This design comes from an exercise in tuning for small area on the open sky130 flow, not from production work. RTL that was checked went through simulation tests only; none was proved equivalent to the original. Not every run is shown, and edits may drop behaviour that the tests do not exercise. Function not checked in runs 3 to 12: the RTL went through the layout flow alone. Power and IR drop assume default switching activity.

$ cat design.v
`timescale 1ns / 1ps
module sevensegdecoder(Seg,Val);
	output 	[0:6] Seg;
	input 	[3:0] Val;
	reg 	[0:6] Seg;
	always @(Val)
	begin
		case(Val)  
			4'h0: Seg = 7'b000_0001;
			4'h1: Seg = 7'b100_1111;  
			4'h2: Seg = 7'b001_0010;  
			4'h3: Seg = 7'b000_0110;  
			4'h4: Seg = 7'b100_1100;  
			4'h5: Seg = 7'b010_0100;  
			4'h6: Seg = 7'b010_0000;  
			4'h7: Seg = 7'b000_1111;  
			4'h8: Seg = 7'b000_0000;
			4'h9: Seg = 7'b000_0100;
			default: Seg = 7'b000_0000;
		endcase
	end
endmodule
`timescale 1ns / 1ps
module fourdigitdriver(A, B, C, D, clk, rst, dots, seg, an, dp, flashing);
    input clk;
    input rst;
    input [3:0] A, B, C, D;
    input [0:3] dots;
    input flashing;
    output reg [3:0] an;
    output [0:6] seg;
    output reg dp;
    reg [7:0] refreshCount;
    reg [15:0] flashingCount;
    reg [1:0] select;
    reg [3:0] Hex;
    reg flashState;
    sevensegdecoder  u1(.Seg(seg[0:6]), .Val(Hex));
    always @(posedge clk)
    if(rst)
    begin
        refreshCount = 0;
        flashingCount = 1;
        select = 0;
        flashState = 0;
        Hex = 0;
        an = 0;
        dp = 0;
    end
    else
    begin
        if(flashingCount == 0)
            flashState = !flashState;
        if(refreshCount == 0)
        begin
            case(select)
                2'b00:
                begin
                    Hex = A;
                    an = 4'b0111;
                    if(!dots[0]) dp = 1;
                    else dp = 0;
                end
                2'b01:
                begin
                    Hex = B;
                    an = 4'b1011;
                    if(!dots[1]) dp = 1;
                    else dp = 0;
                end
                2'b10:
                begin
                    Hex = C;
                    an = 4'b1101;
                    if(!dots[2]) dp = 1;
                    else dp = 0;
                end
                2'b11:
                begin
                    Hex = D;
                    an = 4'b1110;
                    if(!dots[3]) dp = 1;
                    else dp = 0;
                end
            endcase
            select = select + 1'b1;
        end
        if(flashState == 1 && flashing == 1)
            an = 4'b1111;
        refreshCount = refreshCount + 1'b1;
        flashingCount = flashingCount + 1'b1;
    end
endmodule
`timescale 1ns / 1ps
module counter(min,secmsd,seclsd,ten,clk,rst,tick,clr,en,up);
	output [3:0] min,secmsd,seclsd,ten;
	input  clk,rst,tick,clr,en,up;
	wire  upen,bken,mupen,mbken,minupen,minbken,lsden,msden,minen;
	count_to9 tenth(ten,clk,rst,tick,clr,en,up,upen,bken);
	count_to9 lsdig_second(seclsd,clk,rst,tick,clr,lsden,up,mupen,mbken);
	count_to5 msdig_second(secmsd,clk,rst,tick,clr,msden,up,minupen,minbken);
	count_to9 minute(min,clk,rst,tick,clr,minen,up, , );
	assign lsden = (clr && en) || upen || bken;
	assign msden = (clr && en) || mupen || mbken;
	assign minen = (clr && en) || minupen || minbken;
endmodule
module count_to9(cnt,clk,rst,tick,clr,en,up,upen,bken);
	output reg [3:0] cnt;
	output       upen, bken;
	input        clk, rst, tick, clr, en, up;
	reg    [3:0] ncnt;
	always @(posedge clk)
	begin
		if(rst)
			cnt <= 0;
		else if(tick)
		begin
		if(en)
			cnt <= ncnt;
		else
			cnt <= cnt;
        if(clr)
            cnt <= 0;
		end
	end
	always @(cnt or up)
	begin
		if(up)
			ncnt=(cnt==9) ? 0 : cnt+4'b0001;
		else
			ncnt=(cnt==0) ? 9 : cnt-4'b0001;
	end
	assign upen = (cnt==9) && up && en;
	assign bken = (cnt==0) && !up && en;
endmodule
module count_to5(cnt,clk,rst,tick,clr,en,up,upen,bken);
	output reg [3:0] cnt;
	output       upen, bken;
	input        clk, rst, tick, clr, en, up;
	reg    [3:0] ncnt;
	always @(posedge clk)
	begin
		if(rst)
			cnt <= 0;
		else if(tick)
		begin
		if(en)
            cnt <= ncnt;
        else
            cnt <= cnt;
        if(clr)
            cnt <= 0;
		end
	end
	always @(cnt or up)
	begin
		if(up)
			ncnt=(cnt==5) ? 0 : cnt+4'b0001;
		else
			ncnt=(cnt==0) ? 5 : cnt-4'b0001;
	end
	assign upen = (cnt==5) && up && en;
	assign bken = (cnt==0) && !up && en;
endmodule
`timescale 1ns / 1ps
module stopwatchController(seg, an, clk, dp, start, stop, up, reset, lap, set, rst);
    output [0:6] seg;
    output [3:0] an;
    output [0:0] dp;
    input clk;
    input start;
    input stop;
    input up;
    input reset;
    input lap;
    input set;
    input rst;
    wire [0:3] dots = 4'b1010;
    reg tick;
    reg tickLast;
    reg running;
    reg flashing;
    reg started;
    reg countDirection;
    reg resetState;
    reg lapState;
    reg setState;
    wire [3:0] A;
    wire [3:0] B;
    wire [3:0] C;
    wire [3:0] D;
    reg [3:0] lapA;
    reg [3:0] lapB;
    reg [3:0] lapC;
    reg [3:0] lapD;
    integer count;
    reg n_tick, n_running, n_flashing, n_started, n_countDirection;
    reg n_resetState, n_lapState, n_setState;
    reg [3:0] n_lapA, n_lapB, n_lapC, n_lapD;
    integer n_count;
    always @(posedge clk)
    begin
        if(rst)
        begin
            tick <= 1'b0;
            tickLast <= 1'b0;
            running <= 1'b0;
            flashing <= 1'b0;
            started <= 1'b0;
            countDirection <= 1'b1;
            resetState <= 1'b0;
            lapState <= 1'b0;
            setState <= 1'b0;
            lapA <= 4'd0;
            lapB <= 4'd0;
            lapC <= 4'd0;
            lapD <= 4'd0;
            count <= 0;
        end
        else
        begin
        n_tick = tick;
        n_running = running;
        n_flashing = flashing;
        n_started = started;
        n_countDirection = countDirection;
        n_resetState = resetState;
        n_lapState = lapState;
        n_setState = setState;
        n_lapA = lapA;
        n_lapB = lapB;
        n_lapC = lapC;
        n_lapD = lapD;
        n_count = count;
        if(start)
        begin
            n_running = 1'b1;
            n_flashing = 1'b0;
            n_lapState = 1'b0;
        end
        if(stop)
        begin
            n_running = 1'b0;
            n_flashing = 1'b0;
        end
        if(!n_running)
            n_countDirection = up;
        if(!n_running)
            n_resetState = reset;
        if(reset)
            n_started = 0;
        if(n_resetState)
            n_lapState = 0;
        if(A == 0 && B == 0 && C == 0 && D == 0 && n_started && n_setState == 0)
        begin
            n_running = 0;
            n_flashing = 1;
            n_started = 0;
        end
        if(A != 0 || B != 0 || C != 0 || D != 0)
        begin
            n_started = 1;
            n_flashing = 0;
        end
        if(lap)
            n_lapState = 1'b1;
        if(!n_lapState)
        begin
            n_lapA = A;
            n_lapB = B;
            n_lapC = C;
            n_lapD = D;
        end
        if(!n_running)
            n_setState = set;
        if(!n_setState)
            n_count = n_count + 1;
        else
            n_count = n_count + 5;
        if(n_count >= 5000)
        begin
            n_tick = n_tick + 1'b1;
            n_count = 0;
        end
        tick <= n_tick;
        tickLast <= tick;
        running <= n_running;
        flashing <= n_flashing;
        started <= n_started;
        countDirection <= n_countDirection;
        resetState <= n_resetState;
        lapState <= n_lapState;
        setState <= n_setState;
        lapA <= n_lapA;
        lapB <= n_lapB;
        lapC <= n_lapC;
        lapD <= n_lapD;
        count <= n_count;
        end
    end
    wire tickRise = tick & ~tickLast;
    counter counter1(A, B, C, D, clk, rst, tickRise, resetState, running, countDirection);
    fourdigitdriver driver1(lapA, lapB, lapC, lapD, clk, rst, dots, seg, an, dp, flashing);
endmodule
$ cat run.sh
#!/bin/bash
# synth_recipe.tcl (not shown) runs the flow's synth.tcl, then flattens the netlist and writes it again
# the make line also repeats each setting of config.mk as NAME=value (left out here)
make -C /OpenROAD-flow-scripts/flow DESIGN_CONFIG=/design/flow/config.mk WORK_HOME=/design/flow/orfs CLKGATE_MAP_FILE= SYNTH_SCRIPT=/design/flow/synth_recipe.tcl finish
$ cat config.mk
export PLATFORM = sky130hd
export DESIGN_NAME = stopwatchController
export DESIGN_NICKNAME = stopwatchController
export VERILOG_FILES = /design/flow/design.v
export SDC_FILE = /design/flow/constraint.sdc
export NUM_CORES = 4
export LEC_CHECK = 0
export CAP_MARGIN = 20
export CORE_MARGIN = 2
export CORE_UTILIZATION = 40
export SLEW_MARGIN = 20
$ cat constraint.sdc
create_clock -name core_clock -period 10.0 [get_ports {clk}]
set_input_delay 2.0000 -clock core_clock [delete_from_list [all_inputs] [get_ports {clk}]]
set_output_delay 2.0000 -clock core_clock [all_outputs]
set_load 0.01 [all_outputs]
==> metrics list, run 1 <==
* Run status: timing/DRC/antenna clean
- The count of endpoints failing hold in the final timing report is 0.
- Longest Clk Path Bufs: 2
* Cell-by-cell listing of the critical path: clkdlybuf4s50_1, o21bai_1, a21o_1, mux2_2, ha_1, a21oi_1, nor4_1, nand4_1, xnor2_1, a311oi_1, a31oi_4, nor3_1
* Num CTS Buffers: 17
* Diode insertion count for antenna repair: 0
* Post-CTS repair timing setup buffer count: 0
- Vias per cell: 5.452
- Remaining routing DRC violations: 0
- Per-cell routed wire length: 14.22 µm
- The H-tree was split into 4 levels.
- WP data arrival: 6.33 ns
- Capture point of the critical path: count[4]
- Kind of start point of the critical path: input port
- Setup repair after global routing left no endpoint under its margin.
- Once detailed placement completed, the half-perimeter wirelength came to 8734 µm.
- Max frequency: 166.4 MHz
* CTS clk-pin slew, worst paths: 0.05 ns
* Leading area contributor after synthesis: dfxtp_1
* Part of the Yosys area used for sequential elements: 0.3820
- Max Cap Viol: 0
* Die footprint: 16200 µm²
* Type of the setup path with the least slack: in2reg
- In the post-route analysis, the smallest setup slack over all paths is 3.991 ns.
- After detailed placement, the total cell area comes to 6312 µm².
* Core Footprint: 15030 µm²
- Most common cell in the synthesized netlist: dfxtp_1
- Actual transition at the worst max-transition pin: 0.9557 ns
- From synthesis to final layout, the design area changed by 13.89%.
- In this run the tool buffered the top-level ports with 19 buffer cells.
- In this run the power density over the cells is 173.7 nW/µm².
==> run 1: logic make-up after synthesis <==
| group | after synthesis | synth area share |
|---|---|---|
| fa+ha+maj | 18 | 0.03705 |
| simple gates | 317 | 0.2822 |
| mux | 23 | 0.03807 |
| xor+xnor | 60 | 0.08644 |
| flops | 116 | 0.3820 |
| compound gates | 122 | 0.1278 |
| buf+inv | 65 | 0.04651 |
==> run 1: cell usage in the layout (no fill, tap or decap), types with 20 or more instances in the layout <==
cell type and instances:
xnor2_1 36, a21oi_1 53, nand2_1 40, mux2i_1 22
nor3_1 43, o21ai_0 20, xor2_1 24, dfxtp_1 116
nor2_1 98, nand3_1 32
==> run 1: area by class of cell <==
cell class,count,area (µm²)
repair buffers,22,210.2
flip-flops and latches,116,2322
clock buffers,22,484.2
multi-input cells,540,3481
well taps,188,235.2
clock inverters,10,127.6
inverters,17,63.81
fillers,1401,8109
==> run 1: worst min path at each step <==
stage	startpoint	end	slack, ns	depth (start not counted)
finish	driver1.flashingCount[0]	driver1.flashingCount[0]	0.43	1
global placement	driver1.flashingCount[0]	driver1.flashingCount[0]	0.42	1
global route	driver1.flashingCount[0]	driver1.flashingCount[0]	0.46	1
detailed placement	driver1.flashingCount[0]	driver1.flashingCount[0]	0.42	1
floorplan	driver1.flashingCount[0]	driver1.flashingCount[0]	0.40	1
CTS	driver1.flashingCount[0]	driver1.flashingCount[0]	0.44	1
==> run 1: sequential cells by signal (all words and copies together), names as in the netlist, 2 cells and up <==
signal	cells
count	32
driver1.flashingCount	16
driver1.refreshCount	8
seg	7
counter1.lsdig_second.cnt	4
counter1.minute.cnt	4
counter1.msdig_second.cnt	4
counter1.tenth.cnt	4
driver1.Hex	4
driver1.an	4
lapA	4
lapB	4
lapC	4
lapD	4
driver1.select	2
==> run 1: per-stage QoR <==
step	total power, W	hold slack [ns]	util	cells
detailed placement	0.0005891	0.4217	0.4199	883
global placement	0.0005859	0.4162	0.4199	883
floorplan	0.0005620	0.4005	-	721
finish	0.001203	0.4290	0.4606	915
global route	0.001247	0.4585	0.4606	915
CTS	0.001215	0.4354	0.4606	915
==> run 1: metal layers <==
metal  up-vias  track usage  share of wire
met5         -            0              0
met4         0      0.06076          0.014
met3        15      0.04104          0.033
met2        83       0.2818           0.49
met1      2357       0.2051           0.46
li1       2534            -              -
==> run 1: power breakdown <==
part / switching [W] / total (W) / internal, W
logic: 0.0000526 / 0.0000899 / 0.0000373
registers: 0.0000142 / 0.000489 / 0.000475
clock network: 0.000208 / 0.000624 / 0.000415
**Run 1: the metal 3 layer**

Cells faint in the background.
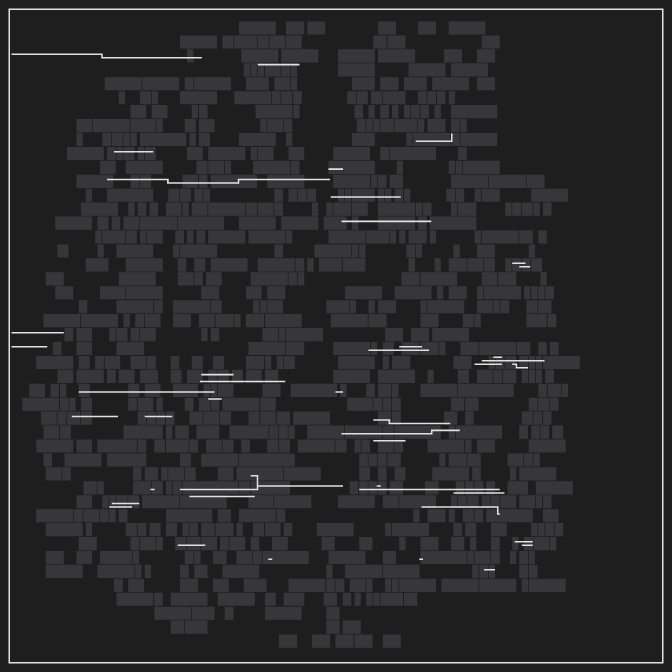
share of all routed wire: 3.3%
longest straight run: 27.1 µm
nets with wire on the layer: 28
met3 routing resource usage after global routing: 0.04104
routed wire length: 13010 µm
number of vias after detailed routing: 4989

**Run 1: track usage over the die**

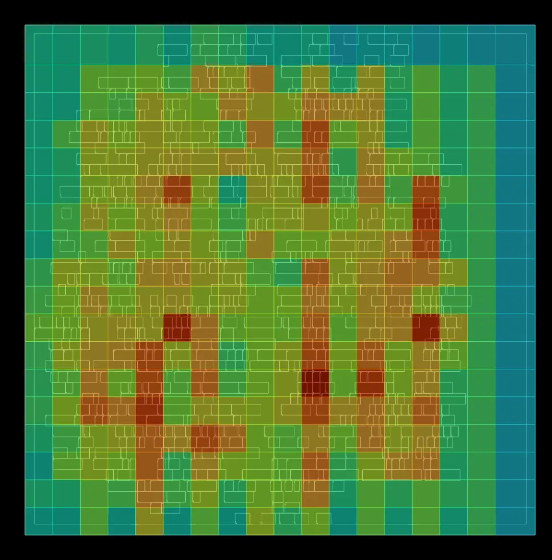
met2 usage in global routing: 0.2818
GR peak layer: met2

**Run 1: metal 2**

Cells faint in the background.
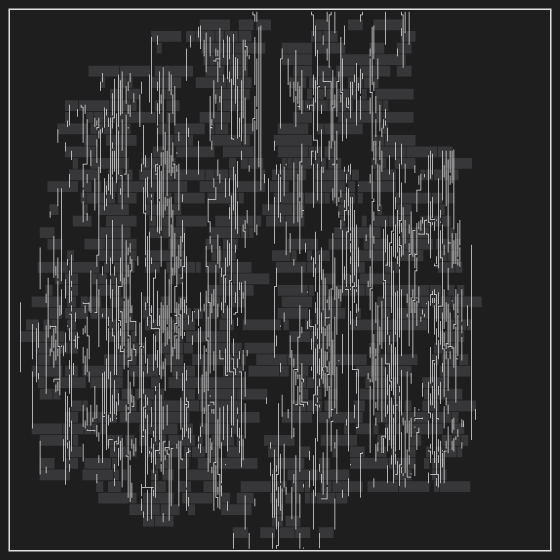
wire length on this layer: 6420 µm
longest straight run: 46.6 µm
share of all routed wire: 49%
nets with wire on the layer: 598

**Run 1: the clock tree on the layout**

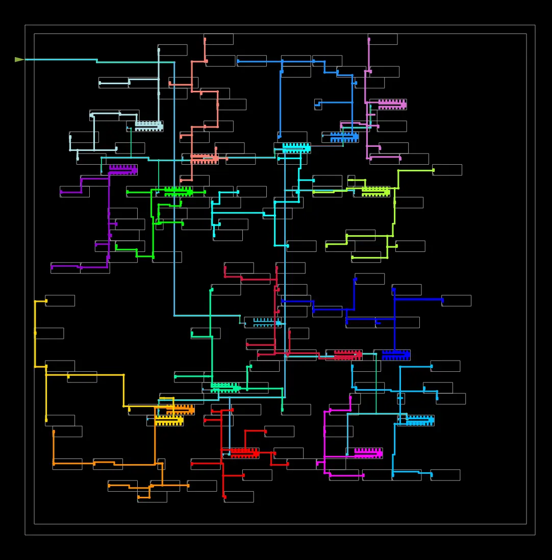

## Run 2: files that changed since run 1, shown whole
==> design.v <==
`timescale 1ns / 1ps
module sevensegdecoder(Seg, Val);
    output reg [0:6] Seg;
    input [3:0] Val;
    always @*
        case (Val)  
            4'h0: Seg = 7'b000_0001;
            4'h1: Seg = 7'b100_1111;
            4'h2: Seg = 7'b001_0010;
            4'h3: Seg = 7'b000_0110;
            4'h4: Seg = 7'b100_1100;
            4'h5: Seg = 7'b010_0100;
            4'h6: Seg = 7'b010_0000;
            4'h7: Seg = 7'b000_1111;
            4'h8: Seg = 7'b000_0000;
            4'h9: Seg = 7'b000_0100;
            default: Seg = 7'bxxx_xxxx;
        endcase
endmodule
`timescale 1ns / 1ps
module fourdigitdriver(A, B, C, D, clk, rst, rstd, seg, an, dp, flashing);
    input clk;
    input rst;
    input rstd;
    input [3:0] A, B, C, D;
    input flashing;
    output [3:0] an;
    output [0:6] seg;
    output dp;
    reg [7:0] l;
    reg [8:0] u;
    reg [3:0] Hex;
    reg blank;
    wire z7 = ~|l[6:0];
    wire refresh = z7 & ~l[7];       
    wire last = z7 & l[7];           
    wire fb = l[7] ^ l[5] ^ l[4] ^ l[3] ^ z7;
    wire [8:0] un = u + {8'd0, last};
    reg [3:0] sel;
    always @*
        case (u[1:0])
            2'd0: sel = A;
            2'd1: sel = B;
            2'd2: sel = C;
            default: sel = D;
        endcase
    always @(posedge clk)
    begin
        l <= rst ? 8'd0 : {l[6:0], fb};
        u <= rst ? 9'd0 : un;
        if (rst | rstd)
            Hex <= 4'd0;
        else if (refresh)
            Hex <= sel;
        blank <= ~rst & ((un[8] & flashing) | (~refresh & blank));
    end
    wire [1:0] dd = u[1:0] - {1'b0, refresh};
    assign an = rstd ? 4'b0000 : (blank ? 4'b1111 : ~(4'b1000 >> dd));
    assign dp = ~rstd & dd[0];
    sevensegdecoder u1(.Seg(seg), .Val(Hex));
endmodule
`timescale 1ns / 1ps
module counter(min, secmsd, seclsd, ten, clk, rst, tick, clr, en, up);
    output [3:0] min, secmsd, seclsd, ten;
    input clk, rst, tick, clr, en, up;
    reg [3:0] d0, d1, d3;    
    reg [2:0] d2;            
    assign ten = d0;
    assign seclsd = d1;
    assign secmsd = {1'b0, d2};
    assign min = d3;
    wire clear = rst | (tick & clr);
    wire e0 = tick & en;
    function automatic endd(input [3:0] x, input u);
        endd = u ? (x[3] & x[0]) : ~|x;
    endfunction
    function automatic [3:0] tgl10(input [3:0] x, input u);
        tgl10 = u ? {(x[2] & x[1] & x[0]) | (x[3] & x[0]), x[1] & x[0], x[0] & ~x[3], 1'b1}
                  : {~|x[2:0], ~x[1] & ~x[0] & (x[3] | x[2]), ~x[0] & |x[3:1], 1'b1};
    endfunction
    wire e1 = e0 & endd(d0, up);
    wire e2 = e1 & endd(d1, up);
    wire e3 = e2 & (up ? (d2[2] & d2[0]) : ~|d2);
    wire [2:0] t2 = up ? {(d2[1] & d2[0]) | (d2[2] & d2[0]), d2[0] & ~d2[2], 1'b1}
                       : {~d2[1] & ~d2[0], ~d2[0] & (d2[1] | d2[2]), 1'b1};
    always @(posedge clk)
    begin
        d0 <= clear ? 4'd0 : d0 ^ ({4{e0}} & tgl10(d0, up));
        d1 <= clear ? 4'd0 : d1 ^ ({4{e1}} & tgl10(d1, up));
        d2 <= clear ? 3'd0 : d2 ^ ({3{e2}} & t2);
        d3 <= clear ? 4'd0 : d3 ^ ({4{e3}} & tgl10(d3, up));
    end
endmodule
`timescale 1ns / 1ps
module stopwatchController(seg, an, clk, dp, start, stop, up, reset, lap, set, rst);
    output [0:6] seg;
    output [3:0] an;
    output [0:0] dp;
    input clk;
    input start;
    input stop;
    input up;
    input reset;
    input lap;
    input set;
    input rst;
    reg running, flashing, started, countDirection, resetState, lapState, setState;
    reg rstd;            
    reg tickRise;
    reg [10:0] q;        
    reg [2:0] r;         
    wire [3:0] A, B, C, D;
    reg [3:0] lapA, lapC, lapD;
    reg [2:0] lapB;
    wire zero = ~|{A, B, C, D};
    wire run0   = stop ? 1'b0 : (start ? 1'b1 : running);
    wire flash0 = (start | stop) ? 1'b0 : flashing;
    wire lap0   = start ? 1'b0 : lapState;
    wire n_countDirection = run0 ? countDirection : up;
    wire n_resetState = run0 ? resetState : reset;
    wire started0 = reset ? 1'b0 : started;
    wire stopz = zero & started0 & ~setState;
    wire n_running = stopz ? 1'b0 : run0;
    wire n_flashing = ~zero ? 1'b0 : (stopz ? 1'b1 : flash0);
    wire n_started = ~zero | (started0 & setState);
    wire n_lapState = lap | (lap0 & ~n_resetState);
    wire n_setState = n_running ? setState : set;
    wire r4 = r[2] & ~r[0];
    wire qen = n_setState | r4;
    wire [10:0] qinc = q + {10'd0, qen};
    wire wrap = qen & (&q[9:0]);
    wire [2:0] rinc = {r[1] & r[0], r[0], ~r[2]};
    always @(posedge clk)
    begin
        if (rst)
        begin
            running <= 1'b0;
            flashing <= 1'b0;
            started <= 1'b0;
            countDirection <= 1'b1;
            resetState <= 1'b0;
            lapState <= 1'b0;
            setState <= 1'b0;
            tickRise <= 1'b0;
            q <= 11'd24;
            r <= 3'b000;
        end
        else
        begin
            running <= n_running;
            flashing <= n_flashing;
            started <= n_started;
            countDirection <= n_countDirection;
            resetState <= n_resetState;
            lapState <= n_lapState;
            setState <= n_setState;
            tickRise <= wrap & ~q[10];
            q <= wrap ? {qinc[10], 10'd24} : qinc;
            r <= wrap ? 3'b000 : (n_setState ? r : rinc);
        end
        rstd <= rst;
    end
    always @(posedge clk)
        if (rstd | ~n_lapState)
        begin
            lapA <= A;
            lapB <= B;
            lapC <= C;
            lapD <= D;
        end
    counter counter1(A, B, C, D, clk, rst, tickRise, resetState, running, countDirection);
    fourdigitdriver driver1(lapA, {1'b0, lapB}, lapC, lapD, clk, rst, rstd, seg, an, dp, flashing);
endmodule
**Run 2: the clock tree on the layout**

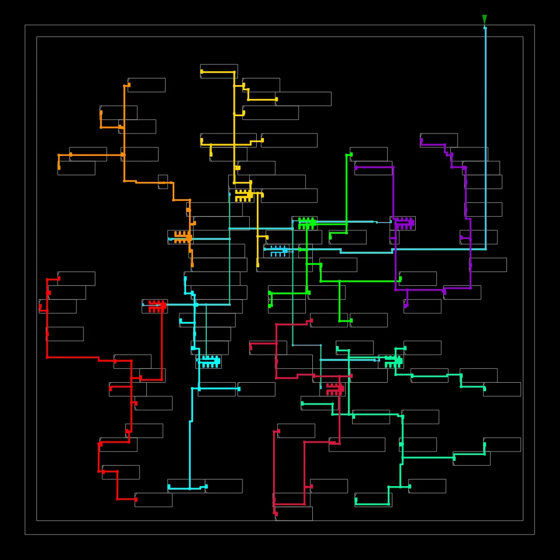
htree depth: 3
clock net sink count: 82
root buffer cell: clkbuf_8
Num CTS Buffers: 9
sequential cell count: 82

**Run 2: routed clock nets over the placement**

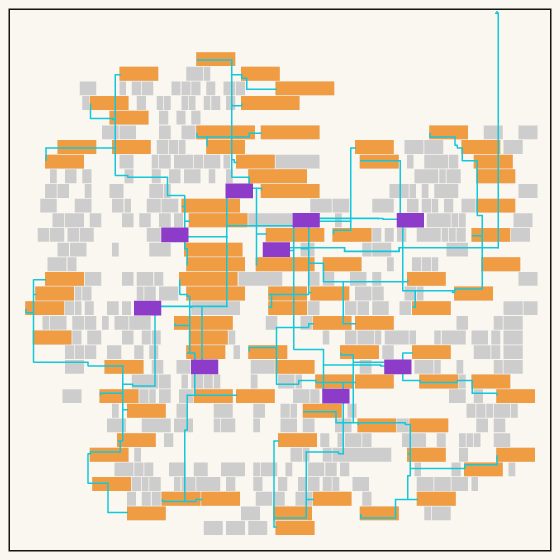
[orange] flip-flops | count: 82
[purple] cells driving clock nets | count: 9
[cyan] clock wires | length: 967 µm
routed clock nets: 10
skew final: 0.01035 ns
Clk network pwr share: 0.381
clock distribution power: 0.000251 W
Worst-Skew Late Latency: 0.34 ns

==> run 2 against run 1 <==
Worst setup slack gained 1.2 ns. Sequential share of layout area grew 9.4 points. Cell count shrank 44%. Critical path type is now reg2out. Power shrank 45%. Highest routed layer unchanged. Clock skew grew 0.0048 ns. Utilization shrank 0.22 points. Global-route usage shrank 1.8 points. First-iteration DRC count shrank 80%. Critical path depth shrank 5. Fmax grew 25%. Clock power shrank about 60%.
==> metrics list, run 2 <==
- Input/output buffers: 19 (unchanged)
- The max-capacitance violation count came to 0 (unchanged).
* Routed wire length: 6883 µm (-47%)
- Int Pwr: 0.0005098 W (-45%)
* Switching Share: 0.2277 (-0.001062)
* Post-CTS repair timing setup buffer count: 0 (unchanged)
- The critical path is of the reg2out type.
* Per-cell routed wire length: 13.39 µm (-5.8%)
- The number of buffers on the longest clock path is 2 (unchanged).
* Switching power summed over all nets: 0.0001503 W (-45%)
- Max frequency: 208.0 MHz (+25%)
* Run status: timing/DRC/antenna clean
- Actual transition at the worst max-transition pin: 0.9424 ns (-0.01328 ns)
* Flop pwr share: 0.534 (+0.127)
- The clock transition at the registers of the reported paths was 0.08 ns (+0.03 ns).
- Setup repair after global routing left no endpoint under its margin.
- The share of total power in combinational logic came to 0.085 (+0.010).
- Core Footprint: 9109 µm² (-39%)
* Number of hold violations in the final report: 0 (unchanged)
- Vias per cell: 5.239 (-3.9%)
- The routed via count is 2693 (-46%).
* Kind of start point of the critical path: flip-flop
- Die footprint: 10050 µm² (-38%)
- In the layout the commonest cells are dfxtp_1 (67), nor2_1 (41), a21oi_1 (24), nand3_1 (20).
* Max FFs per register: 11 (-66%)
- The sequential-to-total area share from yosys stat was 0.4838 (+0.1018).
* Filler cell count in the final layout: 892 (-36%)
- The arrival time of data at the critical path endpoint was 2.81 ns (-3.52 ns).
-- run 2: cell types whose count changed after synthesis, sizes merged, moves of 15 or more --
| cell | delta |
|---|---|
| nor3 | -33 |
| nor2 | -57 |
| a21oi | -28 |
| nand2 | -22 |
| clkbuf | -17 |
| mux2i | -17 |
| edfxtp | +15 |
| xnor2 | -18 |
| dfxtp | -49 |
| nand3 | -15 |
| xor2 | -15 |
-- run 2: kinds of logic (layout without fill, tap and decap cells) --
logic type	after synthesis	in the layout	share of synthesized area
and+or+nand+nor	162	162	0.2297
DFF	82	82	0.4838
AOI/OAI and AO/OA	62	62	0.1105
buffers and inverters	29	48	0.03446
xor gates and xnor gates	27	27	0.06385
muxes	12	12	0.04392
adders and majority gates	10	10	0.03378
-- run 2: area by class of cell --
class	count	area, µm²	share of cell area
repair buffers	21	205.2	0.04915
clock buffers	12	166.4	0.03986
clock inverters	4	47.55	0.01139
flip-flops and latches	82	1792	0.4291
inverters	11	41.29	0.009889
well taps	111	138.9	0.03326
multi-input cells	273	1784	0.4273
-- run 2: worst paths after layout --
path / startpoint / endpoint / slack, ns / depth (start not counted)
max reg2reg: counter1.d0[0] / q[4] / 7.16 / 9
min reg2reg: q[10] / tickRise / 0.46 / 1
max: driver1.l[4] / an[1] / 5.19 / 7
min: q[10] / tickRise / 0.46 / 1
-- run 2: critical path, stage by stage (launching register included) --
cell and delay [ns]:
dfxtp_1 0.33, nor4_1 0.62, nand2_1 0.31, inv_1 0.12, ha_1 0.25, nor2b_1 0.16, a21oi_1 0.14, clkdlybuf4s50_1 0.55
-- run 2: layer usage --
layer	GRT usage	vias to the layer above	part of all wire
met4	0.03793	0	0.012
met1	0.2020	1254	0.49
li1	-	1394	-
met2	0.2334	41	0.47
met3	0.04318	4	0.028
met5	0	-	0
-- run 2: power by group through the flow --
stage | Combinational (W) | Sequential, W | Clock [W]
2_1_floorplan | 0.0000385 | 0.000358 | 0
3_3_place_gp | 0.0000561 | 0.000360 | 0
3_5_place_dp | 0.0000569 | 0.000360 | 0
4_1_cts | 0.0000571 | 0.000353 | 0.000260
5_1_grt | 0.0000638 | 0.000354 | 0.000273
6_report | 0.0000563 | 0.000353 | 0.000251
-- run 2: per-stage QoR --
stage | utilization | total power, W | instance area (µm²) | hold WS [ns] | instances
floorplan | - | 0.0003963 | 3704 | 0.4064 | 384
finish | 0.4584 | 0.0006601 | 4175 | 0.4630 | 514
global placement | 0.4349 | 0.0004162 | 3961 | 0.4498 | 498
detailed placement | 0.4349 | 0.0004172 | 3961 | 0.4465 | 498
CTS | 0.4584 | 0.0006692 | 4175 | 0.4655 | 514
global route | 0.4584 | 0.0006906 | 4175 | 0.4831 | 514
==> run 3: a larger rewrite; changed files in full <==
removed: run.sh
==> design.v <==
`timescale 1ns / 1ps
module sevensegdecoder(Seg, Val);
    output reg [0:6] Seg;
    input [3:0] Val;
    always @*
        case (Val)  
            4'h3: Seg = 7'b000_0001;
            4'h4: Seg = 7'b100_1111;
            4'h5: Seg = 7'b001_0010;
            4'h6: Seg = 7'b000_0110;
            4'h7: Seg = 7'b100_1100;
            4'h8: Seg = 7'b010_0100;
            4'h9: Seg = 7'b010_0000;
            4'ha: Seg = 7'b000_1111;
            4'hb: Seg = 7'b000_0000;
            4'hc: Seg = 7'b000_0100;
            default: Seg = 7'bxxx_xxxx;
        endcase
endmodule
`timescale 1ns / 1ps
module fourdigitdriver(A, B, C, D, clk, rst, rstd, seg, an, dp, flashing);
    input clk;
    input rst;
    input rstd;
    input [3:0] A, B, C, D;
    input flashing;
    output [3:0] an;
    output [0:6] seg;
    output dp;
    reg [7:0] l;
    reg [8:0] u;
    reg [3:0] Hex;
    reg blank;
    wire z7 = ~|l[6:0];
    wire refresh = z7 & ~l[7];       
    wire last = z7 & l[7];           
    wire fb = l[7] ^ l[5] ^ l[4] ^ l[3] ^ z7;
    wire [8:0] un = u + {8'd0, last};
    reg [3:0] sel;
    always @*
        case (u[1:0])
            2'd0: sel = A;
            2'd1: sel = B;
            2'd2: sel = C;
            default: sel = D;
        endcase
    always @(posedge clk)
    begin
        l <= rst ? 8'd0 : {l[6:0], fb};
        u <= rst ? 9'd0 : un;
        if (rst | rstd)
            Hex <= 4'd3;
        else if (refresh)
            Hex <= sel;
        blank <= ~rst & ((un[8] & flashing) | (~refresh & blank));
    end
    wire [1:0] dd = u[1:0] - {1'b0, refresh};
    assign an = rstd ? 4'b0000 : (blank ? 4'b1111 : ~(4'b1000 >> dd));
    assign dp = ~rstd & dd[0];
    sevensegdecoder u1(.Seg(seg), .Val(Hex));
endmodule
`timescale 1ns / 1ps
module counter(min, secmsd, seclsd, ten, clk, rst, tick, clr, en, up);
    output [3:0] min, secmsd, seclsd, ten;
    input clk, rst, tick, clr, en, up;
    reg [3:0] d0, d1, d3; reg [2:0] d2;
    assign ten = d0; assign seclsd = d1; assign secmsd = {1'b0, d2}; assign min = d3;
    wire clear = rst | (tick & clr);
    wire dn = ~up;
    wire e0 = tick & en;
    wire [3:0] a0 = d0 ^ {4{dn}}, a1 = d1 ^ {4{dn}}, a3 = d3 ^ {4{dn}};
    wire [2:0] a2 = d2 ^ {3{dn}};
    wire w0 = a0[3] & a0[2], w1 = a1[3] & a1[2], w2 = a2[2] & a2[1], w3 = a3[3] & a3[2];
    wire e1 = e0 & w0, e2 = e1 & w1, e3 = e2 & w2;
    function automatic [3:0] t10(input [3:0] a, input w);
        t10 = {(a[2] & a[1] & a[0]) | w, (a[1] & a[0]) | w, a[0] | w, 1'b1};
    endfunction
    wire [2:0] t2 = {(a2[1] & a2[0]) | w2, a2[0] | w2, 1'b1};
    always @(posedge clk) begin
        if (clear) begin d0 <= 4'd3; d1 <= 4'd3; d2 <= 3'd1; d3 <= 4'd3; end
        else begin
            d0 <= d0 ^ ({4{e0}} & t10(a0, w0));
            d1 <= d1 ^ ({4{e1}} & t10(a1, w1));
            d2 <= d2 ^ ({3{e2}} & t2);
            d3 <= d3 ^ ({4{e3}} & t10(a3, w3));
        end
    end
endmodule
`timescale 1ns / 1ps
module stopwatchController(seg, an, clk, dp, start, stop, up, reset, lap, set, rst);
    output [0:6] seg;
    output [3:0] an;
    output [0:0] dp;
    input clk;
    input start;
    input stop;
    input up;
    input reset;
    input lap;
    input set;
    input rst;
    reg running, flashing, started, countDirection, resetState, lapState, setState;
    reg rstd;            
    reg tickRise;
    reg [10:0] q;        
    reg [2:0] r;         
    wire [3:0] A, B, C, D;
    reg [3:0] lapA, lapC, lapD;
    reg [2:0] lapB;
    wire zero = (A == 4'd3) & (B == 4'd1) & (C == 4'd3) & (D == 4'd3);
    wire run0   = stop ? 1'b0 : (start ? 1'b1 : running);
    wire flash0 = (start | stop) ? 1'b0 : flashing;
    wire lap0   = start ? 1'b0 : lapState;
    wire n_countDirection = run0 ? countDirection : up;
    wire n_resetState = run0 ? resetState : reset;
    wire started0 = reset ? 1'b0 : started;
    wire stopz = zero & started0 & ~setState;
    wire n_running = stopz ? 1'b0 : run0;
    wire n_flashing = ~zero ? 1'b0 : (stopz ? 1'b1 : flash0);
    wire n_started = ~zero | (started0 & setState);
    wire n_lapState = lap | (lap0 & ~n_resetState);
    wire n_setState = n_running ? setState : set;
    wire r4 = r[2] & ~r[0];
    wire qen = n_setState | r4;
    wire [10:0] qinc = q + {10'd0, qen};
    wire wrap = qen & (&q[9:0]);
    wire [2:0] rinc = {r[1] & r[0], r[0], ~r[2]};
    always @(posedge clk)
    begin
        if (rst)
        begin
            running <= 1'b0;
            flashing <= 1'b0;
            started <= 1'b0;
            countDirection <= 1'b1;
            resetState <= 1'b0;
            lapState <= 1'b0;
            setState <= 1'b0;
            tickRise <= 1'b0;
            q <= 11'd24;
            r <= 3'b000;
        end
        else
        begin
            running <= n_running;
            flashing <= n_flashing;
            started <= n_started;
            countDirection <= n_countDirection;
            resetState <= n_resetState;
            lapState <= n_lapState;
            setState <= n_setState;
            tickRise <= wrap & ~q[10];
            q <= wrap ? {qinc[10], 10'd24} : qinc;
            r <= wrap ? 3'b000 : (n_setState ? r : rinc);
        end
        rstd <= rst;
    end
    always @(posedge clk)
        if (rstd | ~n_lapState)
        begin
            lapA <= A;
            lapB <= B;
            lapC <= C;
            lapD <= D;
        end
    counter counter1(A, B, C, D, clk, rst, tickRise, resetState, running, countDirection);
    fourdigitdriver driver1(lapA, {lapB[2] & lapB[1], lapB[2] ^ lapB[1], ~lapB[1], lapB[0]}, lapC, lapD, clk, rst, rstd, seg, an, dp, flashing);
endmodule
==> flow/run.sh <==
#!/bin/bash
# Layout flow: the standard ORFS flow with three changes:
#  - synthesis maps the logic with an area-oriented ABC script (flow/area.abc)
#    in place of ORFS's delay-oriented one; everything else in synthesis,
#    including the registers, is the standard synthesis (synth_recipe.tcl);
#  - the port buffers are the smallest buffer cell;
#  - clock tree synthesis inserts no dummy loads and uses small buffers.
# Each tool's output goes to the ORFS logs under orfs/logs and make.log.
set -euo pipefail
here=$(pwd)
source flow/knobs.sh
# synthesis script: replace the ABC script, then the standard flow's own synthesis
{
  echo "proc abc {args} {"
  echo "  set i [lsearch -exact \$args -script]"
  echo "  if {\$i >= 0} { lset args [expr {\$i + 1}] {$here/flow/area.abc} }"
  echo "  yosys abc {*}\$args"
  echo "}"
  cat synth_recipe.tcl
} > flow_synth.tcl
bash standard.sh SYNTH_SCRIPT="$here/flow_synth.tcl" \
  BUFFER_PORTS_ARGS="$PORTBUF" \
  CTS_ARGS="$CTSARGS" \
  $EXTRA finish > make.log 2>&1
==> flow/area.abc <==
strash
dc2
dch -f
amap
==> flow/knobs.sh <==
PORTBUF="-buffer_cell sky130_fd_sc_hd__buf_1"
CTSARGS="-sink_clustering_enable -repair_clock_nets -dont_use_dummy_load -buf_list sky130_fd_sc_hd__clkbuf_4 sky130_fd_sc_hd__clkbuf_8"
EXTRA=""
==> standard.sh <==
#!/bin/bash
# synth_recipe.tcl (not shown) runs the flow's synth.tcl, then flattens the netlist and writes it again
# the make line also repeats each setting of config.mk as NAME=value (left out here)
make -C /OpenROAD-flow-scripts/flow DESIGN_CONFIG=/design/flow/config.mk WORK_HOME=/design/flow/orfs CLKGATE_MAP_FILE= SYNTH_SCRIPT=/design/flow/synth_recipe.tcl "${@:-finish}"
==> run 3 against run 2 <==
Area after synthesis fell by 11%. Synthesized cell count shrank 4.4%. The run now fails in clock tree synthesis.
==> metrics list, run 3 <==
- Run status: stopped before the end
* Last stage reached: clock tree synthesis
- The first error in the log reads "[ERROR STA-0564] clock_tree_synthesis positional arguments not supported".
* Leading area contributor after synthesis: dfxtp_1
- Yosys printed 4 warnings.
* Placement-stage cell area: 3495 µm² (-12%)
- Yosys instantiated no cell more often than dfxtp_1.
- After synthesis, the share of flip-flops with an asynchronous set or reset is 0.
- # IOs: 20
- Post-synthesis cell area: 3292 µm²
* Routability congestion estimate from global placement: 0.7676
* Cell count after placement: 490 (-1.6%)
- Net count of the mapped netlist: 385
- Number of distinct standard cells referenced by the synthesized netlist: 31
- Width of the die: 94.72 µm
* Initial cell density of the core: 0.4068
- Among all flip-flop cells after synthesis, the most frequent one is dfxtp_1.
* Most numerous cell types in the synthesized netlist: dfxtp_1 (67), nor2_1 (65), clkinv_1 (57), o21ai_0 (28), a21oi_1 (19)
- Synthesis inferred 82 register bits.
- Standard-cell rows: 33
- Once detailed placement completed, the half-perimeter wirelength came to 4440 µm.
- Each instance of the synthesized netlist takes up on average 8.970 µm².
- The die is 94.72 µm tall.
- By area the synthesized netlist is led by dfxtp_1 (41%), edfxtp_1 (14%), nor2_1 (7.4%).
* Share of the synthesized area in the top cell type: 0.4074
- Cell count after synthesis: 367
* Part of the Yosys area used for sequential elements: 0.5443 (+0.06050)
- Input/output buffers: 19 (unchanged)
- Counting flops with a built-in enable in the synthesized netlist gives 15.
-- run 3: cell types whose count changed after synthesis, moves of 8 or more --
| cell | change |
|---|---|
| clkinv_1 | +57 |
| nor2_1 | +24 |
| o21ai_0 | +20 |
| xnor2_1 | -18 |
| nand3_1 | -15 |
| clkbuf_1 | -14 |
| nor3_1 | -13 |
| inv_1 | -11 |
| a221oi_1 | +8 |
| xor2_1 | -8 |
-- run 3: power groups by stage --
stage          Sequential [W]  Clock (W)  Combinational [W]
3_5_place_dp         0.000358          0          0.0000467
3_3_place_gp         0.000358          0          0.0000459
2_1_floorplan        0.000358          0          0.0000324
-- run 3: worst min-delay path by stage --
stage                        end  slack (ns)
floorplan           driver1.l[3]        0.40
global placement    driver1.l[3]        0.42
detailed placement  driver1.l[7]        0.43
-- run 3: stage by stage --
stage                 util  setup WS [ns]  hold WS, ns
detailed placement  0.4318          5.121       0.4260
global placement    0.4318          5.295       0.4207
floorplan                -          5.599       0.4004
-- run 3: cells by family after synthesis --
family / synth area share
AO/OA/AOI/OAI: 0.1859
XOR/XNOR: 0.002661
adder cells (fa/ha/maj): 0.03801
buffers and inverters: 0.06728
flip-flops: 0.5443
AND/OR/NAND/NOR: 0.1619
==> inputs of run 4 (changes only) <==
==> flow/knobs.sh (replaced) <==
PORTBUF="-buffer_cell sky130_fd_sc_hd__buf_1"
CTSARGS="-sink_clustering_enable -repair_clock_nets -dont_use_dummy_load -buf_list {sky130_fd_sc_hd__clkbuf_4 sky130_fd_sc_hd__clkbuf_8}"
EXTRA=""
**Run 4: the metal 3 layer**

Cells faint in the background.
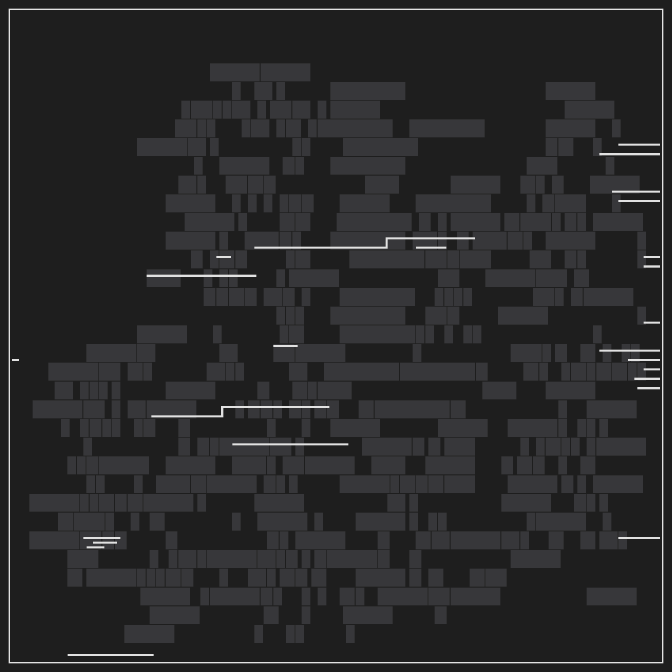
nets with wire on the layer: 22
wire length on this layer: 185 µm
share of all routed wire: 3.1%
routed wire length: 5952 µm
number of vias after detailed routing: 2536

==> run 4 against run 3 <==
The run now finishes clean. Area after synthesis is the same. Synthesized cell count is the same.
==> metrics list, run 4 <==
- The run finished with no timing, DRC or antenna violations.
- TritonCTS built the clock tree.
- Ranked by instance count, the synthesized netlist is headed by dfxtp_1 (67), nor2_1 (65), clkinv_1 (57), o21ai_0 (28), a21oi_1 (19).
* Standard-cell rows: 33 (unchanged)
- The library cell used most frequently in the layout, excluding fill and tap cells, is dfxtp_1.
- The count of flip-flops with a built-in enable after synthesis is 15 (unchanged).
- Count of cells resized by post-cts repair: 0
- Before antenna repair, the detailed router went through 4 iterations.
- The top-level port count was 20 (unchanged).
- The mapped cell area is 3292 µm² (unchanged).
- For met3 alone, demand over resource in global routing was 0.04310.
- In this run the number of cells on the critical path is 19.
* Number of cells on the worst reg-to-reg path: 19
- The post-synthesis sequential element count is 82 (unchanged).
- The share of the synthesized area in the top cell type came to 0.4074 (unchanged).
- Worst-case setup slack after placement: 5.121 ns (unchanged)
- Syn_area_per_cell: 8.970 µm² (unchanged)
- The worst hold path belongs to the class reg2reg.
- Of all cell types, the one taking the most synthesized area is dfxtp_1.
- For this design, the sink count on the clock tree is 82.
- The post-synthesis cell count came to 367 (unchanged).
- The sequential-to-total area share from yosys stat is 0.5443 (unchanged).
- Switching Share: 0.2313
* Peak ir drop on the vdd network: 0.00007841 V
* Commonest register cell after synthesis: dfxtp_1
* Max Cap Viol: 0
- Async set-reset flop share out of synthesis: 0 (unchanged)
- The number of warnings reported in the yosys synthesis log came to 4 (unchanged).
- Dpl hpwl: 4440 µm (unchanged)
- In the post-synthesis netlist, the cell with the most instances is dfxtp_1.
* Input/output buffers: 19 (unchanged)
* Chip Height: 94.72 µm (unchanged)
- Initial cell density of the core: 0.4068 (unchanged)
* Area taken by flip-flops and latches: 1792 µm²
- q holds more flip-flops than any other register.
- By area the synthesized netlist is led by dfxtp_1 (41%), edfxtp_1 (14%), nor2_1 (7.4%).
* Width of the die: 94.72 µm (unchanged)
- The multi-input combinational cells in the finished layout cover a total of 1279 µm².
* Number of distinct standard cells referenced by the synthesized netlist: 31 (unchanged)
- The synthesized netlist net count came to 385 (unchanged).
- The routability congestion estimate from global placement came to 0.7676 (unchanged).
**Run 4: the clock tree on the layout**

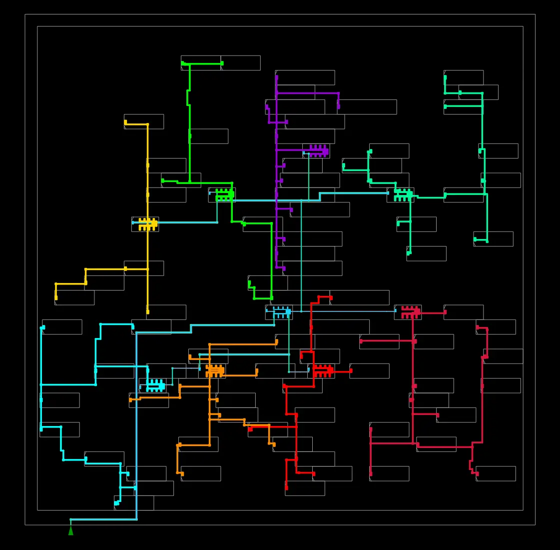

-- run 4: worst min-delay path: cells and delay by family, from the launching register on --
family | cells | cell delay [ns]
buffers and inverters | 1 | 0.05
and+or+nand+nor | 1 | 0.04
DFF | 1 | 0.31
-- run 4: kinds of logic (layout without fill, tap and decap cells) --
group,after synthesis,count (layout),synth area share
simple gates,118,118,0.1619
compound gates,97,97,0.1859
flops,82,82,0.5443
buf+inv,59,86,0.06728
fa+ha+maj,10,10,0.03801
xor+xnor,1,1,0.002661
-- run 4: cell type report --
class                   count  share of cell area
multi-input cells         226              0.3534
well taps                 105             0.03631
inverters                  57             0.05913
flip-flops and latches     82              0.4952
clock buffers               9             0.03423
repair buffers             20             0.02178
-- run 4: path summary, 6_finish.rpt --
check,slack (ns),from,endpoint
hold / removal,0.43,driver1.l[2],driver1.l[3]
hold reg to reg,0.43,driver1.l[2],driver1.l[3]
setup / recovery,5.42,start,q[10]
setup reg to reg,6.15,counter1.d0[1],q[10]
-- run 4: metal layers --
metal / vias up / part of all wire
li1: 1351 / -
met1: 1147 / 0.47
met2: 36 / 0.49
met3: 2 / 0.031
met4: 0 / 0.0057
met5: - / 0
-- run 4: metrics by stage --
stage | std cells | total power (W) | cell area [µm²] | utilization | hold slack [ns]
after detailed placement | 490 | 0.0004050 | 3495 | 0.4318 | 0.4260
after floorplan | 367 | 0.0003899 | 3292 | - | 0.4004
after global routing | 499 | 0.0006055 | 3618 | 0.4471 | 0.4523
after global placement | 490 | 0.0004041 | 3495 | 0.4318 | 0.4207
final | 499 | 0.0005746 | 3618 | 0.4471 | 0.4327
after CTS | 499 | 0.0005845 | 3618 | 0.4471 | 0.4390
-- run 4: power groups by stage --
stage / logic (W) / clock network [W] / registers [W]
3_5_place_dp: 0.0000467 / 0 / 0.000358
2_1_floorplan: 0.0000324 / 0 / 0.000358
5_1_grt: 0.0000537 / 0.000200 / 0.000352
3_3_place_gp: 0.0000459 / 0 / 0.000358
4_1_cts: 0.0000468 / 0.000187 / 0.000351
6_report: 0.0000464 / 0.000178 / 0.000351
**Run 4: metal 2**

Cells faint in the background.
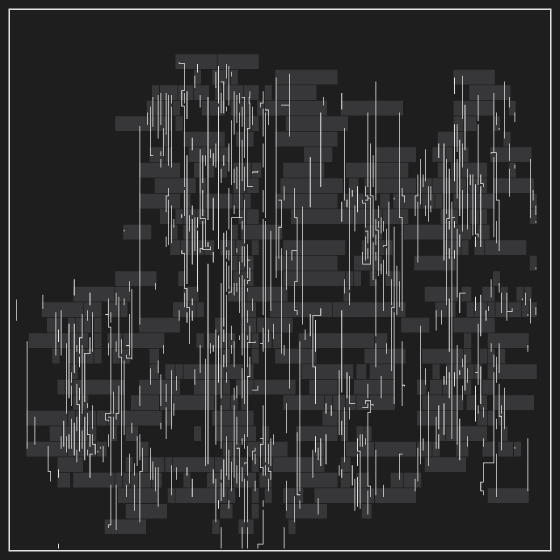

==> inputs of run 5 (changes only) <==
==> flow/area.abc (replaced) <==
strash
&get -n
&deepsyn -T 60
&put
dch -f
amap
**Run 5: metal 2**

Cells faint in the background.
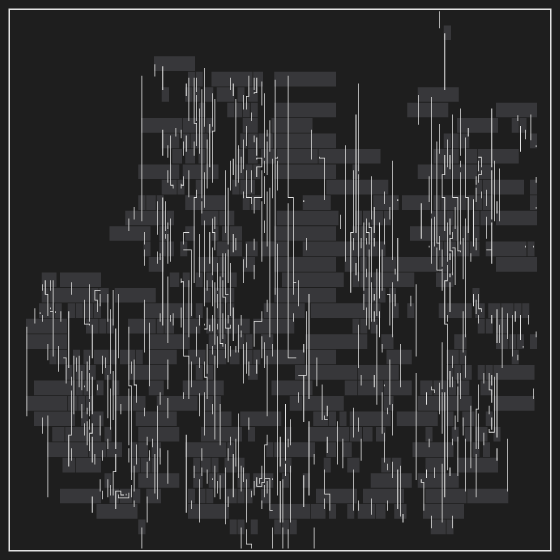
nets with wire on the layer: 351
main direction: vertical
share of all routed wire: 47%

==> run 5 against run 4 <==
First-iteration DRC count shrank 24%. Area after synthesis increased by 0.91%. Via count grew 1.5%. Global-route usage decreased by 0.49 points. Worst setup slack gained 0.099 ns. Non-clock buffer count stayed put. Largest cell class unchanged.
==> metrics list, run 5 <==
- Run status: timing/DRC/antenna clean
* Most common cell in the synthesized netlist: nor2_1
- Warnings from Yosys: 4 (unchanged)
* Total power: 0.0005674 W (-1.3%)
* Pre-antenna DRT Iters: 4 (unchanged)
- The total instance count after detailed placement was 505 (+3.1%).
- The routability congestion estimate from global placement was 0.7658 (-0.23%).
- Number of vias after detailed routing: 2575 (+1.5%)
* Part of the Yosys area used for sequential elements: 0.5394 (-0.004920)
* Worst R2R Setup Slack: 6.79 ns (+0.64 ns)
- Reg-to-Reg Start: counter1.d0[0]
* Crit Reg-Reg Endpoint: q[8]
* Chip Height: 95.13 µm (+0.43%)
- Cell count after synthesis: 382 (+4.1%)
- The synthesized netlist net count came to 400 (+3.9%).
- The starting density of the core came to 0.4084 (+0.001627).
- Register with the most flip-flops: q
* Standard-cell rows: 33 (unchanged)
- Leading area contributor after synthesis: dfxtp_1
- Synth Area in XOR/XNOR: 0.002637 (-0.00002405)
* Clock net sink count: 82 (unchanged)
- The number of gates given a new drive strength after cts was 0 (unchanged).
- Async set-reset flop share out of synthesis: 0 (unchanged)
* Peak ir drop on the vdd network: 0.00007945 V (+1.3%)
- Routed wire length: 5837 µm (-1.9%)
* Destination of the worst hold path: driver1.l[2]
- The path class of the tightest hold or removal check is reg2reg.
- Share of the synthesized area in the top cell type: 0.4038 (-0.003683)
- # IOs: 20 (unchanged)
**Run 5: track usage over the die**

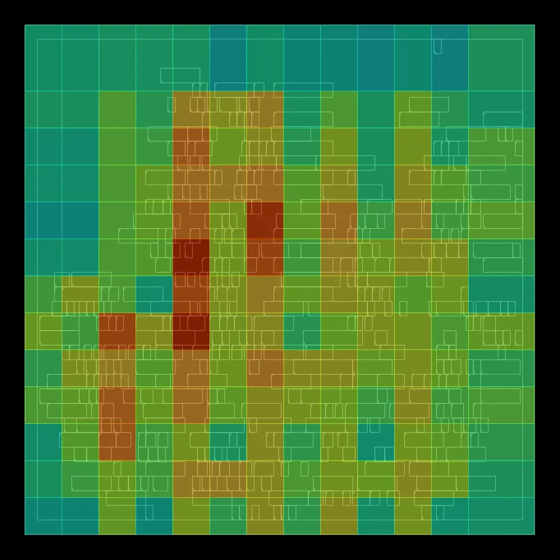
Post-Route Utilization: 0.4485
per-cell routed wire length: 11.36 µm

[run 5: worst max path at each step]
stage                  from    end  slack, ns  cells after the start
2_1_floorplan  driver1.l[4]  an[0]       6.12                     10
3_3_place_gp          start   q[8]       5.93                     16
3_5_place_dp          start   q[8]       5.85                     16
4_1_cts        driver1.l[4]  an[0]       5.48                     11
5_1_grt        driver1.l[4]  an[0]       5.12                     11
6_report       driver1.l[4]  an[0]       5.52                     11
[run 5: report_power, final]
part / total, W / internal, W / leakage (nW) / switching (W)
Clock: 0.000176 / 0.0000805 / 0.0647 / 0.0000959
Combinational: 0.0000420 / 0.0000141 / 0.613 / 0.0000278
Sequential: 0.000349 / 0.000345 / 0.684 / 0.00000418
Total: 0.000567 / 0.000439 / 1.36 / 0.000128
[run 5: area by class of cell]
type	count	area share
clock buffer	9	0.03395
inverter	50	0.05144
multi-input combinational	248	0.3659
sequential	82	0.4911
tap	105	0.03601
timing repair buffer	20	0.02160
[run 5: cell families after synthesis]
kind of cell,Yosys count
flops,82
compound gates,85
simple gates,152
xor+xnor,1
buf+inv,52
fa+ha+maj,10
[run 5: worst max-delay path, cell delays in order (launching register included)]
cell,delay [ns]
dfxtp_1,0.32
clkinv_1,0.06
nand4_1,0.09
nor4_1,0.27
clkinv_1,0.14
nor2_1,0.33
ha_1,0.23
nor2_1,0.04
a21oi_1,0.20
clkinv_1,0.12
a31oi_1,0.18
buf_1,0.17
[run 5: per-layer routing]
layer,vias up,part of all wire,GRT usage
met2,40,0.47,0.2447
met5,-,0,0
li1,1376,-,-
met1,1157,0.48,0.1713
met4,0,0.0051,0.04348
met3,2,0.036,0.04506
[run 5: per-stage QoR]
| stage | area, µm² | util | hold slack, ns |
|---|---|---|---|
| final | 3649 | 0.4485 | 0.4251 |
| after global routing | 3649 | 0.4485 | 0.4487 |
| after CTS | 3649 | 0.4485 | 0.4294 |
| after detailed placement | 3525 | 0.4333 | 0.4179 |
| after global placement | 3525 | 0.4333 | 0.4116 |
| after floorplan | 3322 | - | 0.4007 |
**Run 5: signal wires on met1**

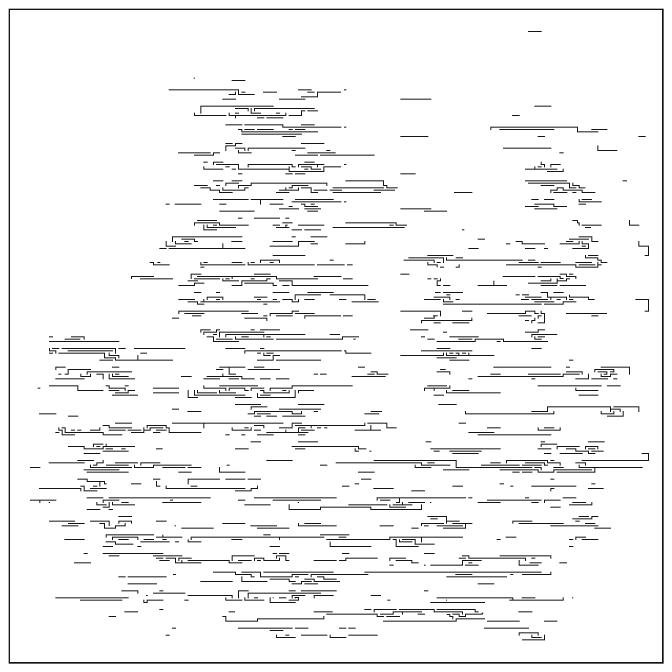

==> inputs of run 6 (changes only) <==
==> flow/area.abc (replaced) <==
&get -n
&st
&dch -f
&nf -R 1000 -p -F 8 -A 8
&put
**Run 6: signal wires on met1**

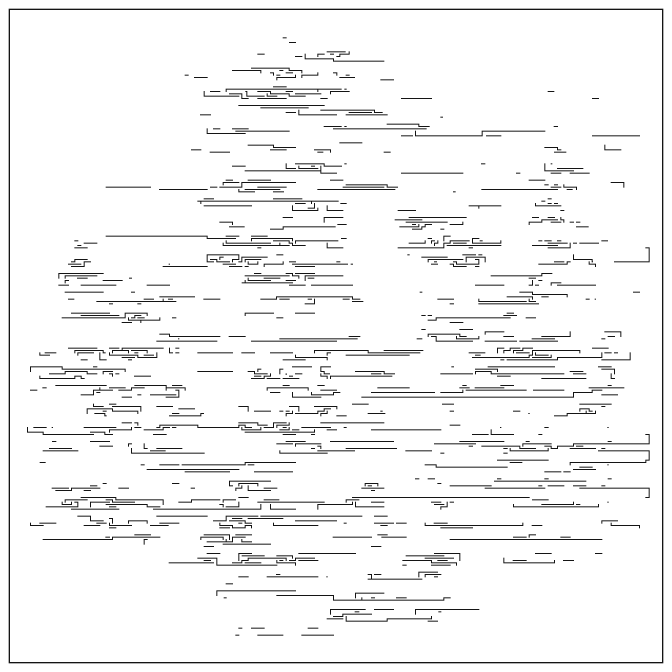
share of all routed wire: 47%
longest straight run: 30.8 µm

==> run 6 against run 5 <==
Die area fell by 0.22%. Synthesized cell count fell by 13%. Worst hold slack improved by 0.028 ns. Cell count fell by 8.9%. Via count fell by 11%. Critical path depth fell by 4. Sequential power rose by 1%. Clock-buffer cell count did not move. Non-clock buffer count did not move. Critical endpoint is now an[3].
==> metrics list, run 6 <==
- Crit Reg-Reg Endpoint: counter1.d3[3]
- The number of gates given a new drive strength after cts came to 0 (unchanged).
- STA classifies the critical path endpoint as an output port.
- The number of antenna violations at the first check in global routing was 0.
- The share of the synthesized area in the top cell type was 0.4047 (+0.0009145).
- The register with the most flip-flops in the layout has 11 of them.
* Initial cell density of the core: 0.4075 (-0.0009229)
* Clock net sink count: 82 (unchanged)
- The standard cell area after detailed placement is 3525 µm² (unchanged).
* Fraction of the mapped netlist area in adder cells: 0.03775
- Destination of the worst hold path: tickRise
- Run status: timing/DRC/antenna clean
* Peak ir drop on the vdd network: 0.00008697 V (+9.5%)
* Warnings from Yosys: 4 (unchanged)
* Total power: 0.0005835 W (+2.8%)
* Most common cell in the synthesized netlist: dfxtp_1
* Synth Area in XOR/XNOR: 0.1110 (+0.1083)
- Switching Share: 0.2348 (+0.009359)
- Clk network pwr share: 0.306 (-0.005)
- Switching power summed over all nets: 0.0001370 W (+7.1%)
- Worst R2R Setup Slack: 6.86 ns (+0.07 ns)
- Per-cell routed wire length: 11.87 µm (+4.6%)
- The top-level port count came to 20 (unchanged).
* Reg-to-Reg Start: countDirection
- Net count of the mapped netlist: 352 (-12%)
* Worst hold-check path type: reg2reg
- Number of vias after detailed routing: 2302 (-11%)
- Standard-cell rows: 33 (unchanged)
* Flop pwr share: 0.605 (-0.010)
* Routability congestion estimate from global placement: 0.7773 (+1.5%)
- Cell count after synthesis: 334 (-13%)
- Async set-reset flop share out of synthesis: 0 (unchanged)
- The height of the die came to 95.03 µm (-0.11%).
- The total routed wirelength came to 5557 µm (-4.8%).
* Pre-antenna DRT Iters: 4 (unchanged)
- Synthesis instantiated 33 different standard cells from the library.
- The total internal power is 0.0004464 W (+1.6%).
**Run 6: track usage over the die**

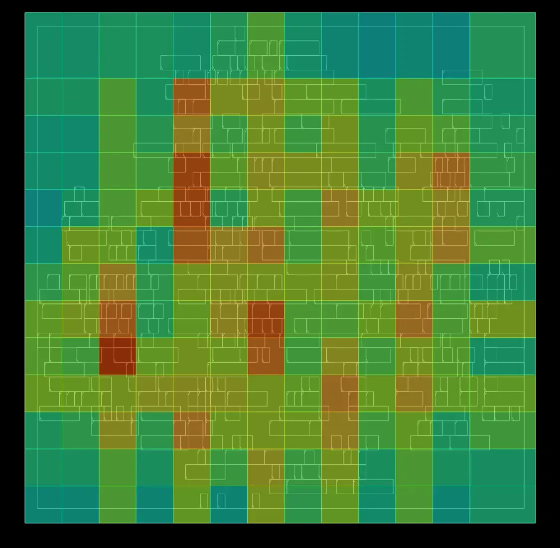
met3 routing resource usage after global routing: 0.05375
Overall Global Routing Usage: 0.1374

-- run 6: cells by family (layout without fill, tap and decap cells) --
family          count (synthesis)  count (layout)
simple gates                  131             131
flops                          82              82
compound gates                 56              56
buf+inv                         8              37
fa+ha+maj                      10              10
xor+xnor                       42              42
mux                             5               5
-- run 6: cell type report --
cell class              instances  area share
multi-input cells             244      0.4091
flip-flops and latches         82      0.4911
repair buffers                 20     0.02160
clock buffers                   9     0.03395
well taps                     105     0.03601
inverters                       8    0.008230
-- run 6: through the flow --
step,hold WS (ns),util,cells
after floorplan,0.4211,-,334
after CTS,0.4499,0.4485,468
after detailed placement,0.4390,0.4333,459
after global placement,0.4447,0.4333,459
final,0.4535,0.4485,468
after global routing,0.4705,0.4485,468
-- run 6: how the worst max path moves through the flow --
stage,startpoint,to
finish,driver1.l[1],an[3]
global route,driver1.l[1],an[1]
CTS,driver1.l[1],an[3]
detailed placement,reset,q[9]
global placement,reset,q[9]
floorplan,reset,q[9]
-- run 6: power groups by stage --
stage	Sequential, W	Clock [W]	Combinational [W]
CTS	0.000353	0.000187	0.0000525
global placement	0.000360	0	0.0000512
finish	0.000353	0.000179	0.0000520
floorplan	0.000360	0	0.0000370
detailed placement	0.000360	0	0.0000521
global route	0.000354	0.000199	0.0000596
-- run 6: critical path: stages (launching register included) --
cell and delay (ns):
dfxtp_1 0.32, nor4_1 0.26, nand2_1 0.14, nor2_1 0.40, ha_1 0.34, nor2b_1 0.16, a21oi_1 0.14, buf_1 0.16
-- run 6: per-layer routing --
layer  wire length, µm  track usage
met2              2601       0.2287
met3               239      0.05375
met1              2610       0.1591
met5                 0            0
met4               106      0.05435
**Run 6: the clock tree on the layout**

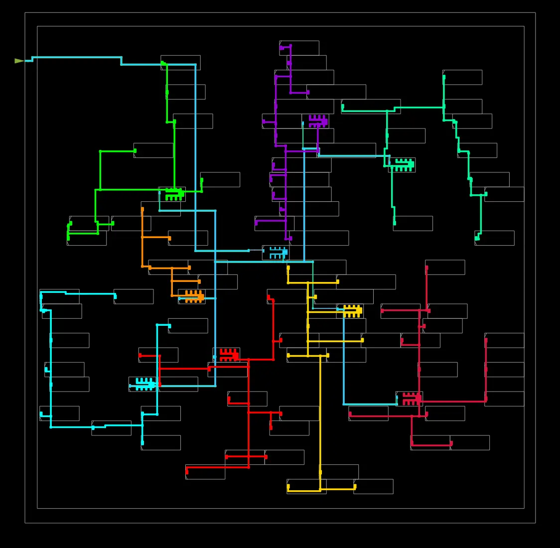

==> inputs of run 7 (changes only) <==
==> flow/area.abc (replaced) <==
strash
&get -n
&deepsyn -T 20
&dch -f
&nf -R 1000 -p -F 8 -A 8
&put
**Run 7: the clock tree on the layout**

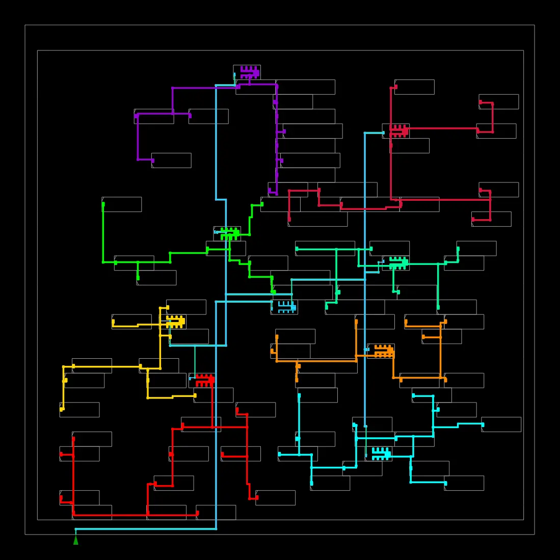

**Run 7: track usage over the die**

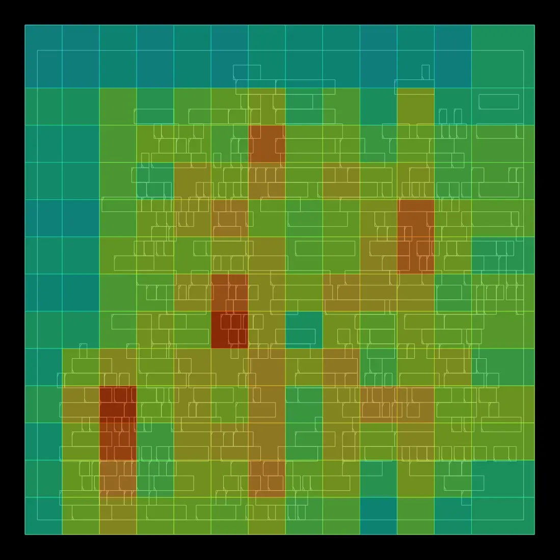
fraction of met1 tracks used by global routing: 0.1748
met3 routing resource usage after global routing: 0.02634
Post-Route Utilization: 0.4593
Overall Global Routing Usage: 0.1421

==> run 7 against run 6 <==
Still clean. Non-clock buffer count is the same. Critical endpoint is now an[1]. Fmax decreased by 3.7%. Flip-flop and latch count did not move. Critical path depth unchanged. Global-route usage rose by 0.46 points. Critical path type unchanged.
==> metrics list, run 7 <==
* Run status: timing/DRC/antenna clean
- Share of the synthesized area in the top cell type: 0.4096 (+0.004948)
- The proportion of register bits with asynchronous set or reset after synthesis came to 0 (unchanged).
- The number of gates given a new drive strength after cts is 0 (unchanged).
- Length of routed wiring on met1: 2765 µm (+5.9%)
* Final hold slack: 0.4611 ns (+0.007584 ns)
- Width of the die: 94.48 µm
* Warnings from Yosys: 4 (unchanged)
- The worst voltage drop across the vdd grid is 0.00005812 V (-33%).
- # IOs: 20 (unchanged)
* Number of vias after detailed routing: 2361 (+2.6%)
- Routed met3 length: 141 µm (-41%)
* Worst hold-check path type: reg2reg
* Standard-cell rows: 32 (-3.0%)
* Chip Height: 94.48 µm (-0.58%)
* Maximum single-stage delay on the critical path: 0.48 ns (+0.08 ns)
* Routability congestion estimate from global placement: 0.8528 (+9.7%)
* Per-cell routed wire length: 12.40 µm (+4.4%)
- The number of clock sinks seen by CTS is 82 (unchanged).
- Number of distinct standard cells referenced by the synthesized netlist: 39 (+18%)
- Max FFs per register: 11 (unchanged)
- Power spread over the standard cell area amounts to 157.9 nW/µm².
- The layout has 767 filler cells.
- The number of antenna violations at the first check in global routing came to 0 (unchanged).
* Total met2 wirelength after detailed routing: 2612 µm (+0.42%)
- Pre-antenna DRT Iters: 4 (unchanged)
- First-pass GRT wire length: 9894 µm
- Net count, final: 375
* Crit path max-delay cell type: nor2_1
- The total instance count after detailed placement came to 448 (-2.4%).
* DR top layer: met4
* Worst Setup End Kind: output port
- Most common cell in the synthesized netlist: dfxtp_1
* Initial cell density of the core: 0.4173 (+0.009775)
- Cell count after synthesis: 326 (-2.4%)
- The total routed wirelength is 5666 µm (+2.0%).
==> run 7: through the flow <==
| stage | area [µm²] | utilization | total power, W |
|---|---|---|---|
| final | 3605 | 0.4593 | 0.0005692 |
| after global placement | 3481 | 0.4436 | 0.0003960 |
| after CTS | 3605 | 0.4593 | 0.0005768 |
| after floorplan | 3274 | - | 0.0003837 |
| after detailed placement | 3481 | 0.4436 | 0.0003971 |
| after global routing | 3605 | 0.4593 | 0.0005958 |
==> run 7: final cells by class <==
class                   count  area [µm²]  share of cell area
clock buffers               9       123.9             0.03436
inverters                   7       26.28            0.007289
multi-input cells         237        1456              0.4040
flip-flops and latches     82        1792              0.4970
well taps                 102       127.6             0.03540
repair buffers             20       78.83             0.02187
==> run 7: cells by family (layout without fill, tap and decap cells) <==
group / after synthesis / after routing / share of synthesized area
AND/OR/NAND/NOR: 134 / 134 / 0.2018
flip-flops: 82 / 82 / 0.5472
AO/OA/AOI/OAI: 64 / 64 / 0.1123
XOR/XNOR: 20 / 20 / 0.05349
adder cells (fa/ha/maj): 10 / 10 / 0.03821
multiplexers: 9 / 9 / 0.03898
buffers and inverters: 7 / 36 / 0.008026
==> run 7: worst paths after layout <==
| check | startpoint | endpoint | slack (ns) | cells past startpoint |
|---|---|---|---|---|
| setup / recovery | driver1.l[1] | an[1] | 5.57 | 7 |
| hold / removal | driver1.l[3] | driver1.l[4] | 0.46 | 2 |
| setup reg to reg | counter1.d1[0] | q[10] | 6.89 | 12 |
| hold reg to reg | driver1.l[3] | driver1.l[4] | 0.46 | 2 |
==> run 7: per-layer routing <==
metal | vias to the layer above | GRT usage
met5 | - | 0
met4 | 0 | 0.07971
met3 | 10 | 0.02634
met2 | 39 | 0.2345
met1 | 1088 | 0.1748
li1 | 1224 | -
==> run 7: report_power, final <==
part	switching, W	internal, W
Combinational	0.0000243	0.0000157
Sequential	0.00000584	0.000344
Clock	0.0000993	0.0000804
Total	0.000129	0.000440
==> run 7: worst max-delay path, delay by kind of cell (launching register included) <==
kind	cells	cell delay, ns
flip-flops	1	0.31
AO/OA/AOI/OAI	1	0.14
AND/OR/NAND/NOR	4	1.12
adder cells (fa/ha/maj)	1	0.36
buffers and inverters	1	0.16
**Run 7: signal wires on met1**

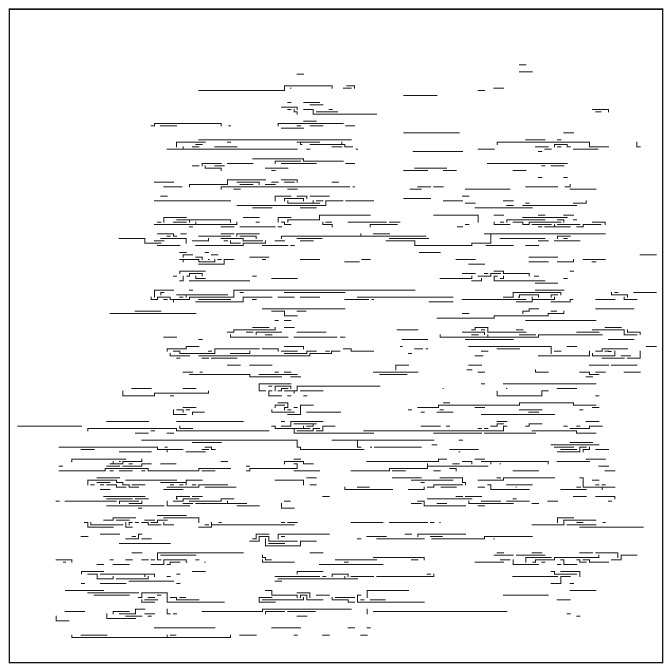

==> inputs of run 8 (changes only) <==
==> flow/area.abc (replaced) <==
strash
dc2
dch -f
amap
==> flow/knobs.sh (replaced) <==
PORTBUF="-buffer_cell sky130_fd_sc_hd__buf_1"
CTSARGS="-sink_clustering_enable -repair_clock_nets -dont_use_dummy_load -buf_list {sky130_fd_sc_hd__clkbuf_4}"
EXTRA=""
**Run 8: signal wires on met1**

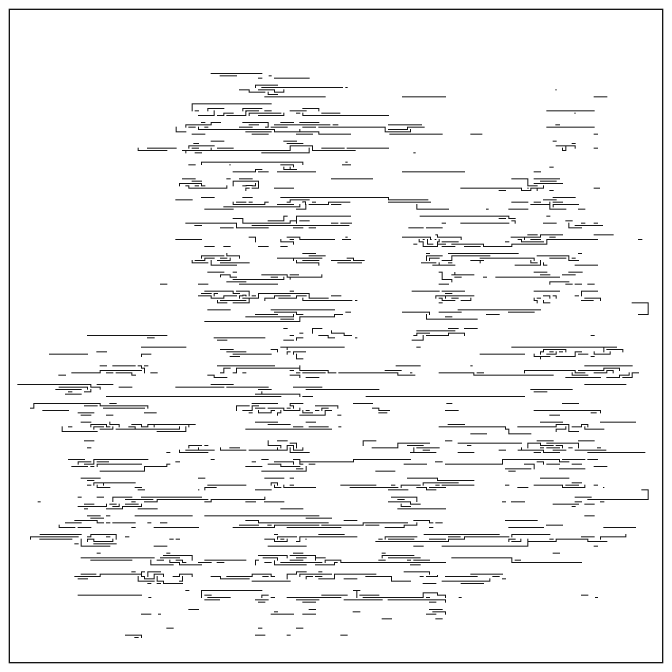
share of all routed wire: 47%
longest straight run: 25.3 µm
wire length on this layer: 2780 µm
main direction: horizontal
nets with wire on the layer: 384
fraction of met1 tracks used by global routing: 0.1738
routed wire length: 5944 µm

==> run 8 against run 7 <==
Critical path depth grew 12. Clock skew grew 0.011 ns. Routed wire length grew 4.9%. Fmax shrank 1.1%. Non-clock buffer count is the same. Worst hold slack lost 0.023 ns. Worst setup slack lost 0.047 ns. Cell count grew 9.2%. Power shrank 6.5%. Die area grew 0.52%. Critical path type is now in2reg.
==> metrics list, run 8 <==
* Most common cell in the synthesized netlist: dfxtp_1
- The first-pass iteration count of the detailed router is 4 (unchanged).
- Reg-to-Reg Start: counter1.d0[1]
- Setup repair after global routing left no endpoint under its margin.
- Worst-Skew Late Latency: 0.40 ns
- Async set-reset flop share out of synthesis: 0 (unchanged)
- The starting density of the core is 0.4068 (-0.01048).
- Clock tree synthesis inserted a total of 9 buffers.
- The unique cell type count in the Yosys netlist is 31 (-21%).
* Total power per unit cell area: 149.5 nW/µm² (-5.3%)
- Origin of the worst min-delay path: driver1.l[2]
- Area taken by flip-flops and latches: 1792 µm² (unchanged)
- Count of cells resized by post-cts repair: 0 (unchanged)
* Standard-cell rows: 33 (+3.1%)
- Cell count after placement: 490 (+9.4%)
- Of the available clock period, the critical path in the final layout requires 0.4481.
- The number of warnings reported in the yosys synthesis log is 4 (unchanged).
- The number of clock sinks seen by CTS is 82 (unchanged).
- Chip Height: 94.72 µm (+0.26%)
- The number of antenna violations at the first check in global routing came to 0 (unchanged).
- The worst pin sits at a relative slew slack of 0.3613.
- The final-report max-slew violation count was 0.
* Routability congestion estimate from global placement: 0.7676 (-10%)
* Cell count after synthesis: 367 (+13%)
* Max Cap Viol: 0
* Number of hold violations in the final report: 0
- Destination of the worst hold path: driver1.l[3]
- The worst voltage drop across the vdd grid came to 0.00004337 V (-25%).
* Count of cells along the worst hold path: 2 (unchanged)
- Synthesis produced a netlist with a net count of 385.
* Register with the most flip-flops: q
- The worst reg-to-reg path cell count was 19 (+7).
- Net count, final: 414 (+10%)
* Setup total negative slack: 0 ns
- Filler cell count in the final layout: 785 (+2.3%)
- The flow ran to the end and the layout has no timing, DRC or antenna violations.
- In this run the critical register-to-register path is captured at q[10].
* Startpoint of the most critical setup path: start
* Worst hold-check path type: reg2reg
- In this run, the number of DRC markers left after iteration 0 of detailed routing was 120.
- Footprint of the multi-input gates: 1279 µm² (-12%)
* Maximum single-stage delay on the critical path: 0.35 ns (-0.13 ns)
- Max Fanout on Critical Path: 5
- The width of the die is 94.72 µm (+0.26%).
- Per-cell routed wire length: 11.91 µm (-3.9%)
- Crit path max-delay cell type: o21ai_0
* Number of flops mapped to enable cells by yosys: 15
- First-pass GRT wire length: 10460 µm (+5.7%)
* Worst Setup End Kind: flip-flop
* Max FFs per register: 11 (unchanged)
- The register-to-register setup slack was 6.16 ns (-0.73 ns).
- The share of the synthesized area in the top cell type was 0.4074 (-0.002180).
- Number of vias after detailed routing: 2521 (+6.8%)
* # IOs: 20 (unchanged)
**Run 8: track usage over the die**

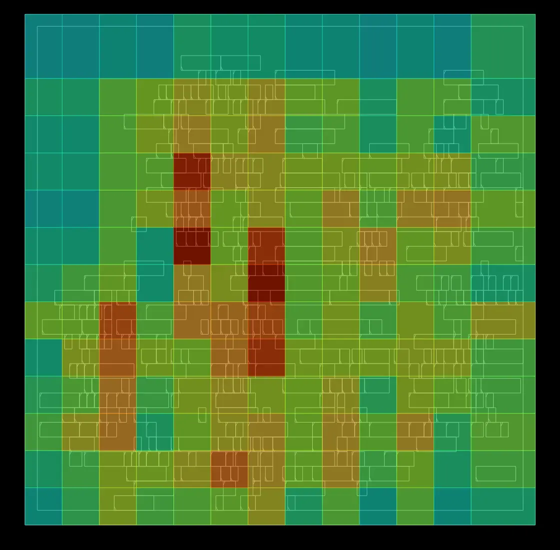
Post-Route Utilization: 0.4402
met3 routing resource usage after global routing: 0.04549
Overall Global Routing Usage: 0.1479

[run 8: changes by cell type in the layout (fill, tap and decap cells not counted), sizes merged, moves of 9 or more]
cell | before | now
clkinv | 7 | 57
xnor2 | 10 | 0
o22ai | 0 | 9
a221oi | 0 | 10
xor2 | 10 | 1
nor2 | 32 | 65
nand2 | 30 | 13
nor3 | 21 | 6
[run 8: logic make-up after synthesis]
logic type	synth area share
AOI/OAI and AO/OA	0.1859
xor gates and xnor gates	0.002661
buffers and inverters	0.06728
adders and majority gates	0.03801
DFF	0.5443
and+or+nand+nor	0.1619
[run 8: report_power, final]
part	leakage (nW)	switching, W	total, W	internal, W
combinational	0.579	0.0000306	0.0000463	0.0000157
sequential	0.685	0.00000524	0.000351	0.000345
clock	0.0414	0.0000935	0.000135	0.0000420
[run 8: how the worst max path moves through the flow]
stage | cells after the start | end | slack, ns
floorplan | 18 | q[10] | 5.60
global placement | 19 | q[10] | 5.29
detailed placement | 19 | q[10] | 5.12
CTS | 11 | an[2] | 5.49
global route | 19 | q[10] | 5.07
finish | 19 | q[10] | 5.52
[run 8: critical path: cells and delay by family]
kind            cells  cell delay (ns)
simple gates        8             1.05
compound gates      5             0.84
buf+inv             4             0.48
fa+ha+maj           2             0.38
[run 8: final cells by class]
type	count	area share
Sequential cell	82	0.5030
Inverter	57	0.06006
Multi-Input combinational cell	226	0.3590
Tap cell	105	0.03688
Timing Repair Buffer	20	0.02213
Clock buffer	9	0.01897
[run 8: per-layer routing]
metal  global-route usage  share of wire  routed length [µm]  vias to the layer above
met2               0.2583           0.48                2859                       44
met4              0.04469          0.012                  70                        0
li1                     -              -                   -                     1345
met3              0.04549          0.040                 239                        5
met5                    0              0                   0                        -
met1               0.1738           0.47                2775                     1127
[run 8: stage by stage]
stage	util	hold WS, ns	total power [W]	cell area [µm²]	setup slack, ns
2_1_floorplan	-	0.4004	0.0003899	3292	5.599
3_3_place_gp	0.4318	0.4207	0.0004041	3495	5.295
3_5_place_dp	0.4318	0.4260	0.0004050	3495	5.121
4_1_cts	0.4402	0.4455	0.0005400	3562	5.492
5_1_grt	0.4402	0.4585	0.0005619	3562	5.068
6_report	0.4402	0.4385	0.0005324	3562	5.519
**Run 8: the clock tree on the layout**

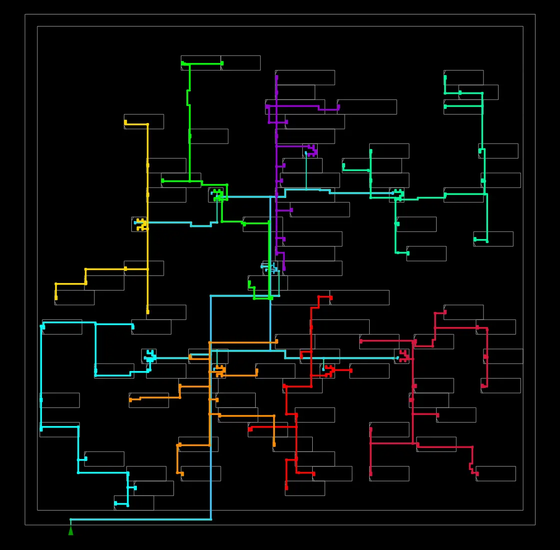

==> inputs of run 9 (changes only) <==
--- a/config.mk
+++ b/config.mk
@@ -7,5 +7,5 @@
 export LEC_CHECK = 0
 export CAP_MARGIN = 20
 export CORE_MARGIN = 2
-export CORE_UTILIZATION = 40
+export CORE_UTILIZATION = 60
 export SLEW_MARGIN = 20
**Run 9: the clock tree on the layout**

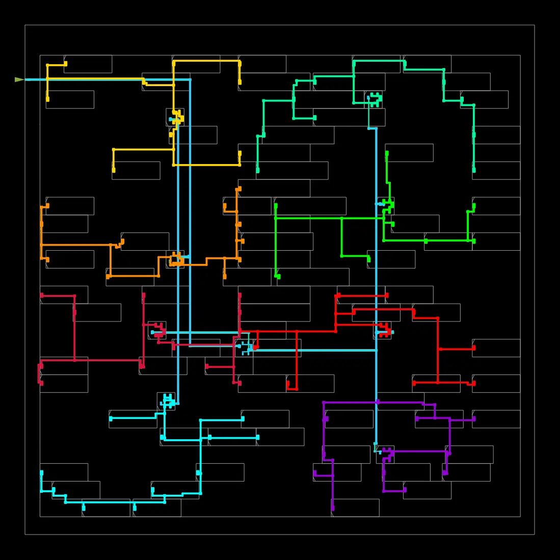
root buffer cell: clkbuf_4

==> run 9 against run 8 <==
Still clean on timing, DRC and antenna. Worst hold slack better by 0.0025 ns. Clock skew down 0.015 ns. Synthesized cell count unchanged. Fmax up 0.29%. Global-route usage up 6.5 points. Combinational power about the same. Flip-flop and latch count unchanged. First-iteration DRC count up 33%. Clock power about the same. Sequential power about the same. Sequential share of layout area up 0.63 points. Critical endpoint is now an[2]. Largest cell class unchanged.
==> metrics list, run 9 <==
- The flow ran to the end and the layout has no timing, DRC or antenna violations.
* Cell count after synthesis: 367 (unchanged)
* Ratio of final minimum period to clock period: 0.4468 (-0.001296)
- The starting density of the core is 0.6325 (+0.2257).
* Peak ir drop on the vdd network: 0.00007402 V (+71%)
* Pins Over Slew Limit: 0 (unchanged)
* Setup repair after global routing missed its margin: false
- The clock insertion delay at the later pin of the skew report came to 0.40 ns (about the same).
- The standard cell area after detailed placement was 3451 µm² (-1.3%).
- The flip-flop count of the largest register, all copies and words added was 11 (unchanged).
- The number of antenna violations at the first check in global routing is 0 (unchanged).
- Register with the most flip-flops: q
* Routability congestion estimate from global placement: 0.8027 (+4.6%)
- Setup total negative slack: 0 ns (unchanged)
- The worst-case setup slack after placement came to 5.169 ns (+0.04739 ns).
- First-pass GRT wire length: 10230 µm (-2.2%)
* Share of the synthesized area in the top cell type: 0.4074 (unchanged)
* Async set-reset flop share out of synthesis: 0 (unchanged)
- Cell area after layout: 3518 µm² (-1.2%)
- The power density normalized to cell area came to 151.7 nW/µm² (+1.5%).
- Area taken by flip-flops and latches: 1792 µm² (unchanged)
* Per-cell routed wire length: 12.62 µm (+6.0%)
- The number of clock sinks seen by CTS was 82 (unchanged).
- The number of inserted filler cells in the final layout was 431 (-45%).
* Post-Route Utilization: 0.6760 (+0.2358)
- The count of flip-flops with a built-in enable after synthesis was 15 (unchanged).
* Pre-antenna DRT Iters: 4 (unchanged)
- The count of routing violations after the opening detailed-route iteration was 159 (+33%).
* Worst-case headroom to the max-slew limit: 0.3640 (+0.002674)
* Crit path max-delay cell type: nor2_1
* Worst hold-check path type: reg2reg
- The synthesized netlist net count came to 385 (unchanged).
**Run 9: signal wires on met1**

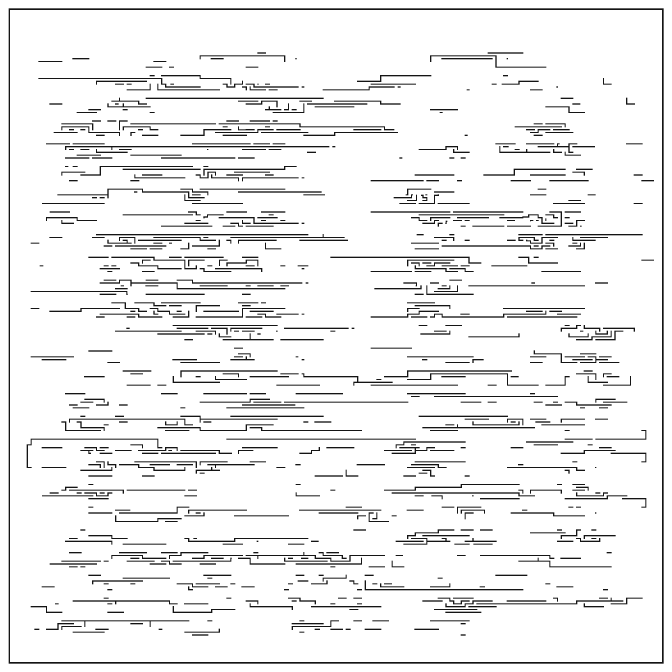
longest straight run: 31.5 µm
main direction: horizontal
number of vias after detailed routing: 2602
routed wire length: 5856 µm
fraction of met1 tracks used by global routing: 0.2605

==> run 9: cell counts after synthesis <==
No cell type changed its count.
==> run 9: metrics by stage <==
| step | std cells | hold slack [ns] |
|---|---|---|
| floorplan | 367 | 0.4004 |
| global placement | 455 | 0.4169 |
| detailed placement | 455 | 0.4259 |
| CTS | 464 | 0.4415 |
| global route | 464 | 0.4545 |
| finish | 464 | 0.4411 |
==> run 9: final timing paths <==
check | slack [ns] | from | cells past startpoint | end
max | 5.53 | driver1.l[5] | 11 | an[2]
min reg2reg | 0.44 | driver1.l[2] | 2 | driver1.l[3]
max reg2reg | 6.22 | counter1.d0[1] | 19 | q[10]
min | 0.44 | driver1.l[2] | 2 | driver1.l[3]
==> run 9: cell families (layout without fill, tap and decap cells) <==
| kind of cell | after synthesis | count (layout) | synth area share |
|---|---|---|---|
| and+or+nand+nor | 118 | 118 | 0.1619 |
| xor gates and xnor gates | 1 | 1 | 0.002661 |
| DFF | 82 | 82 | 0.5443 |
| buffers and inverters | 59 | 86 | 0.06728 |
| adders and majority gates | 10 | 10 | 0.03801 |
| AOI/OAI and AO/OA | 97 | 97 | 0.1859 |
==> run 9: power by group <==
part / internal (W) / switching [W]
Clock: 0.0000420 / 0.0000945
Combinational: 0.0000159 / 0.0000306
Sequential: 0.000345 / 0.00000514
==> run 9: final cells by class <==
class / instances / area share
clock buffer: 9 / 0.01920
inverter: 57 / 0.06081
multi-input combinational: 226 / 0.3634
sequential: 82 / 0.5092
tap: 70 / 0.02489
timing repair buffer: 20 / 0.02240
==> run 9: metal layers <==
layer / wire, µm / part of all wire / GRT usage / vias up
met5: 0 / 0 / 0 / -
met4: 177 / 0.030 / 0.1263 / 0
met3: 194 / 0.033 / 0.03333 / 13
met2: 2684 / 0.46 / 0.3552 / 64
met1: 2799 / 0.48 / 0.2605 / 1180
li1: - / - / - / 1345
==> run 9: worst register-to-register path: cells and delay by family (launching register included) <==
kind | cells | cell delay (ns)
compound gates | 4 | 0.65
fa+ha+maj | 2 | 0.39
buf+inv | 3 | 0.33
flops | 1 | 0.38
simple gates | 10 | 1.95
==> inputs of run 10 (changes only) <==
==> flow/knobs.sh (replaced) <==
PORTBUF="-buffer_cell sky130_fd_sc_hd__buf_1"
CTSARGS="-sink_clustering_enable -repair_clock_nets -dont_use_dummy_load -buf_list {sky130_fd_sc_hd__clkbuf_4} -sink_buffer_max_cap_derate 0.6"
EXTRA=""
**Run 10: the metal 4 layer**

Cells faint in the background.
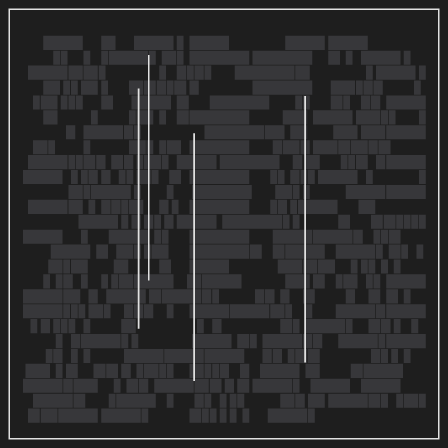
longest straight run: 48.3 µm
share of all routed wire: 3.0%
nets with wire on the layer: 3
main direction: vertical
wire length on this layer: 178 µm

**Run 10: track usage over the die**

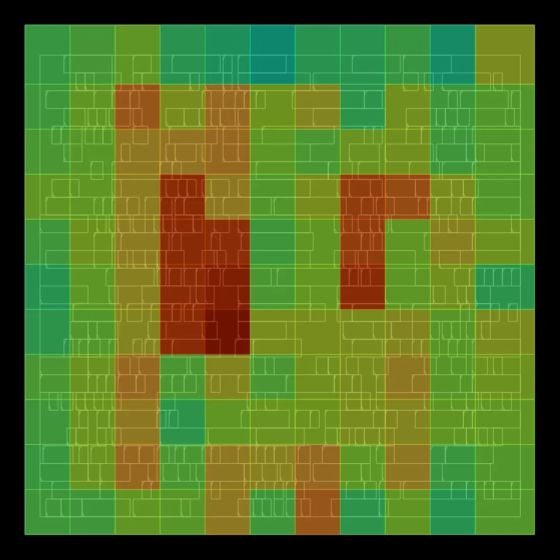
met2 usage in global routing: 0.3552
per-cell routed wire length: 12.62 µm
Overall Global Routing Usage: 0.2127
met3 routing resource usage after global routing: 0.03333

==> run 10 against run 9 <==
Power did not move. Final area did not move. Worst hold slack did not move. First-iteration DRC count did not move. Worst setup slack did not move. Still clean. Clock-buffer cell count did not move. Area after synthesis did not move. Non-clock buffer count did not move. Critical path depth did not move. Cell count did not move. Critical endpoint unchanged. Clock skew did not move.
==> metrics list, run 10 <==
- Run status: timing/DRC/antenna clean
- The worst-case setup slack after placement came to 5.169 ns (unchanged).
- After layout, the worst setup slack is 5.532 ns.
* Setup repair after global routing missed its margin: false
- The register with the most flip-flops in the final layout is q.
- First-pass GRT wire length: 10230 µm (unchanged)
* Routability congestion estimate from global placement: 0.8027 (unchanged)
* Setup total negative slack: 0 ns (unchanged)
- The total routed wirelength was 5856 µm (unchanged).
- Pins Over Slew Limit: 0 (unchanged)
- Max-cap violations in this run came to 0.
* Initial cell density of the core: 0.6325 (unchanged)
- Share of the synthesized area in the top cell type: 0.4074 (unchanged)
- The power share of the clock group came to 0.256 (about the same).
- Clock net sink count: 82 (unchanged)
- The count of flip-flops with a built-in enable after synthesis was 15 (unchanged).
* Int Pwr: 0.0004033 W (unchanged)
- The register-to-register setup slack came to 6.22 ns (about the same).
- Combinational fraction of design power: 0.087 (about the same)
- Switching Share: 0.2442 (unchanged)
- The tightest min-delay check is of the reg2reg type.
- The worst voltage drop across the vdd grid came to 0.00007402 V (unchanged).
* Via count of the first global-routing pass: 2388
* Filler cell count in the final layout: 431 (unchanged)
- Net count of the mapped netlist: 385 (unchanged)
- Cell count after synthesis: 367 (unchanged)
- The tree is rooted in a clkbuf_4.
- Worst-Skew Late Latency: 0.40 ns (about the same)
- The power density normalized to cell area came to 151.7 nW/µm² (unchanged).
- The share of total power in sequential cells was 0.657 (about the same).
- Pre-antenna DRT Iters: 4 (unchanged)
- Antenna violations before repair: 0 (unchanged)
* Crit path max-delay cell type: nor2_1
* Ratio of final minimum period to clock period: 0.4468 (unchanged)
- Switching power summed over all nets: 0.0001303 W (unchanged)
- Initial detailed-routing violation count: 159 (unchanged)
- The flip-flop count of the largest register, all copies and words added came to 11 (unchanged).
* Async set-reset flop share out of synthesis: 0 (unchanged)
-- run 10: power groups by stage --
stage	Combinational, W	Sequential (W)	Clock [W]
floorplan	0.0000324	0.000358	0
global placement	0.0000455	0.000358	0
detailed placement	0.0000468	0.000358	0
CTS	0.0000470	0.000351	0.000139
global route	0.0000530	0.000352	0.000153
finish	0.0000466	0.000351	0.000137
-- run 10: routing by layer --
metal,track usage,share of wire,vias to the layer above
met4,0.1263,0.030,0
met3,0.03333,0.033,13
met1,0.2605,0.48,1180
li1,-,-,1345
met5,0,0,-
met2,0.3552,0.46,64
-- run 10: logic make-up after synthesis --
kind of cell             after synthesis  share of synthesized area
AO/OA/AOI/OAI                         97                     0.1859
flip-flops                            82                     0.5443
XOR/XNOR                               1                   0.002661
buffers and inverters                 59                    0.06728
AND/OR/NAND/NOR                      118                     0.1619
adder cells (fa/ha/maj)               10                    0.03801
-- run 10: worst paths after layout --
| kind | depth (start not counted) | endpoint | from |
|---|---|---|---|
| setup / recovery | 11 | an[2] | driver1.l[5] |
| hold / removal | 2 | driver1.l[3] | driver1.l[2] |
| setup reg to reg | 19 | q[10] | counter1.d0[1] |
| hold reg to reg | 2 | driver1.l[3] | driver1.l[2] |
-- run 10: metrics by stage --
step / power [W] / instances / hold WS, ns / cell area (µm²) / util
after floorplan: 0.0003899 / 367 / 0.4004 / 3292 / -
after global placement: 0.0004036 / 455 / 0.4169 / 3451 / 0.6630
after detailed placement: 0.0004050 / 455 / 0.4259 / 3451 / 0.6630
after CTS: 0.0005370 / 464 / 0.4415 / 3518 / 0.6760
after global routing: 0.0005578 / 464 / 0.4545 / 3518 / 0.6760
final: 0.0005336 / 464 / 0.4411 / 3518 / 0.6760
-- run 10: area by class of cell --
cell class	instances	area, µm²	share of cell area
Clock buffer	9	67.56	0.01920
Inverter	57	214.0	0.06081
Sequential cell	82	1792	0.5092
Multi-Input combinational cell	226	1279	0.3634
Tap cell	70	87.58	0.02489
Timing Repair Buffer	20	78.83	0.02240
-- run 10: worst reg2reg max path: stages (launching register included) --
cell      delay (ns)
dfxtp_1         0.38
clkinv_1        0.13
or4_1           0.52
or3_1           0.41
o31ai_1         0.28
a22oi_1         0.15
clkinv_1        0.11
nor2b_1         0.09
nor2_1          0.12
ha_1            0.20
ha_1            0.19
clkinv_1        0.09
nor3_1          0.23
nand2_1         0.11
nor2_1          0.12
nand2_1         0.08
nor2_1          0.16
nand3_1         0.11
o21ai_0         0.16
a21oi_1         0.06
==> inputs of run 11 (changes only) <==
==> flow/knobs.sh (replaced) <==
PORTBUF="-buffer_cell sky130_fd_sc_hd__buf_1"
CTSARGS="-sink_clustering_enable -repair_clock_nets -dont_use_dummy_load -buf_list {sky130_fd_sc_hd__clkbuf_8} -sink_clustering_size 25 -sink_clustering_max_diameter 200"
EXTRA=""
--- a/config.mk
+++ b/config.mk
@@ -7,5 +7,5 @@
 export LEC_CHECK = 0
 export CAP_MARGIN = 20
 export CORE_MARGIN = 2
-export CORE_UTILIZATION = 60
+export CORE_UTILIZATION = 40
 export SLEW_MARGIN = 20
**Run 11: routed clock nets over the placement**

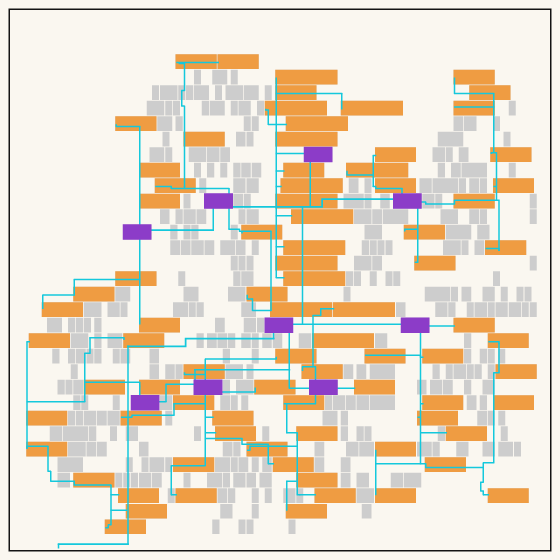
[purple] cells driving clock nets | count: 9
[cyan] clock wires | length: 919 µm
[orange] flip-flops | count: 82
flops lie: spread over the die

**Run 11: signal wires on met1**

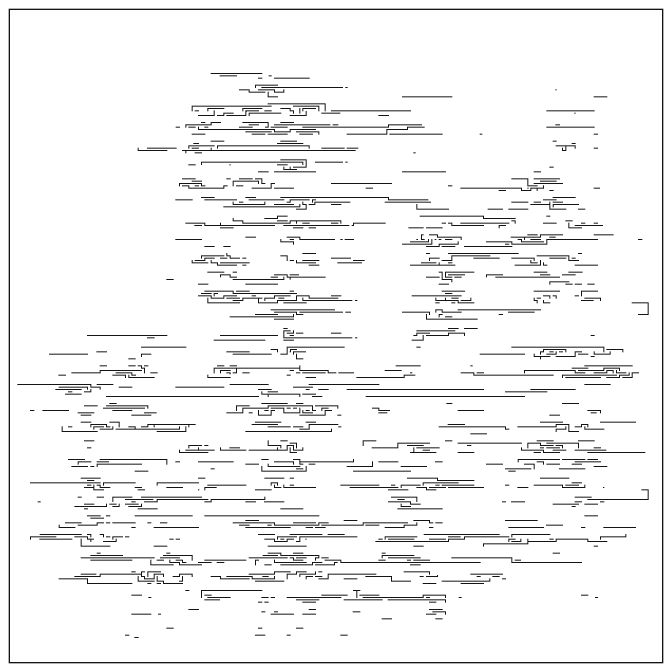
share of all routed wire: 47%
wire length on this layer: 2820 µm
longest straight run: 25.1 µm
fraction of met1 tracks used by global routing: 0.1738
number of vias after detailed routing: 2536

==> run 11 against run 10 <==
First-iteration DRC count is 6.9% higher. Power is 7.7% higher. Utilization is 23 points lower. Via count is 2.5% lower. Combinational power hardly changed. Flip-flop and latch count stayed put. Clock power is about 30% higher. Register-to-register slack worse by 0.07 ns. Die area is 47% higher. Non-clock buffer count stayed put. Worst setup slack worse by 0.11 ns. Critical path type is now in2reg. Largest cell class unchanged. Largest power group unchanged.
==> metrics list, run 11 <==
- Max frequency: 218.3 MHz
- Root buffer cell: clkbuf_8
* Leak: 1.330 nW
- The total routed wirelength is 5952 µm (+1.6%).
* Worst hold-check path type: reg2reg
- Placement-stage cell area: 3495 µm² (+1.3%)
- The number of global-route vias before repair came to 2432 (+1.8%).
- Leading area contributor after synthesis: dfxtp_1
* CTS clk-pin slew, worst paths: 0.08 ns
- Leaving out fill and tap cells, the most frequent cell in the layout is dfxtp_1.
- The final core utilization was 0.4471 (-0.2288).
- Measured against its own limit, the worst slew margin works out to 0.3641.
- The number of antenna violations at the first check in global routing was 0 (unchanged).
- The post-synthesis cell count came to 367 (unchanged).
- Among all cell types in the netlist, the one instantiated most often is dfxtp_1.
- Run status: timing/DRC/antenna clean
- Post-cts hold buffer count: 0
- Counting the buffers created by CTS gives 9.
- The starting density of the core was 0.4068 (-0.2257).
- Count of endpoints failing setup in the final report: 0
- Of the synthesized area, sequential elements account for 0.5443.
- The routability congestion estimate from global placement is 0.7676 (-4.4%).
* Setup total negative slack: 0 ns (unchanged)
- The power density normalized to cell area came to 158.8 nW/µm² (+4.7%).
- The worst voltage drop across the vdd grid came to 0.00007841 V (+5.9%).
- The setup slack after layout was 5.419 ns (-0.1130 ns).
- Most frequent cells in the layout: dfxtp_1 (67), nor2_1 (65), clkinv_1 (57), o21ai_0 (28)
- Register with the most flip-flops: q
- The die is 94.72 µm tall.
- Net count, final: 414
- Clock net sink count: 82 (unchanged)
- The mean routed wirelength per cell came to 11.93 µm (-5.5%).
* Largest net degree at the start of global routing: 28
* Max Cap Viol: 0 (unchanged)
* Dpl hpwl: 4440 µm
- The worst hold-check slack came to 0.4327 ns (-0.008341 ns).
- In the post-synthesis netlist, the biggest area contributors are dfxtp_1 (41%), edfxtp_1 (14%), nor2_1 (7.4%).
- Worst-Skew Late Latency: 0.33 ns (-0.07 ns)
- At the worst endpoint, the arrival time is 4.80 ns.
- Pin placement for this block handled 20 I/O pins.
* Pre-antenna DRT Iters: 4 (unchanged)
- The post-route clock period utilization was 0.4581 (+0.01130).
- Overall Global Routing Usage: 0.1479 (-0.06487)
- The cell area after layout is 3618 µm² (+2.8%).
- Pins Over Slew Limit: 0 (unchanged)
- Max Fanout on Critical Path: 5
* Net count of the mapped netlist: 385 (unchanged)
- Clock tree from TritonCTS: yes
* First-pass GRT wire length: 10470 µm (+2.4%)
- The number of antenna diodes in the final layout is 0.
* Min Clock Period, post-route: 4.581 ns
- The clock arrives with 0.01751 ns of skew.
- Number of flops mapped to enable cells by yosys: 15 (unchanged)
- Setup repair after global routing left no endpoint under its margin.
- Share of the synthesized area in the top cell type: 0.4074 (unchanged)
- The flip-flop count of the largest register, all copies and words added is 11 (unchanged).
- Initial detailed-routing violation count: 170 (+6.9%)
- The worst-case setup slack after placement is 5.121 ns (-0.04739 ns).
- Async set-reset flop share out of synthesis: 0 (unchanged)
## run 11: cell counts after synthesis
No cell type changed its count.
## run 11: cell families (layout without fill, tap and decap cells)
logic type | after synthesis | in the layout | synth area share
adders and majority gates | 10 | 10 | 0.03801
xor gates and xnor gates | 1 | 1 | 0.002661
buffers and inverters | 59 | 86 | 0.06728
and+or+nand+nor | 118 | 118 | 0.1619
AOI/OAI and AO/OA | 97 | 97 | 0.1859
DFF | 82 | 82 | 0.5443
## run 11: routing by layer
metal | up-vias | routed length [µm] | global-route usage
li1 | 1351 | - | -
met1 | 1147 | 2815 | 0.1738
met2 | 36 | 2917 | 0.2600
met3 | 2 | 184 | 0.04310
met4 | 0 | 34 | 0.04469
met5 | - | 0 | 0
## run 11: report_power, final
group,switching (W),internal [W]
Sequential,0.00000519,0.000345
Clock,0.0000970,0.0000805
Combinational,0.0000307,0.0000157
Total,0.000133,0.000442
## run 11: worst max-delay path, stage by stage
cell	delay, ns
buf_1	0.09
o21ai_0	0.35
clkinv_1	0.19
o31ai_1	0.12
a22oi_1	0.16
clkinv_1	0.11
nor2b_1	0.08
nor2_1	0.13
ha_1	0.20
ha_1	0.18
clkinv_1	0.09
nor3_1	0.28
nand2_1	0.12
nor2_1	0.12
nand2_1	0.07
nor2_1	0.16
nand3_1	0.11
o21ai_0	0.17
a21oi_1	0.05
## run 11: through the flow
stage | instances | power [W]
2_1_floorplan | 367 | 0.0003899
3_3_place_gp | 490 | 0.0004041
3_5_place_dp | 490 | 0.0004050
4_1_cts | 499 | 0.0005845
5_1_grt | 499 | 0.0006055
6_report | 499 | 0.0005746
## run 11: layout make-up
type                       count  area, µm²
inverter                      57      214.0
tap                          105      131.4
sequential                    82       1792
clock buffer                   9      123.9
timing repair buffer          20      78.83
fill                         776       4474
multi-input combinational    226       1279
## run 11: worst paths after layout
check                               startpoint           end  slack, ns  cells past startpoint
worst min-delay path              driver1.l[2]  driver1.l[3]       0.43                      2
worst min register to register    driver1.l[2]  driver1.l[3]       0.43                      2
worst max register to register  counter1.d0[1]         q[10]       6.15                     19
worst max-delay path                     start         q[10]       5.42                     19
**Run 11: track usage over the die**

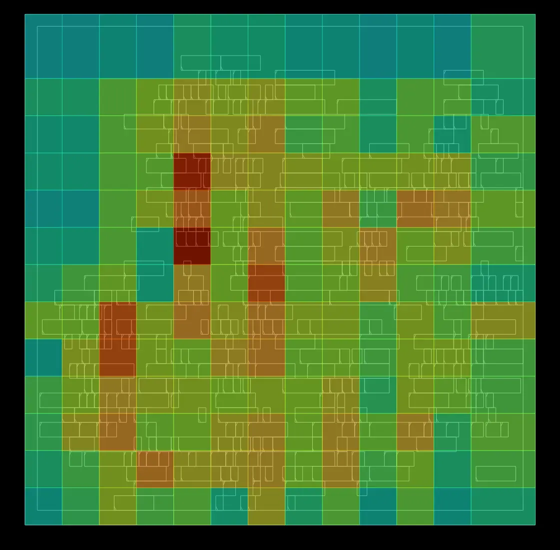

==> inputs of run 12 (changes only) <==
--- a/design.v
+++ b/design.v
@@ -4,17 +4,22 @@
     input [3:0] Val;
     always @*
         case (Val)  
-            4'h3: Seg = 7'b000_0001;
-            4'h4: Seg = 7'b100_1111;
-            4'h5: Seg = 7'b001_0010;
-            4'h6: Seg = 7'b000_0110;
-            4'h7: Seg = 7'b100_1100;
-            4'h8: Seg = 7'b010_0100;
-            4'h9: Seg = 7'b010_0000;
-            4'ha: Seg = 7'b000_1111;
-            4'hb: Seg = 7'b000_0000;
-            4'hc: Seg = 7'b000_0100;
-            default: Seg = 7'bxxx_xxxx;
+            4'h0: Seg = 7'b110_1111;  
+            4'h1: Seg = 7'b011_1011;  
+            4'h2: Seg = 7'b000_0111;  
+            4'h3: Seg = 7'b000_0001;  
+            4'h4: Seg = 7'b100_1111;  
+            4'h5: Seg = 7'b001_0010;  
+            4'h6: Seg = 7'b000_0110;  
+            4'h7: Seg = 7'b100_1100;  
+            4'h8: Seg = 7'b010_0100;  
+            4'h9: Seg = 7'b010_0000;  
+            4'ha: Seg = 7'b000_1111;  
+            4'hb: Seg = 7'b000_0000;  
+            4'hc: Seg = 7'b000_0100;  
+            4'hd: Seg = 7'b100_0000;  
+            4'he: Seg = 7'b000_1110;  
+            4'hf: Seg = 7'b100_0100;  
         endcase
 endmodule
 `timescale 1ns / 1ps
@@ -35,7 +40,16 @@
     wire refresh = z7 & ~l[7];       
     wire last = z7 & l[7];           
     wire fb = l[7] ^ l[5] ^ l[4] ^ l[3] ^ z7;
-    wire [8:0] un = u + {8'd0, last};
+    wire [9:0] uc;
+    assign uc[0] = last;
+    genvar i;
+    generate
+        for (i = 0; i < 9; i = i + 1)
+        begin : ucarry
+            assign uc[i + 1] = uc[i] & u[i];
+        end
+    endgenerate
+    wire [8:0] un = u ^ uc[8:0];
     reg [3:0] sel;
     always @*
         case (u[1:0])
@@ -122,8 +136,17 @@
     wire n_setState = n_running ? setState : set;
     wire r4 = r[2] & ~r[0];
     wire qen = n_setState | r4;
-    wire [10:0] qinc = q + {10'd0, qen};
-    wire wrap = qen & (&q[9:0]);
+    wire [11:0] qc;
+    assign qc[0] = qen;
+    genvar i;
+    generate
+        for (i = 0; i < 11; i = i + 1)
+        begin : qcarry
+            assign qc[i + 1] = qc[i] & q[i];
+        end
+    endgenerate
+    wire [10:0] qinc = q ^ qc[10:0];
+    wire wrap = qc[10];
     wire [2:0] rinc = {r[1] & r[0], r[0], ~r[2]};
     always @(posedge clk)
     begin
==> flow/area.abc (replaced) <==
strash
&get -n
&deepsyn -T 20
&dch -f
&nf -R 1000 -p -F 8 -A 8
&put
==> flow/knobs.sh (replaced) <==
PORTBUF="-buffer_cell sky130_fd_sc_hd__buf_1"
CTSARGS="-sink_clustering_enable -repair_clock_nets -dont_use_dummy_load -buf_list {sky130_fd_sc_hd__clkbuf_4}"
EXTRA="ADDER_MAP_FILE="
--- a/config.mk
+++ b/config.mk
@@ -7,5 +7,5 @@
 export LEC_CHECK = 0
 export CAP_MARGIN = 20
 export CORE_MARGIN = 2
-export CORE_UTILIZATION = 40
+export CORE_UTILIZATION = 60
 export SLEW_MARGIN = 20
**Run 12: track usage over the die**

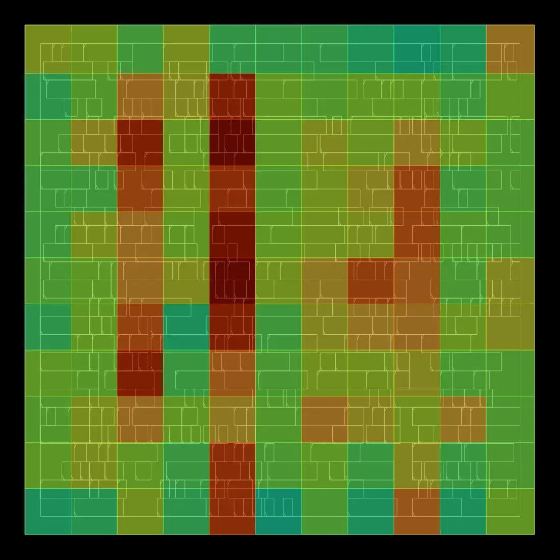
per-cell routed wire length: 12.62 µm
fraction of met1 tracks used by global routing: 0.2555
Overall Global Routing Usage: 0.2003

**Run 12: signal wires on met1**

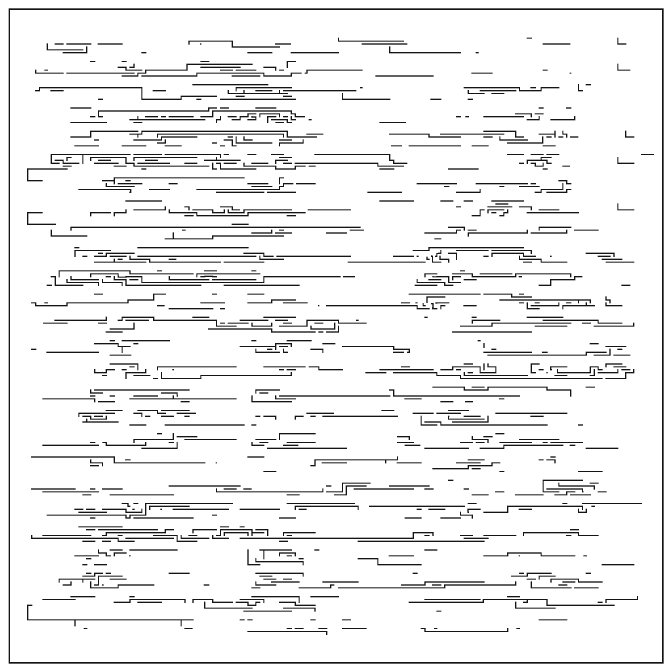
main direction: horizontal
wire length on this layer: 2690 µm
longest straight run: 33.8 µm
share of all routed wire: 50%
nets with wire on the layer: 344
routed wire length: 5339 µm
number of vias after detailed routing: 2308

==> run 12 against run 11 <==
Critical path type is now reg2out. Largest power group unchanged. Sequential power about the same. Clock power decreased by 24%. Final area fell by 7.0%. Routed wire length down 10%.
==> metrics list, run 12 <==
- The worst-case setup slack after placement is 5.350 ns (+0.2286 ns).
- Crit Reg-Reg Endpoint: r[2]
- Post-cts hold buffer count: 0 (unchanged)
- The leakage power is 1.247 nW (-6.2%).
- Worst-Skew Late Latency: 0.41 ns (+0.08 ns)
* Max Fanout on Critical Path: 10 (+5)
- Clock tree from TritonCTS: yes
- Yosys instantiated no cell more often than dfxtp_1.
- Part of the Yosys area used for sequential elements: 0.5723 (+0.02806)
- Clk network pwr share: 0.257 (-0.052)
* Count of cells along the worst hold path: 2 (unchanged)
- WP data arrival: 2.96 ns (-1.84 ns)
- The number of antenna violations at the first check in global routing is 0 (unchanged).
- The post-route clock skew was 0.02511 ns (+0.007604 ns).
* Total power per unit cell area: 156.3 nW/µm² (-1.6%)
* Worst-case headroom to the max-slew limit: 0.3644 (about the same)
- The setup slack after layout came to 5.043 ns (-0.3756 ns).
* Diode insertion count for antenna repair: 0 (unchanged)
* # IOs: 20 (unchanged)
- The number of global-route vias before repair is 2129 (-12%).
- CTS clk-pin slew, worst paths: 0.11 ns (+0.03 ns)
- The proportion of register bits with asynchronous set or reset after synthesis came to 0 (unchanged).
* Reg-to-Reg Start: counter1.d0[2]
- The worst reg-to-reg path cell count came to 16 (-3).
- The starting density of the core came to 0.6169 (+0.2101).
- Most frequent cells in the layout: dfxtp_1 (67), nor2_1 (44), nand2_1 (30), a21oi_1 (26), buf_1 (19)
- The final critical path time including I/O delays and setup came to 4.957 ns (+0.3756 ns).
* Flop pwr share: 0.668 (+0.058)
- Root buffer cell: clkbuf_4
* Most common library cell in the layout ignoring fill and taps: dfxtp_1
* Startpoint of the most critical setup path: driver1.l[1]
- The synthesized design spends more area on one cell type than any other, namely dfxtp_1.
* Share of the synthesized area in the top cell type: 0.4285 (+0.02101)
- The run finished with no timing, DRC or antenna violations.
- The sum of net half-perimeters after detailed placement came to 3751 µm (-16%).
- Cell count after synthesis: 324 (-12%)
* Setup total negative slack: 0 ns (unchanged)
- The height of the die came to 76.23 µm (-20%).
- By area the synthesized netlist is led by dfxtp_1 (43%), edfxtp_1 (14%), nor2_1 (5.3%).
- The worst voltage drop across the vdd grid was 0.00008868 V (+13%).
- The first-pass iteration count of the detailed router was 5 (+1).
- Int Pwr: 0.0004017 W (-9.1%)
* Max frequency: 201.7 MHz (-7.6%)
* Number of flops mapped to enable cells by yosys: 15 (unchanged)
* Origin of the worst min-delay path: r[1]
* Register with the most flip-flops: q
* Max FFs per register: 11 (unchanged)
- Worst R2R Setup Slack: 5.74 ns (-0.41 ns)
- Switching power summed over all nets: 0.0001241 W (-6.6%)
- The first-pass GRT wire length is 9246 µm (-12%).
* Clock net sink count: 82 (unchanged)
## run 12: cell types whose count changed in the layout (fill, tap and decap cells not counted), sizes merged, moves of 8 or more
| cell | previous run | this run |
|---|---|---|
| nand2 | 13 | 30 |
| nor3 | 6 | 18 |
| o22ai | 9 | 1 |
| ha | 10 | 0 |
| o21ai | 28 | 17 |
| xor2 | 1 | 11 |
| clkinv | 57 | 10 |
| nor2 | 65 | 44 |
| a221oi | 10 | 0 |
## run 12: worst max-delay path, stage by stage (launching register included)
cell and delay, ns:
dfxtp_1 0.32, or4_1 0.51, nor4_1 0.48, nor2b_1 0.65
xnor2_1 0.21, nor2_1 0.09, a21oi_1 0.13, buf_1 0.16
## run 12: through the flow
step / cell area, µm² / utilization / hold WS [ns] / instances / power [W]
after floorplan: 3131 / - / 0.4086 / 324 / 0.0003855
after global placement: 3297 / 0.6497 / 0.4346 / 414 / 0.0003975
after detailed placement: 3297 / 0.6497 / 0.4411 / 414 / 0.0003986
after CTS: 3364 / 0.6630 / 0.4543 / 423 / 0.0005306
after global routing: 3364 / 0.6630 / 0.4904 / 423 / 0.0005480
final: 3364 / 0.6630 / 0.4511 / 423 / 0.0005258
## run 12: final cells by class
cell class | instances | area, µm² | share of cell area
Inverter | 10 | 37.54 | 0.01116
Timing Repair Buffer | 20 | 78.83 | 0.02343
Sequential cell | 82 | 1792 | 0.5325
Tap cell | 70 | 87.58 | 0.02603
Clock buffer | 9 | 67.56 | 0.02008
Multi-Input combinational cell | 232 | 1301 | 0.3868
## run 12: power groups by stage
stage                     clock [W]  combinational, W  sequential (W)
after floorplan                   0         0.0000272        0.000358
after global placement            0         0.0000389        0.000359
after detailed placement          0         0.0000400        0.000359
after CTS                  0.000139         0.0000402        0.000351
after global routing       0.000150         0.0000457        0.000352
final                      0.000135         0.0000395        0.000351
## run 12: kinds of logic after synthesis
logic type,Yosys count,synth area share
xor+xnor,18,0.05036
simple gates,142,0.2194
flops,82,0.5723
compound gates,69,0.1323
buf+inv,10,0.01199
mux,3,0.01359
## run 12: layer usage
layer,vias up,track usage,share of wire
li1,1219,-,-
met1,1044,0.2555,0.50
met2,32,0.3195,0.44
met3,13,0.03910,0.023
met4,0,0.1145,0.031
met5,-,0,0
## run 12: worst max path at each step
stage / to / slack [ns] / cells after the start
2_1_floorplan: an[1] / 5.80 / 6
3_3_place_gp: r[2] / 5.46 / 14
3_5_place_dp: r[2] / 5.35 / 14
4_1_cts: an[0] / 4.98 / 7
5_1_grt: an[2] / 4.69 / 7
6_report: an[0] / 5.04 / 7
**Run 12: metal 2**

Cells faint in the background.
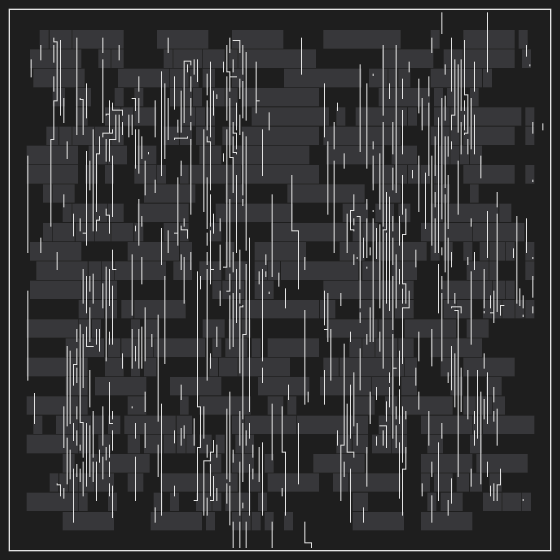

==> inputs of run 13 (changes only) <==
--- a/design.v
+++ b/design.v
@@ -1,26 +1,17 @@
 `timescale 1ns / 1ps
 module sevensegdecoder(Seg, Val);
-    output reg [0:6] Seg;
+    output [0:6] Seg;
     input [3:0] Val;
-    always @*
-        case (Val)  
-            4'h0: Seg = 7'b110_1111;  
-            4'h1: Seg = 7'b011_1011;  
-            4'h2: Seg = 7'b000_0111;  
-            4'h3: Seg = 7'b000_0001;  
-            4'h4: Seg = 7'b100_1111;  
-            4'h5: Seg = 7'b001_0010;  
-            4'h6: Seg = 7'b000_0110;  
-            4'h7: Seg = 7'b100_1100;  
-            4'h8: Seg = 7'b010_0100;  
-            4'h9: Seg = 7'b010_0000;  
-            4'ha: Seg = 7'b000_1111;  
-            4'hb: Seg = 7'b000_0000;  
-            4'hc: Seg = 7'b000_0100;  
-            4'hd: Seg = 7'b100_0000;  
-            4'he: Seg = 7'b000_1110;  
-            4'hf: Seg = 7'b100_0100;  
-        endcase
+    function automatic any(input [15:0] codes, input [3:0] v);
+        any = codes[v];
+    endfunction
+    assign Seg[0] = any(16'b1010000010010001, Val);
+    assign Seg[1] = any(16'b0000001100000011, Val);
+    assign Seg[2] = any(16'b0000000000100010, Val);
+    assign Seg[3] = any(16'b0100010010010011, Val);
+    assign Seg[4] = any(16'b1101010111010101, Val);
+    assign Seg[5] = any(16'b0100010001110111, Val);
+    assign Seg[6] = any(16'b0000010000011111, Val);
 endmodule
 `timescale 1ns / 1ps
 module fourdigitdriver(A, B, C, D, clk, rst, rstd, seg, an, dp, flashing);
==> flow/knobs.sh (replaced) <==
PORTBUF="-buffer_cell sky130_fd_sc_hd__buf_1"
CTSARGS="-sink_clustering_enable -repair_clock_nets -dont_use_dummy_load -buf_list {sky130_fd_sc_hd__clkbuf_8}"
EXTRA="ADDER_MAP_FILE="
**Run 13: metal 2**

Cells faint in the background.
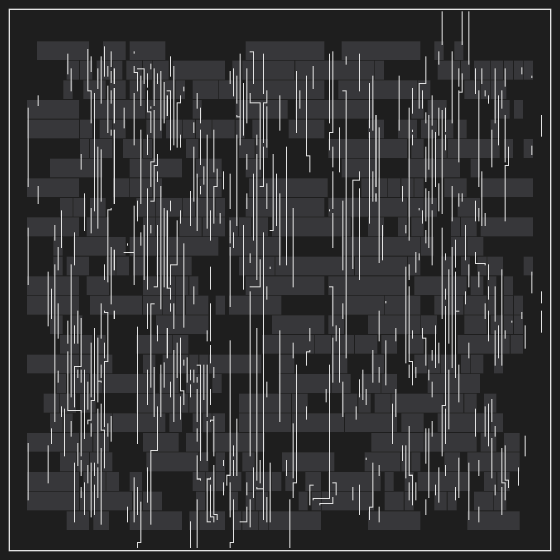
wire length on this layer: 2340 µm
longest straight run: 39.8 µm
share of all routed wire: 45%
main direction: vertical
nets with wire on the layer: 274

==> run 13 against run 12 <==
Still clean on timing, DRC and antenna. Power is 0.72% lower. Cell count decreased by 3.8%. Worst hold slack got worse by 0.016 ns. Sequential share of layout area down 2.6 points. Utilization up 1.8 points. Combinational power down about 20%. Sequential power fell by 8.8%. Register-to-register slack better by 0.65 ns. Non-clock buffer count stayed put. Critical endpoint unchanged. Largest power group unchanged.
==> metrics list, run 13 <==
- The clock transition at the registers of the reported paths was 0.08 ns (-0.03 ns).
- Leak: 1.215 nW (-2.5%)
* Clock tree from TritonCTS: yes
- Worst-case headroom to the max-slew limit: 0.3491 (-0.01530)
* Per-cell routed wire length: 12.86 µm (+1.9%)
- The post-route clock skew is 0.03157 ns (+0.006461 ns).
* Cell-by-cell listing of the critical path: or4_1, nor4_1, nor2b_1, xnor2_1, nor2_1, a31oi_1, buf_1
- Max frequency: 213.9 MHz (+6.0%)
- Post-cts hold buffer count: 0 (unchanged)
* Leading area contributor after synthesis: dfxtp_1
- The detailed-route wire length on metal 1 came to 2634 µm (-2.2%).
- DR top layer: met4
* Chip Height: 75.00 µm (-1.6%)
* Share of the synthesized area in the top cell type: 0.3972 (-0.03127)
- The area of combinational cells with multiple inputs was 1301 µm² (unchanged).
- The highest fanout seen on the critical path came to 6 (-4).
- The library cell used most frequently in the layout, excluding fill and tap cells, is dfxtp_1.
- # IOs: 20 (unchanged)
- Dpl hpwl: 3742 µm (-0.23%)
- The routed via count came to 2234 (-3.2%).
- Maximum single-stage delay on the critical path: 0.51 ns (-0.14 ns)
* Worst-Skew Late Latency: 0.34 ns (-0.07 ns)
- Routed met3 length: 147 µm (+18%)
- Cell family with the largest share of critical-path delay: simple AND/OR/NAND/NOR gates
- Max FFs per register: 11 (unchanged)
- Run status: timing/DRC/antenna clean
* Setup total negative slack: 0 ns (unchanged)
- Part of the Yosys area used for sequential elements: 0.5461 (-0.02621)
- Peak ir drop on the vdd network: 0.00009130 V (+3.0%)
- The total routed wirelength came to 5233 µm (-2.0%).
- dfxtp_1 is the most common cell in the netlist.
- In the final layout, the share of cells above drive strength 1 is 0.02941.
* WP data arrival: 2.68 ns (-0.28 ns)
- Register with the most flip-flops: q
* Pre-antenna DRT Iters: 4 (-1)
- Async set-reset flop share out of synthesis: 0 (unchanged)
* Buffers plus inverters on the worst setup path: 1 (unchanged)
- The final critical path time including I/O delays and setup came to 4.676 ns (-0.2808 ns).
- Area taken by flip-flops and latches: 1652 µm² (-7.8%)
- Via count of the first global-routing pass: 1966 (-7.7%)
- Most frequent cells in the layout: dfxtp_1 (60), nor2_1 (31), nand2_1 (30), a21oi_1 (24), nor3_1 (23)
- The number of antenna violations at the first check in global routing is 0 (unchanged).
* Total power per unit cell area: 160.2 nW/µm² (+2.5%)
* Diode insertion count for antenna repair: 0 (unchanged)
* Net count, final: 350
**Run 13: the clock tree on the layout**

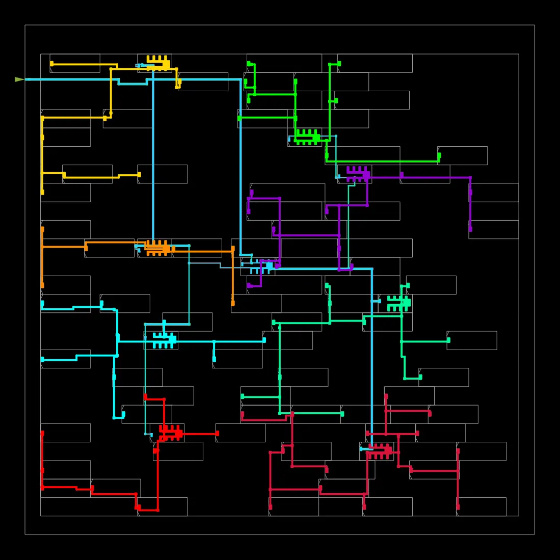
root buffer cell: clkbuf_8
clock net sink count: 75
sequential cell count: 75

==> run 13: cell count changes in the layout (fill, tap and decap cells not counted), moves of 4 or more <==
cell      previous run  this run
clkbuf_4             9         0
clkinv_1            10         5
dfxtp_1             67        60
clkbuf_8             0         9
nor2_1              44        31
nor3_1              18        23
and3_1               4         8
nand2b_1             3         7
==> run 13: report_power, final <==
part | internal (W) | switching [W] | total (W) | leakage (nW)
sequential | 0.000315 | 0.00000477 | 0.000320 | 0.628
clock | 0.0000802 | 0.0000904 | 0.000171 | 0.0647
combinational | 0.0000120 | 0.0000195 | 0.0000315 | 0.523
==> run 13: metal layers <==
metal,GRT usage,vias to the layer above
met5,0,-
met2,0.3090,34
met1,0.2852,999
li1,-,1190
met3,0.04150,11
met4,0.1190,0
==> run 13: layout make-up <==
cell class,instances,area share
clock buffers,9,0.03802
inverters,5,0.005760
multi-input cells,231,0.3994
flip-flops and latches,75,0.5069
well taps,67,0.02573
repair buffers,20,0.02419
==> run 13: kinds of logic after synthesis <==
| logic type | Yosys count | synth area share |
|---|---|---|
| AOI/OAI and AO/OA | 70 | 0.1407 |
| muxes | 2 | 0.006620 |
| xor gates and xnor gates | 18 | 0.05213 |
| and+or+nand+nor | 141 | 0.2309 |
| buffers and inverters | 12 | 0.02358 |
| DFF | 75 | 0.5461 |
==> run 13: worst paths after layout <==
kind / depth (start not counted) / from / slack [ns] / end
worst max-delay path: 7 / driver1.l[1] / 5.32 / an[0]
worst min register to register: 1 / q[10] / 0.43 / tickRise
worst max register to register: 15 / counter1.d0[2] / 6.39 / r[2]
worst min-delay path: 1 / q[10] / 0.43 / tickRise
==> run 13: through the flow <==
step | instances | hold WS [ns] | instance area, µm² | util | setup slack, ns
6_report | 407 | 0.4349 | 3258 | 0.6808 | 5.324
5_1_grt | 407 | 0.4436 | 3258 | 0.6808 | 5.113
4_1_cts | 407 | 0.4339 | 3258 | 0.6808 | 5.299
3_5_place_dp | 398 | 0.4234 | 3134 | 0.6549 | 5.342
3_3_place_gp | 398 | 0.4302 | 3134 | 0.6549 | 5.457
2_1_floorplan | 318 | 0.4114 | 3024 | - | 5.799

==> gallery <==
Metal 2.
Cells faint in the background.
image #1
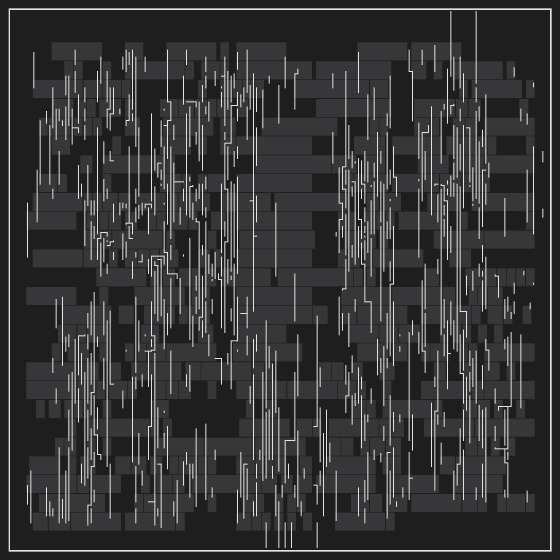
image #2
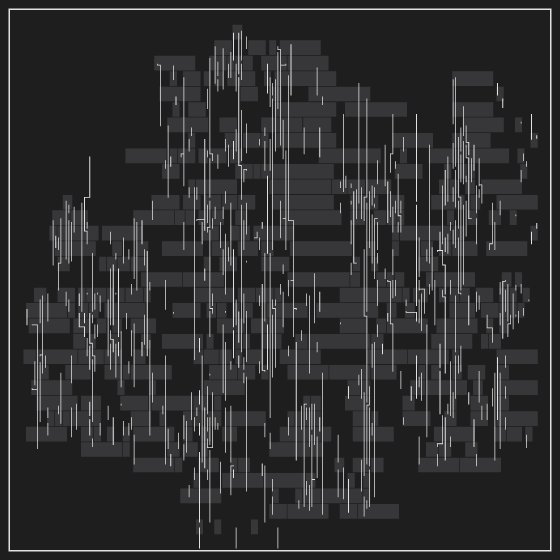
image #3
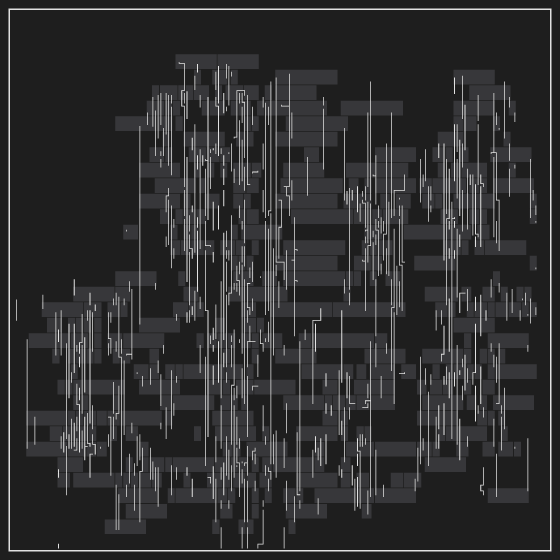
image #4
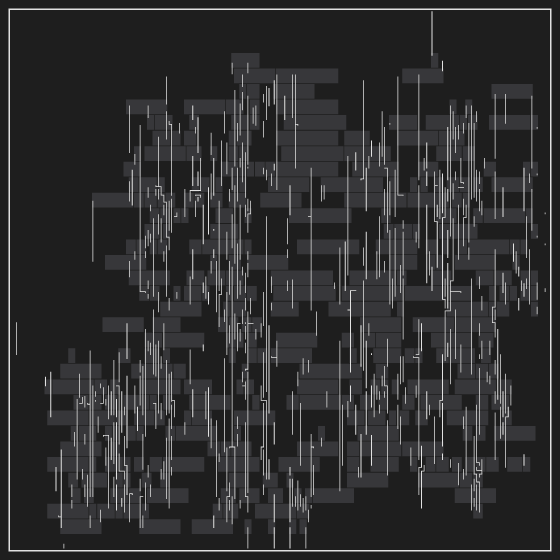
image #5
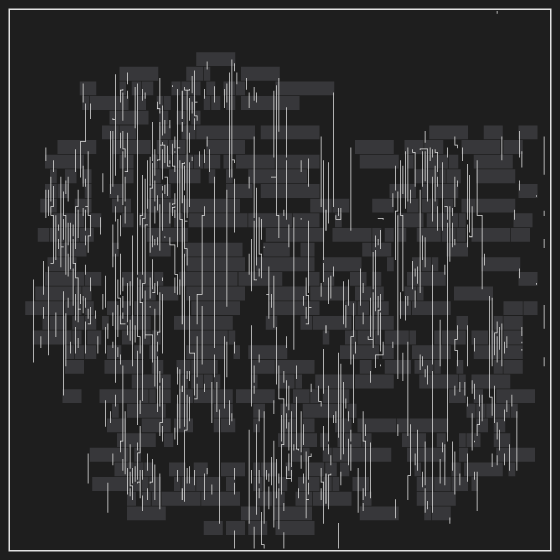
| picture | from |
|---|---|
| image #2 | run 6 |
| image #4 | run 7 |
| image #1 | run 9 |
| image #3 | run 8 |
| image #5 | run 2 |

Key to image #5:
nets with wire on the layer: 338
share of all routed wire: 47%
wire length on this layer: 3220 µm


==> gallery <==
The metal 4 layer.
Cells faint in the background.
(a)
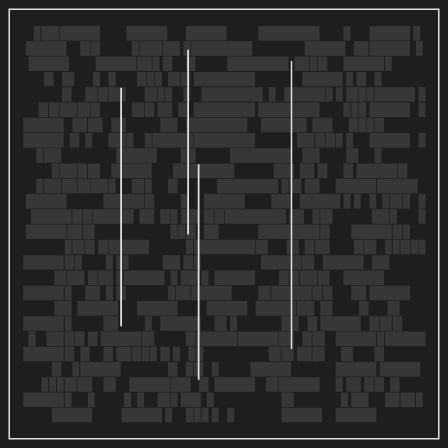
(b)
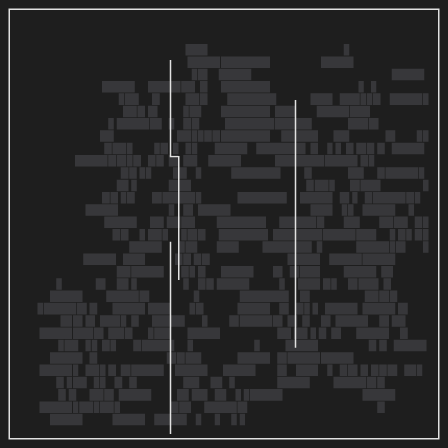
(c)
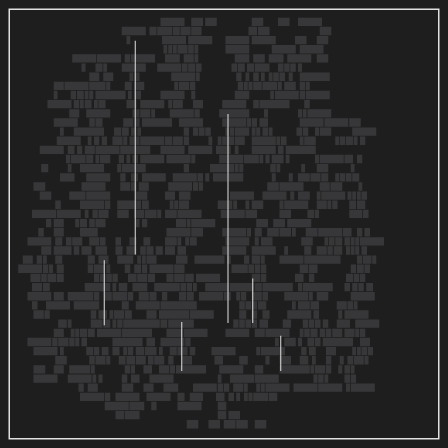
- (a) = run 12
- (c) = run 1
- (b) = run 7

==> static timing again, ports no longer ideal <==
No port has a modelled driver above. Below, the same layouts with a new extraction and two added sets of constraints. Step 1 assumes that a clkbuf_16 drives the clock port and a buf_2 every other input. Step 2, shift: input delay + t, output delay - t, t = (earliest + latest rising clock arrival at the registers) / 2. This alone moves slack from input paths to output paths. Three values: no drivers, after step 1, after step 2; two values: the first two.
run | t, ns | setup slack, ns | latest minus earliest clock arrival (ns) | slew at the worst register clock pin (ns) | worst slew at a driven data input, ns
run 1 | 0.450 | 3.991 / 4.012 / 3.562 | 0.006 / 0.005 | 0.05 / 0.05 | 0.03
run 2 | 0.365 | 5.192 / 5.162 / 5.527 | 0.010 / 0.010 | 0.09 / 0.09 | 0.04
run 4 | 0.354 | 5.419 / 5.430 / 5.076 | 0.022 / 0.023 | 0.08 / 0.08 | 0.04
run 5 | 0.355 | 5.518 / 5.487 / 5.825 | 0.022 / 0.022 | 0.08 / 0.08 | 0.03
run 6 | 0.360 | 5.729 / 5.699 / 5.589 | 0.033 / 0.033 | 0.08 / 0.08 | 0.05
run 7 | 0.369 | 5.566 / 5.536 / 5.864 | 0.019 / 0.019 | 0.08 / 0.08 | 0.03
run 8 | 0.418 | 5.519 / 5.499 / 5.110 | 0.037 / 0.037 | 0.12 / 0.12 | 0.04
run 9 | 0.423 | 5.532 / 5.504 / 5.180 | 0.016 / 0.016 | 0.11 / 0.11 | 0.04
run 10 | 0.423 | 5.532 / 5.504 / 5.180 | 0.016 / 0.016 | 0.11 / 0.11 | 0.04
run 11 | 0.354 | 5.419 / 5.430 / 5.076 | 0.022 / 0.023 | 0.08 / 0.08 | 0.04
run 12 | 0.425 | 5.043 / 5.014 / 5.322 | 0.025 / 0.025 | 0.12 / 0.12 | 0.03
run 13 | 0.358 | 5.324 / 5.295 / 5.300 | 0.031 / 0.031 | 0.08 / 0.08 | 0.04
After both steps setup and hold are still met in every run listed. For run 1, which loses most, drivers alone change the setup slack by +0.021 ns; drivers and shift together by -0.429 ns.
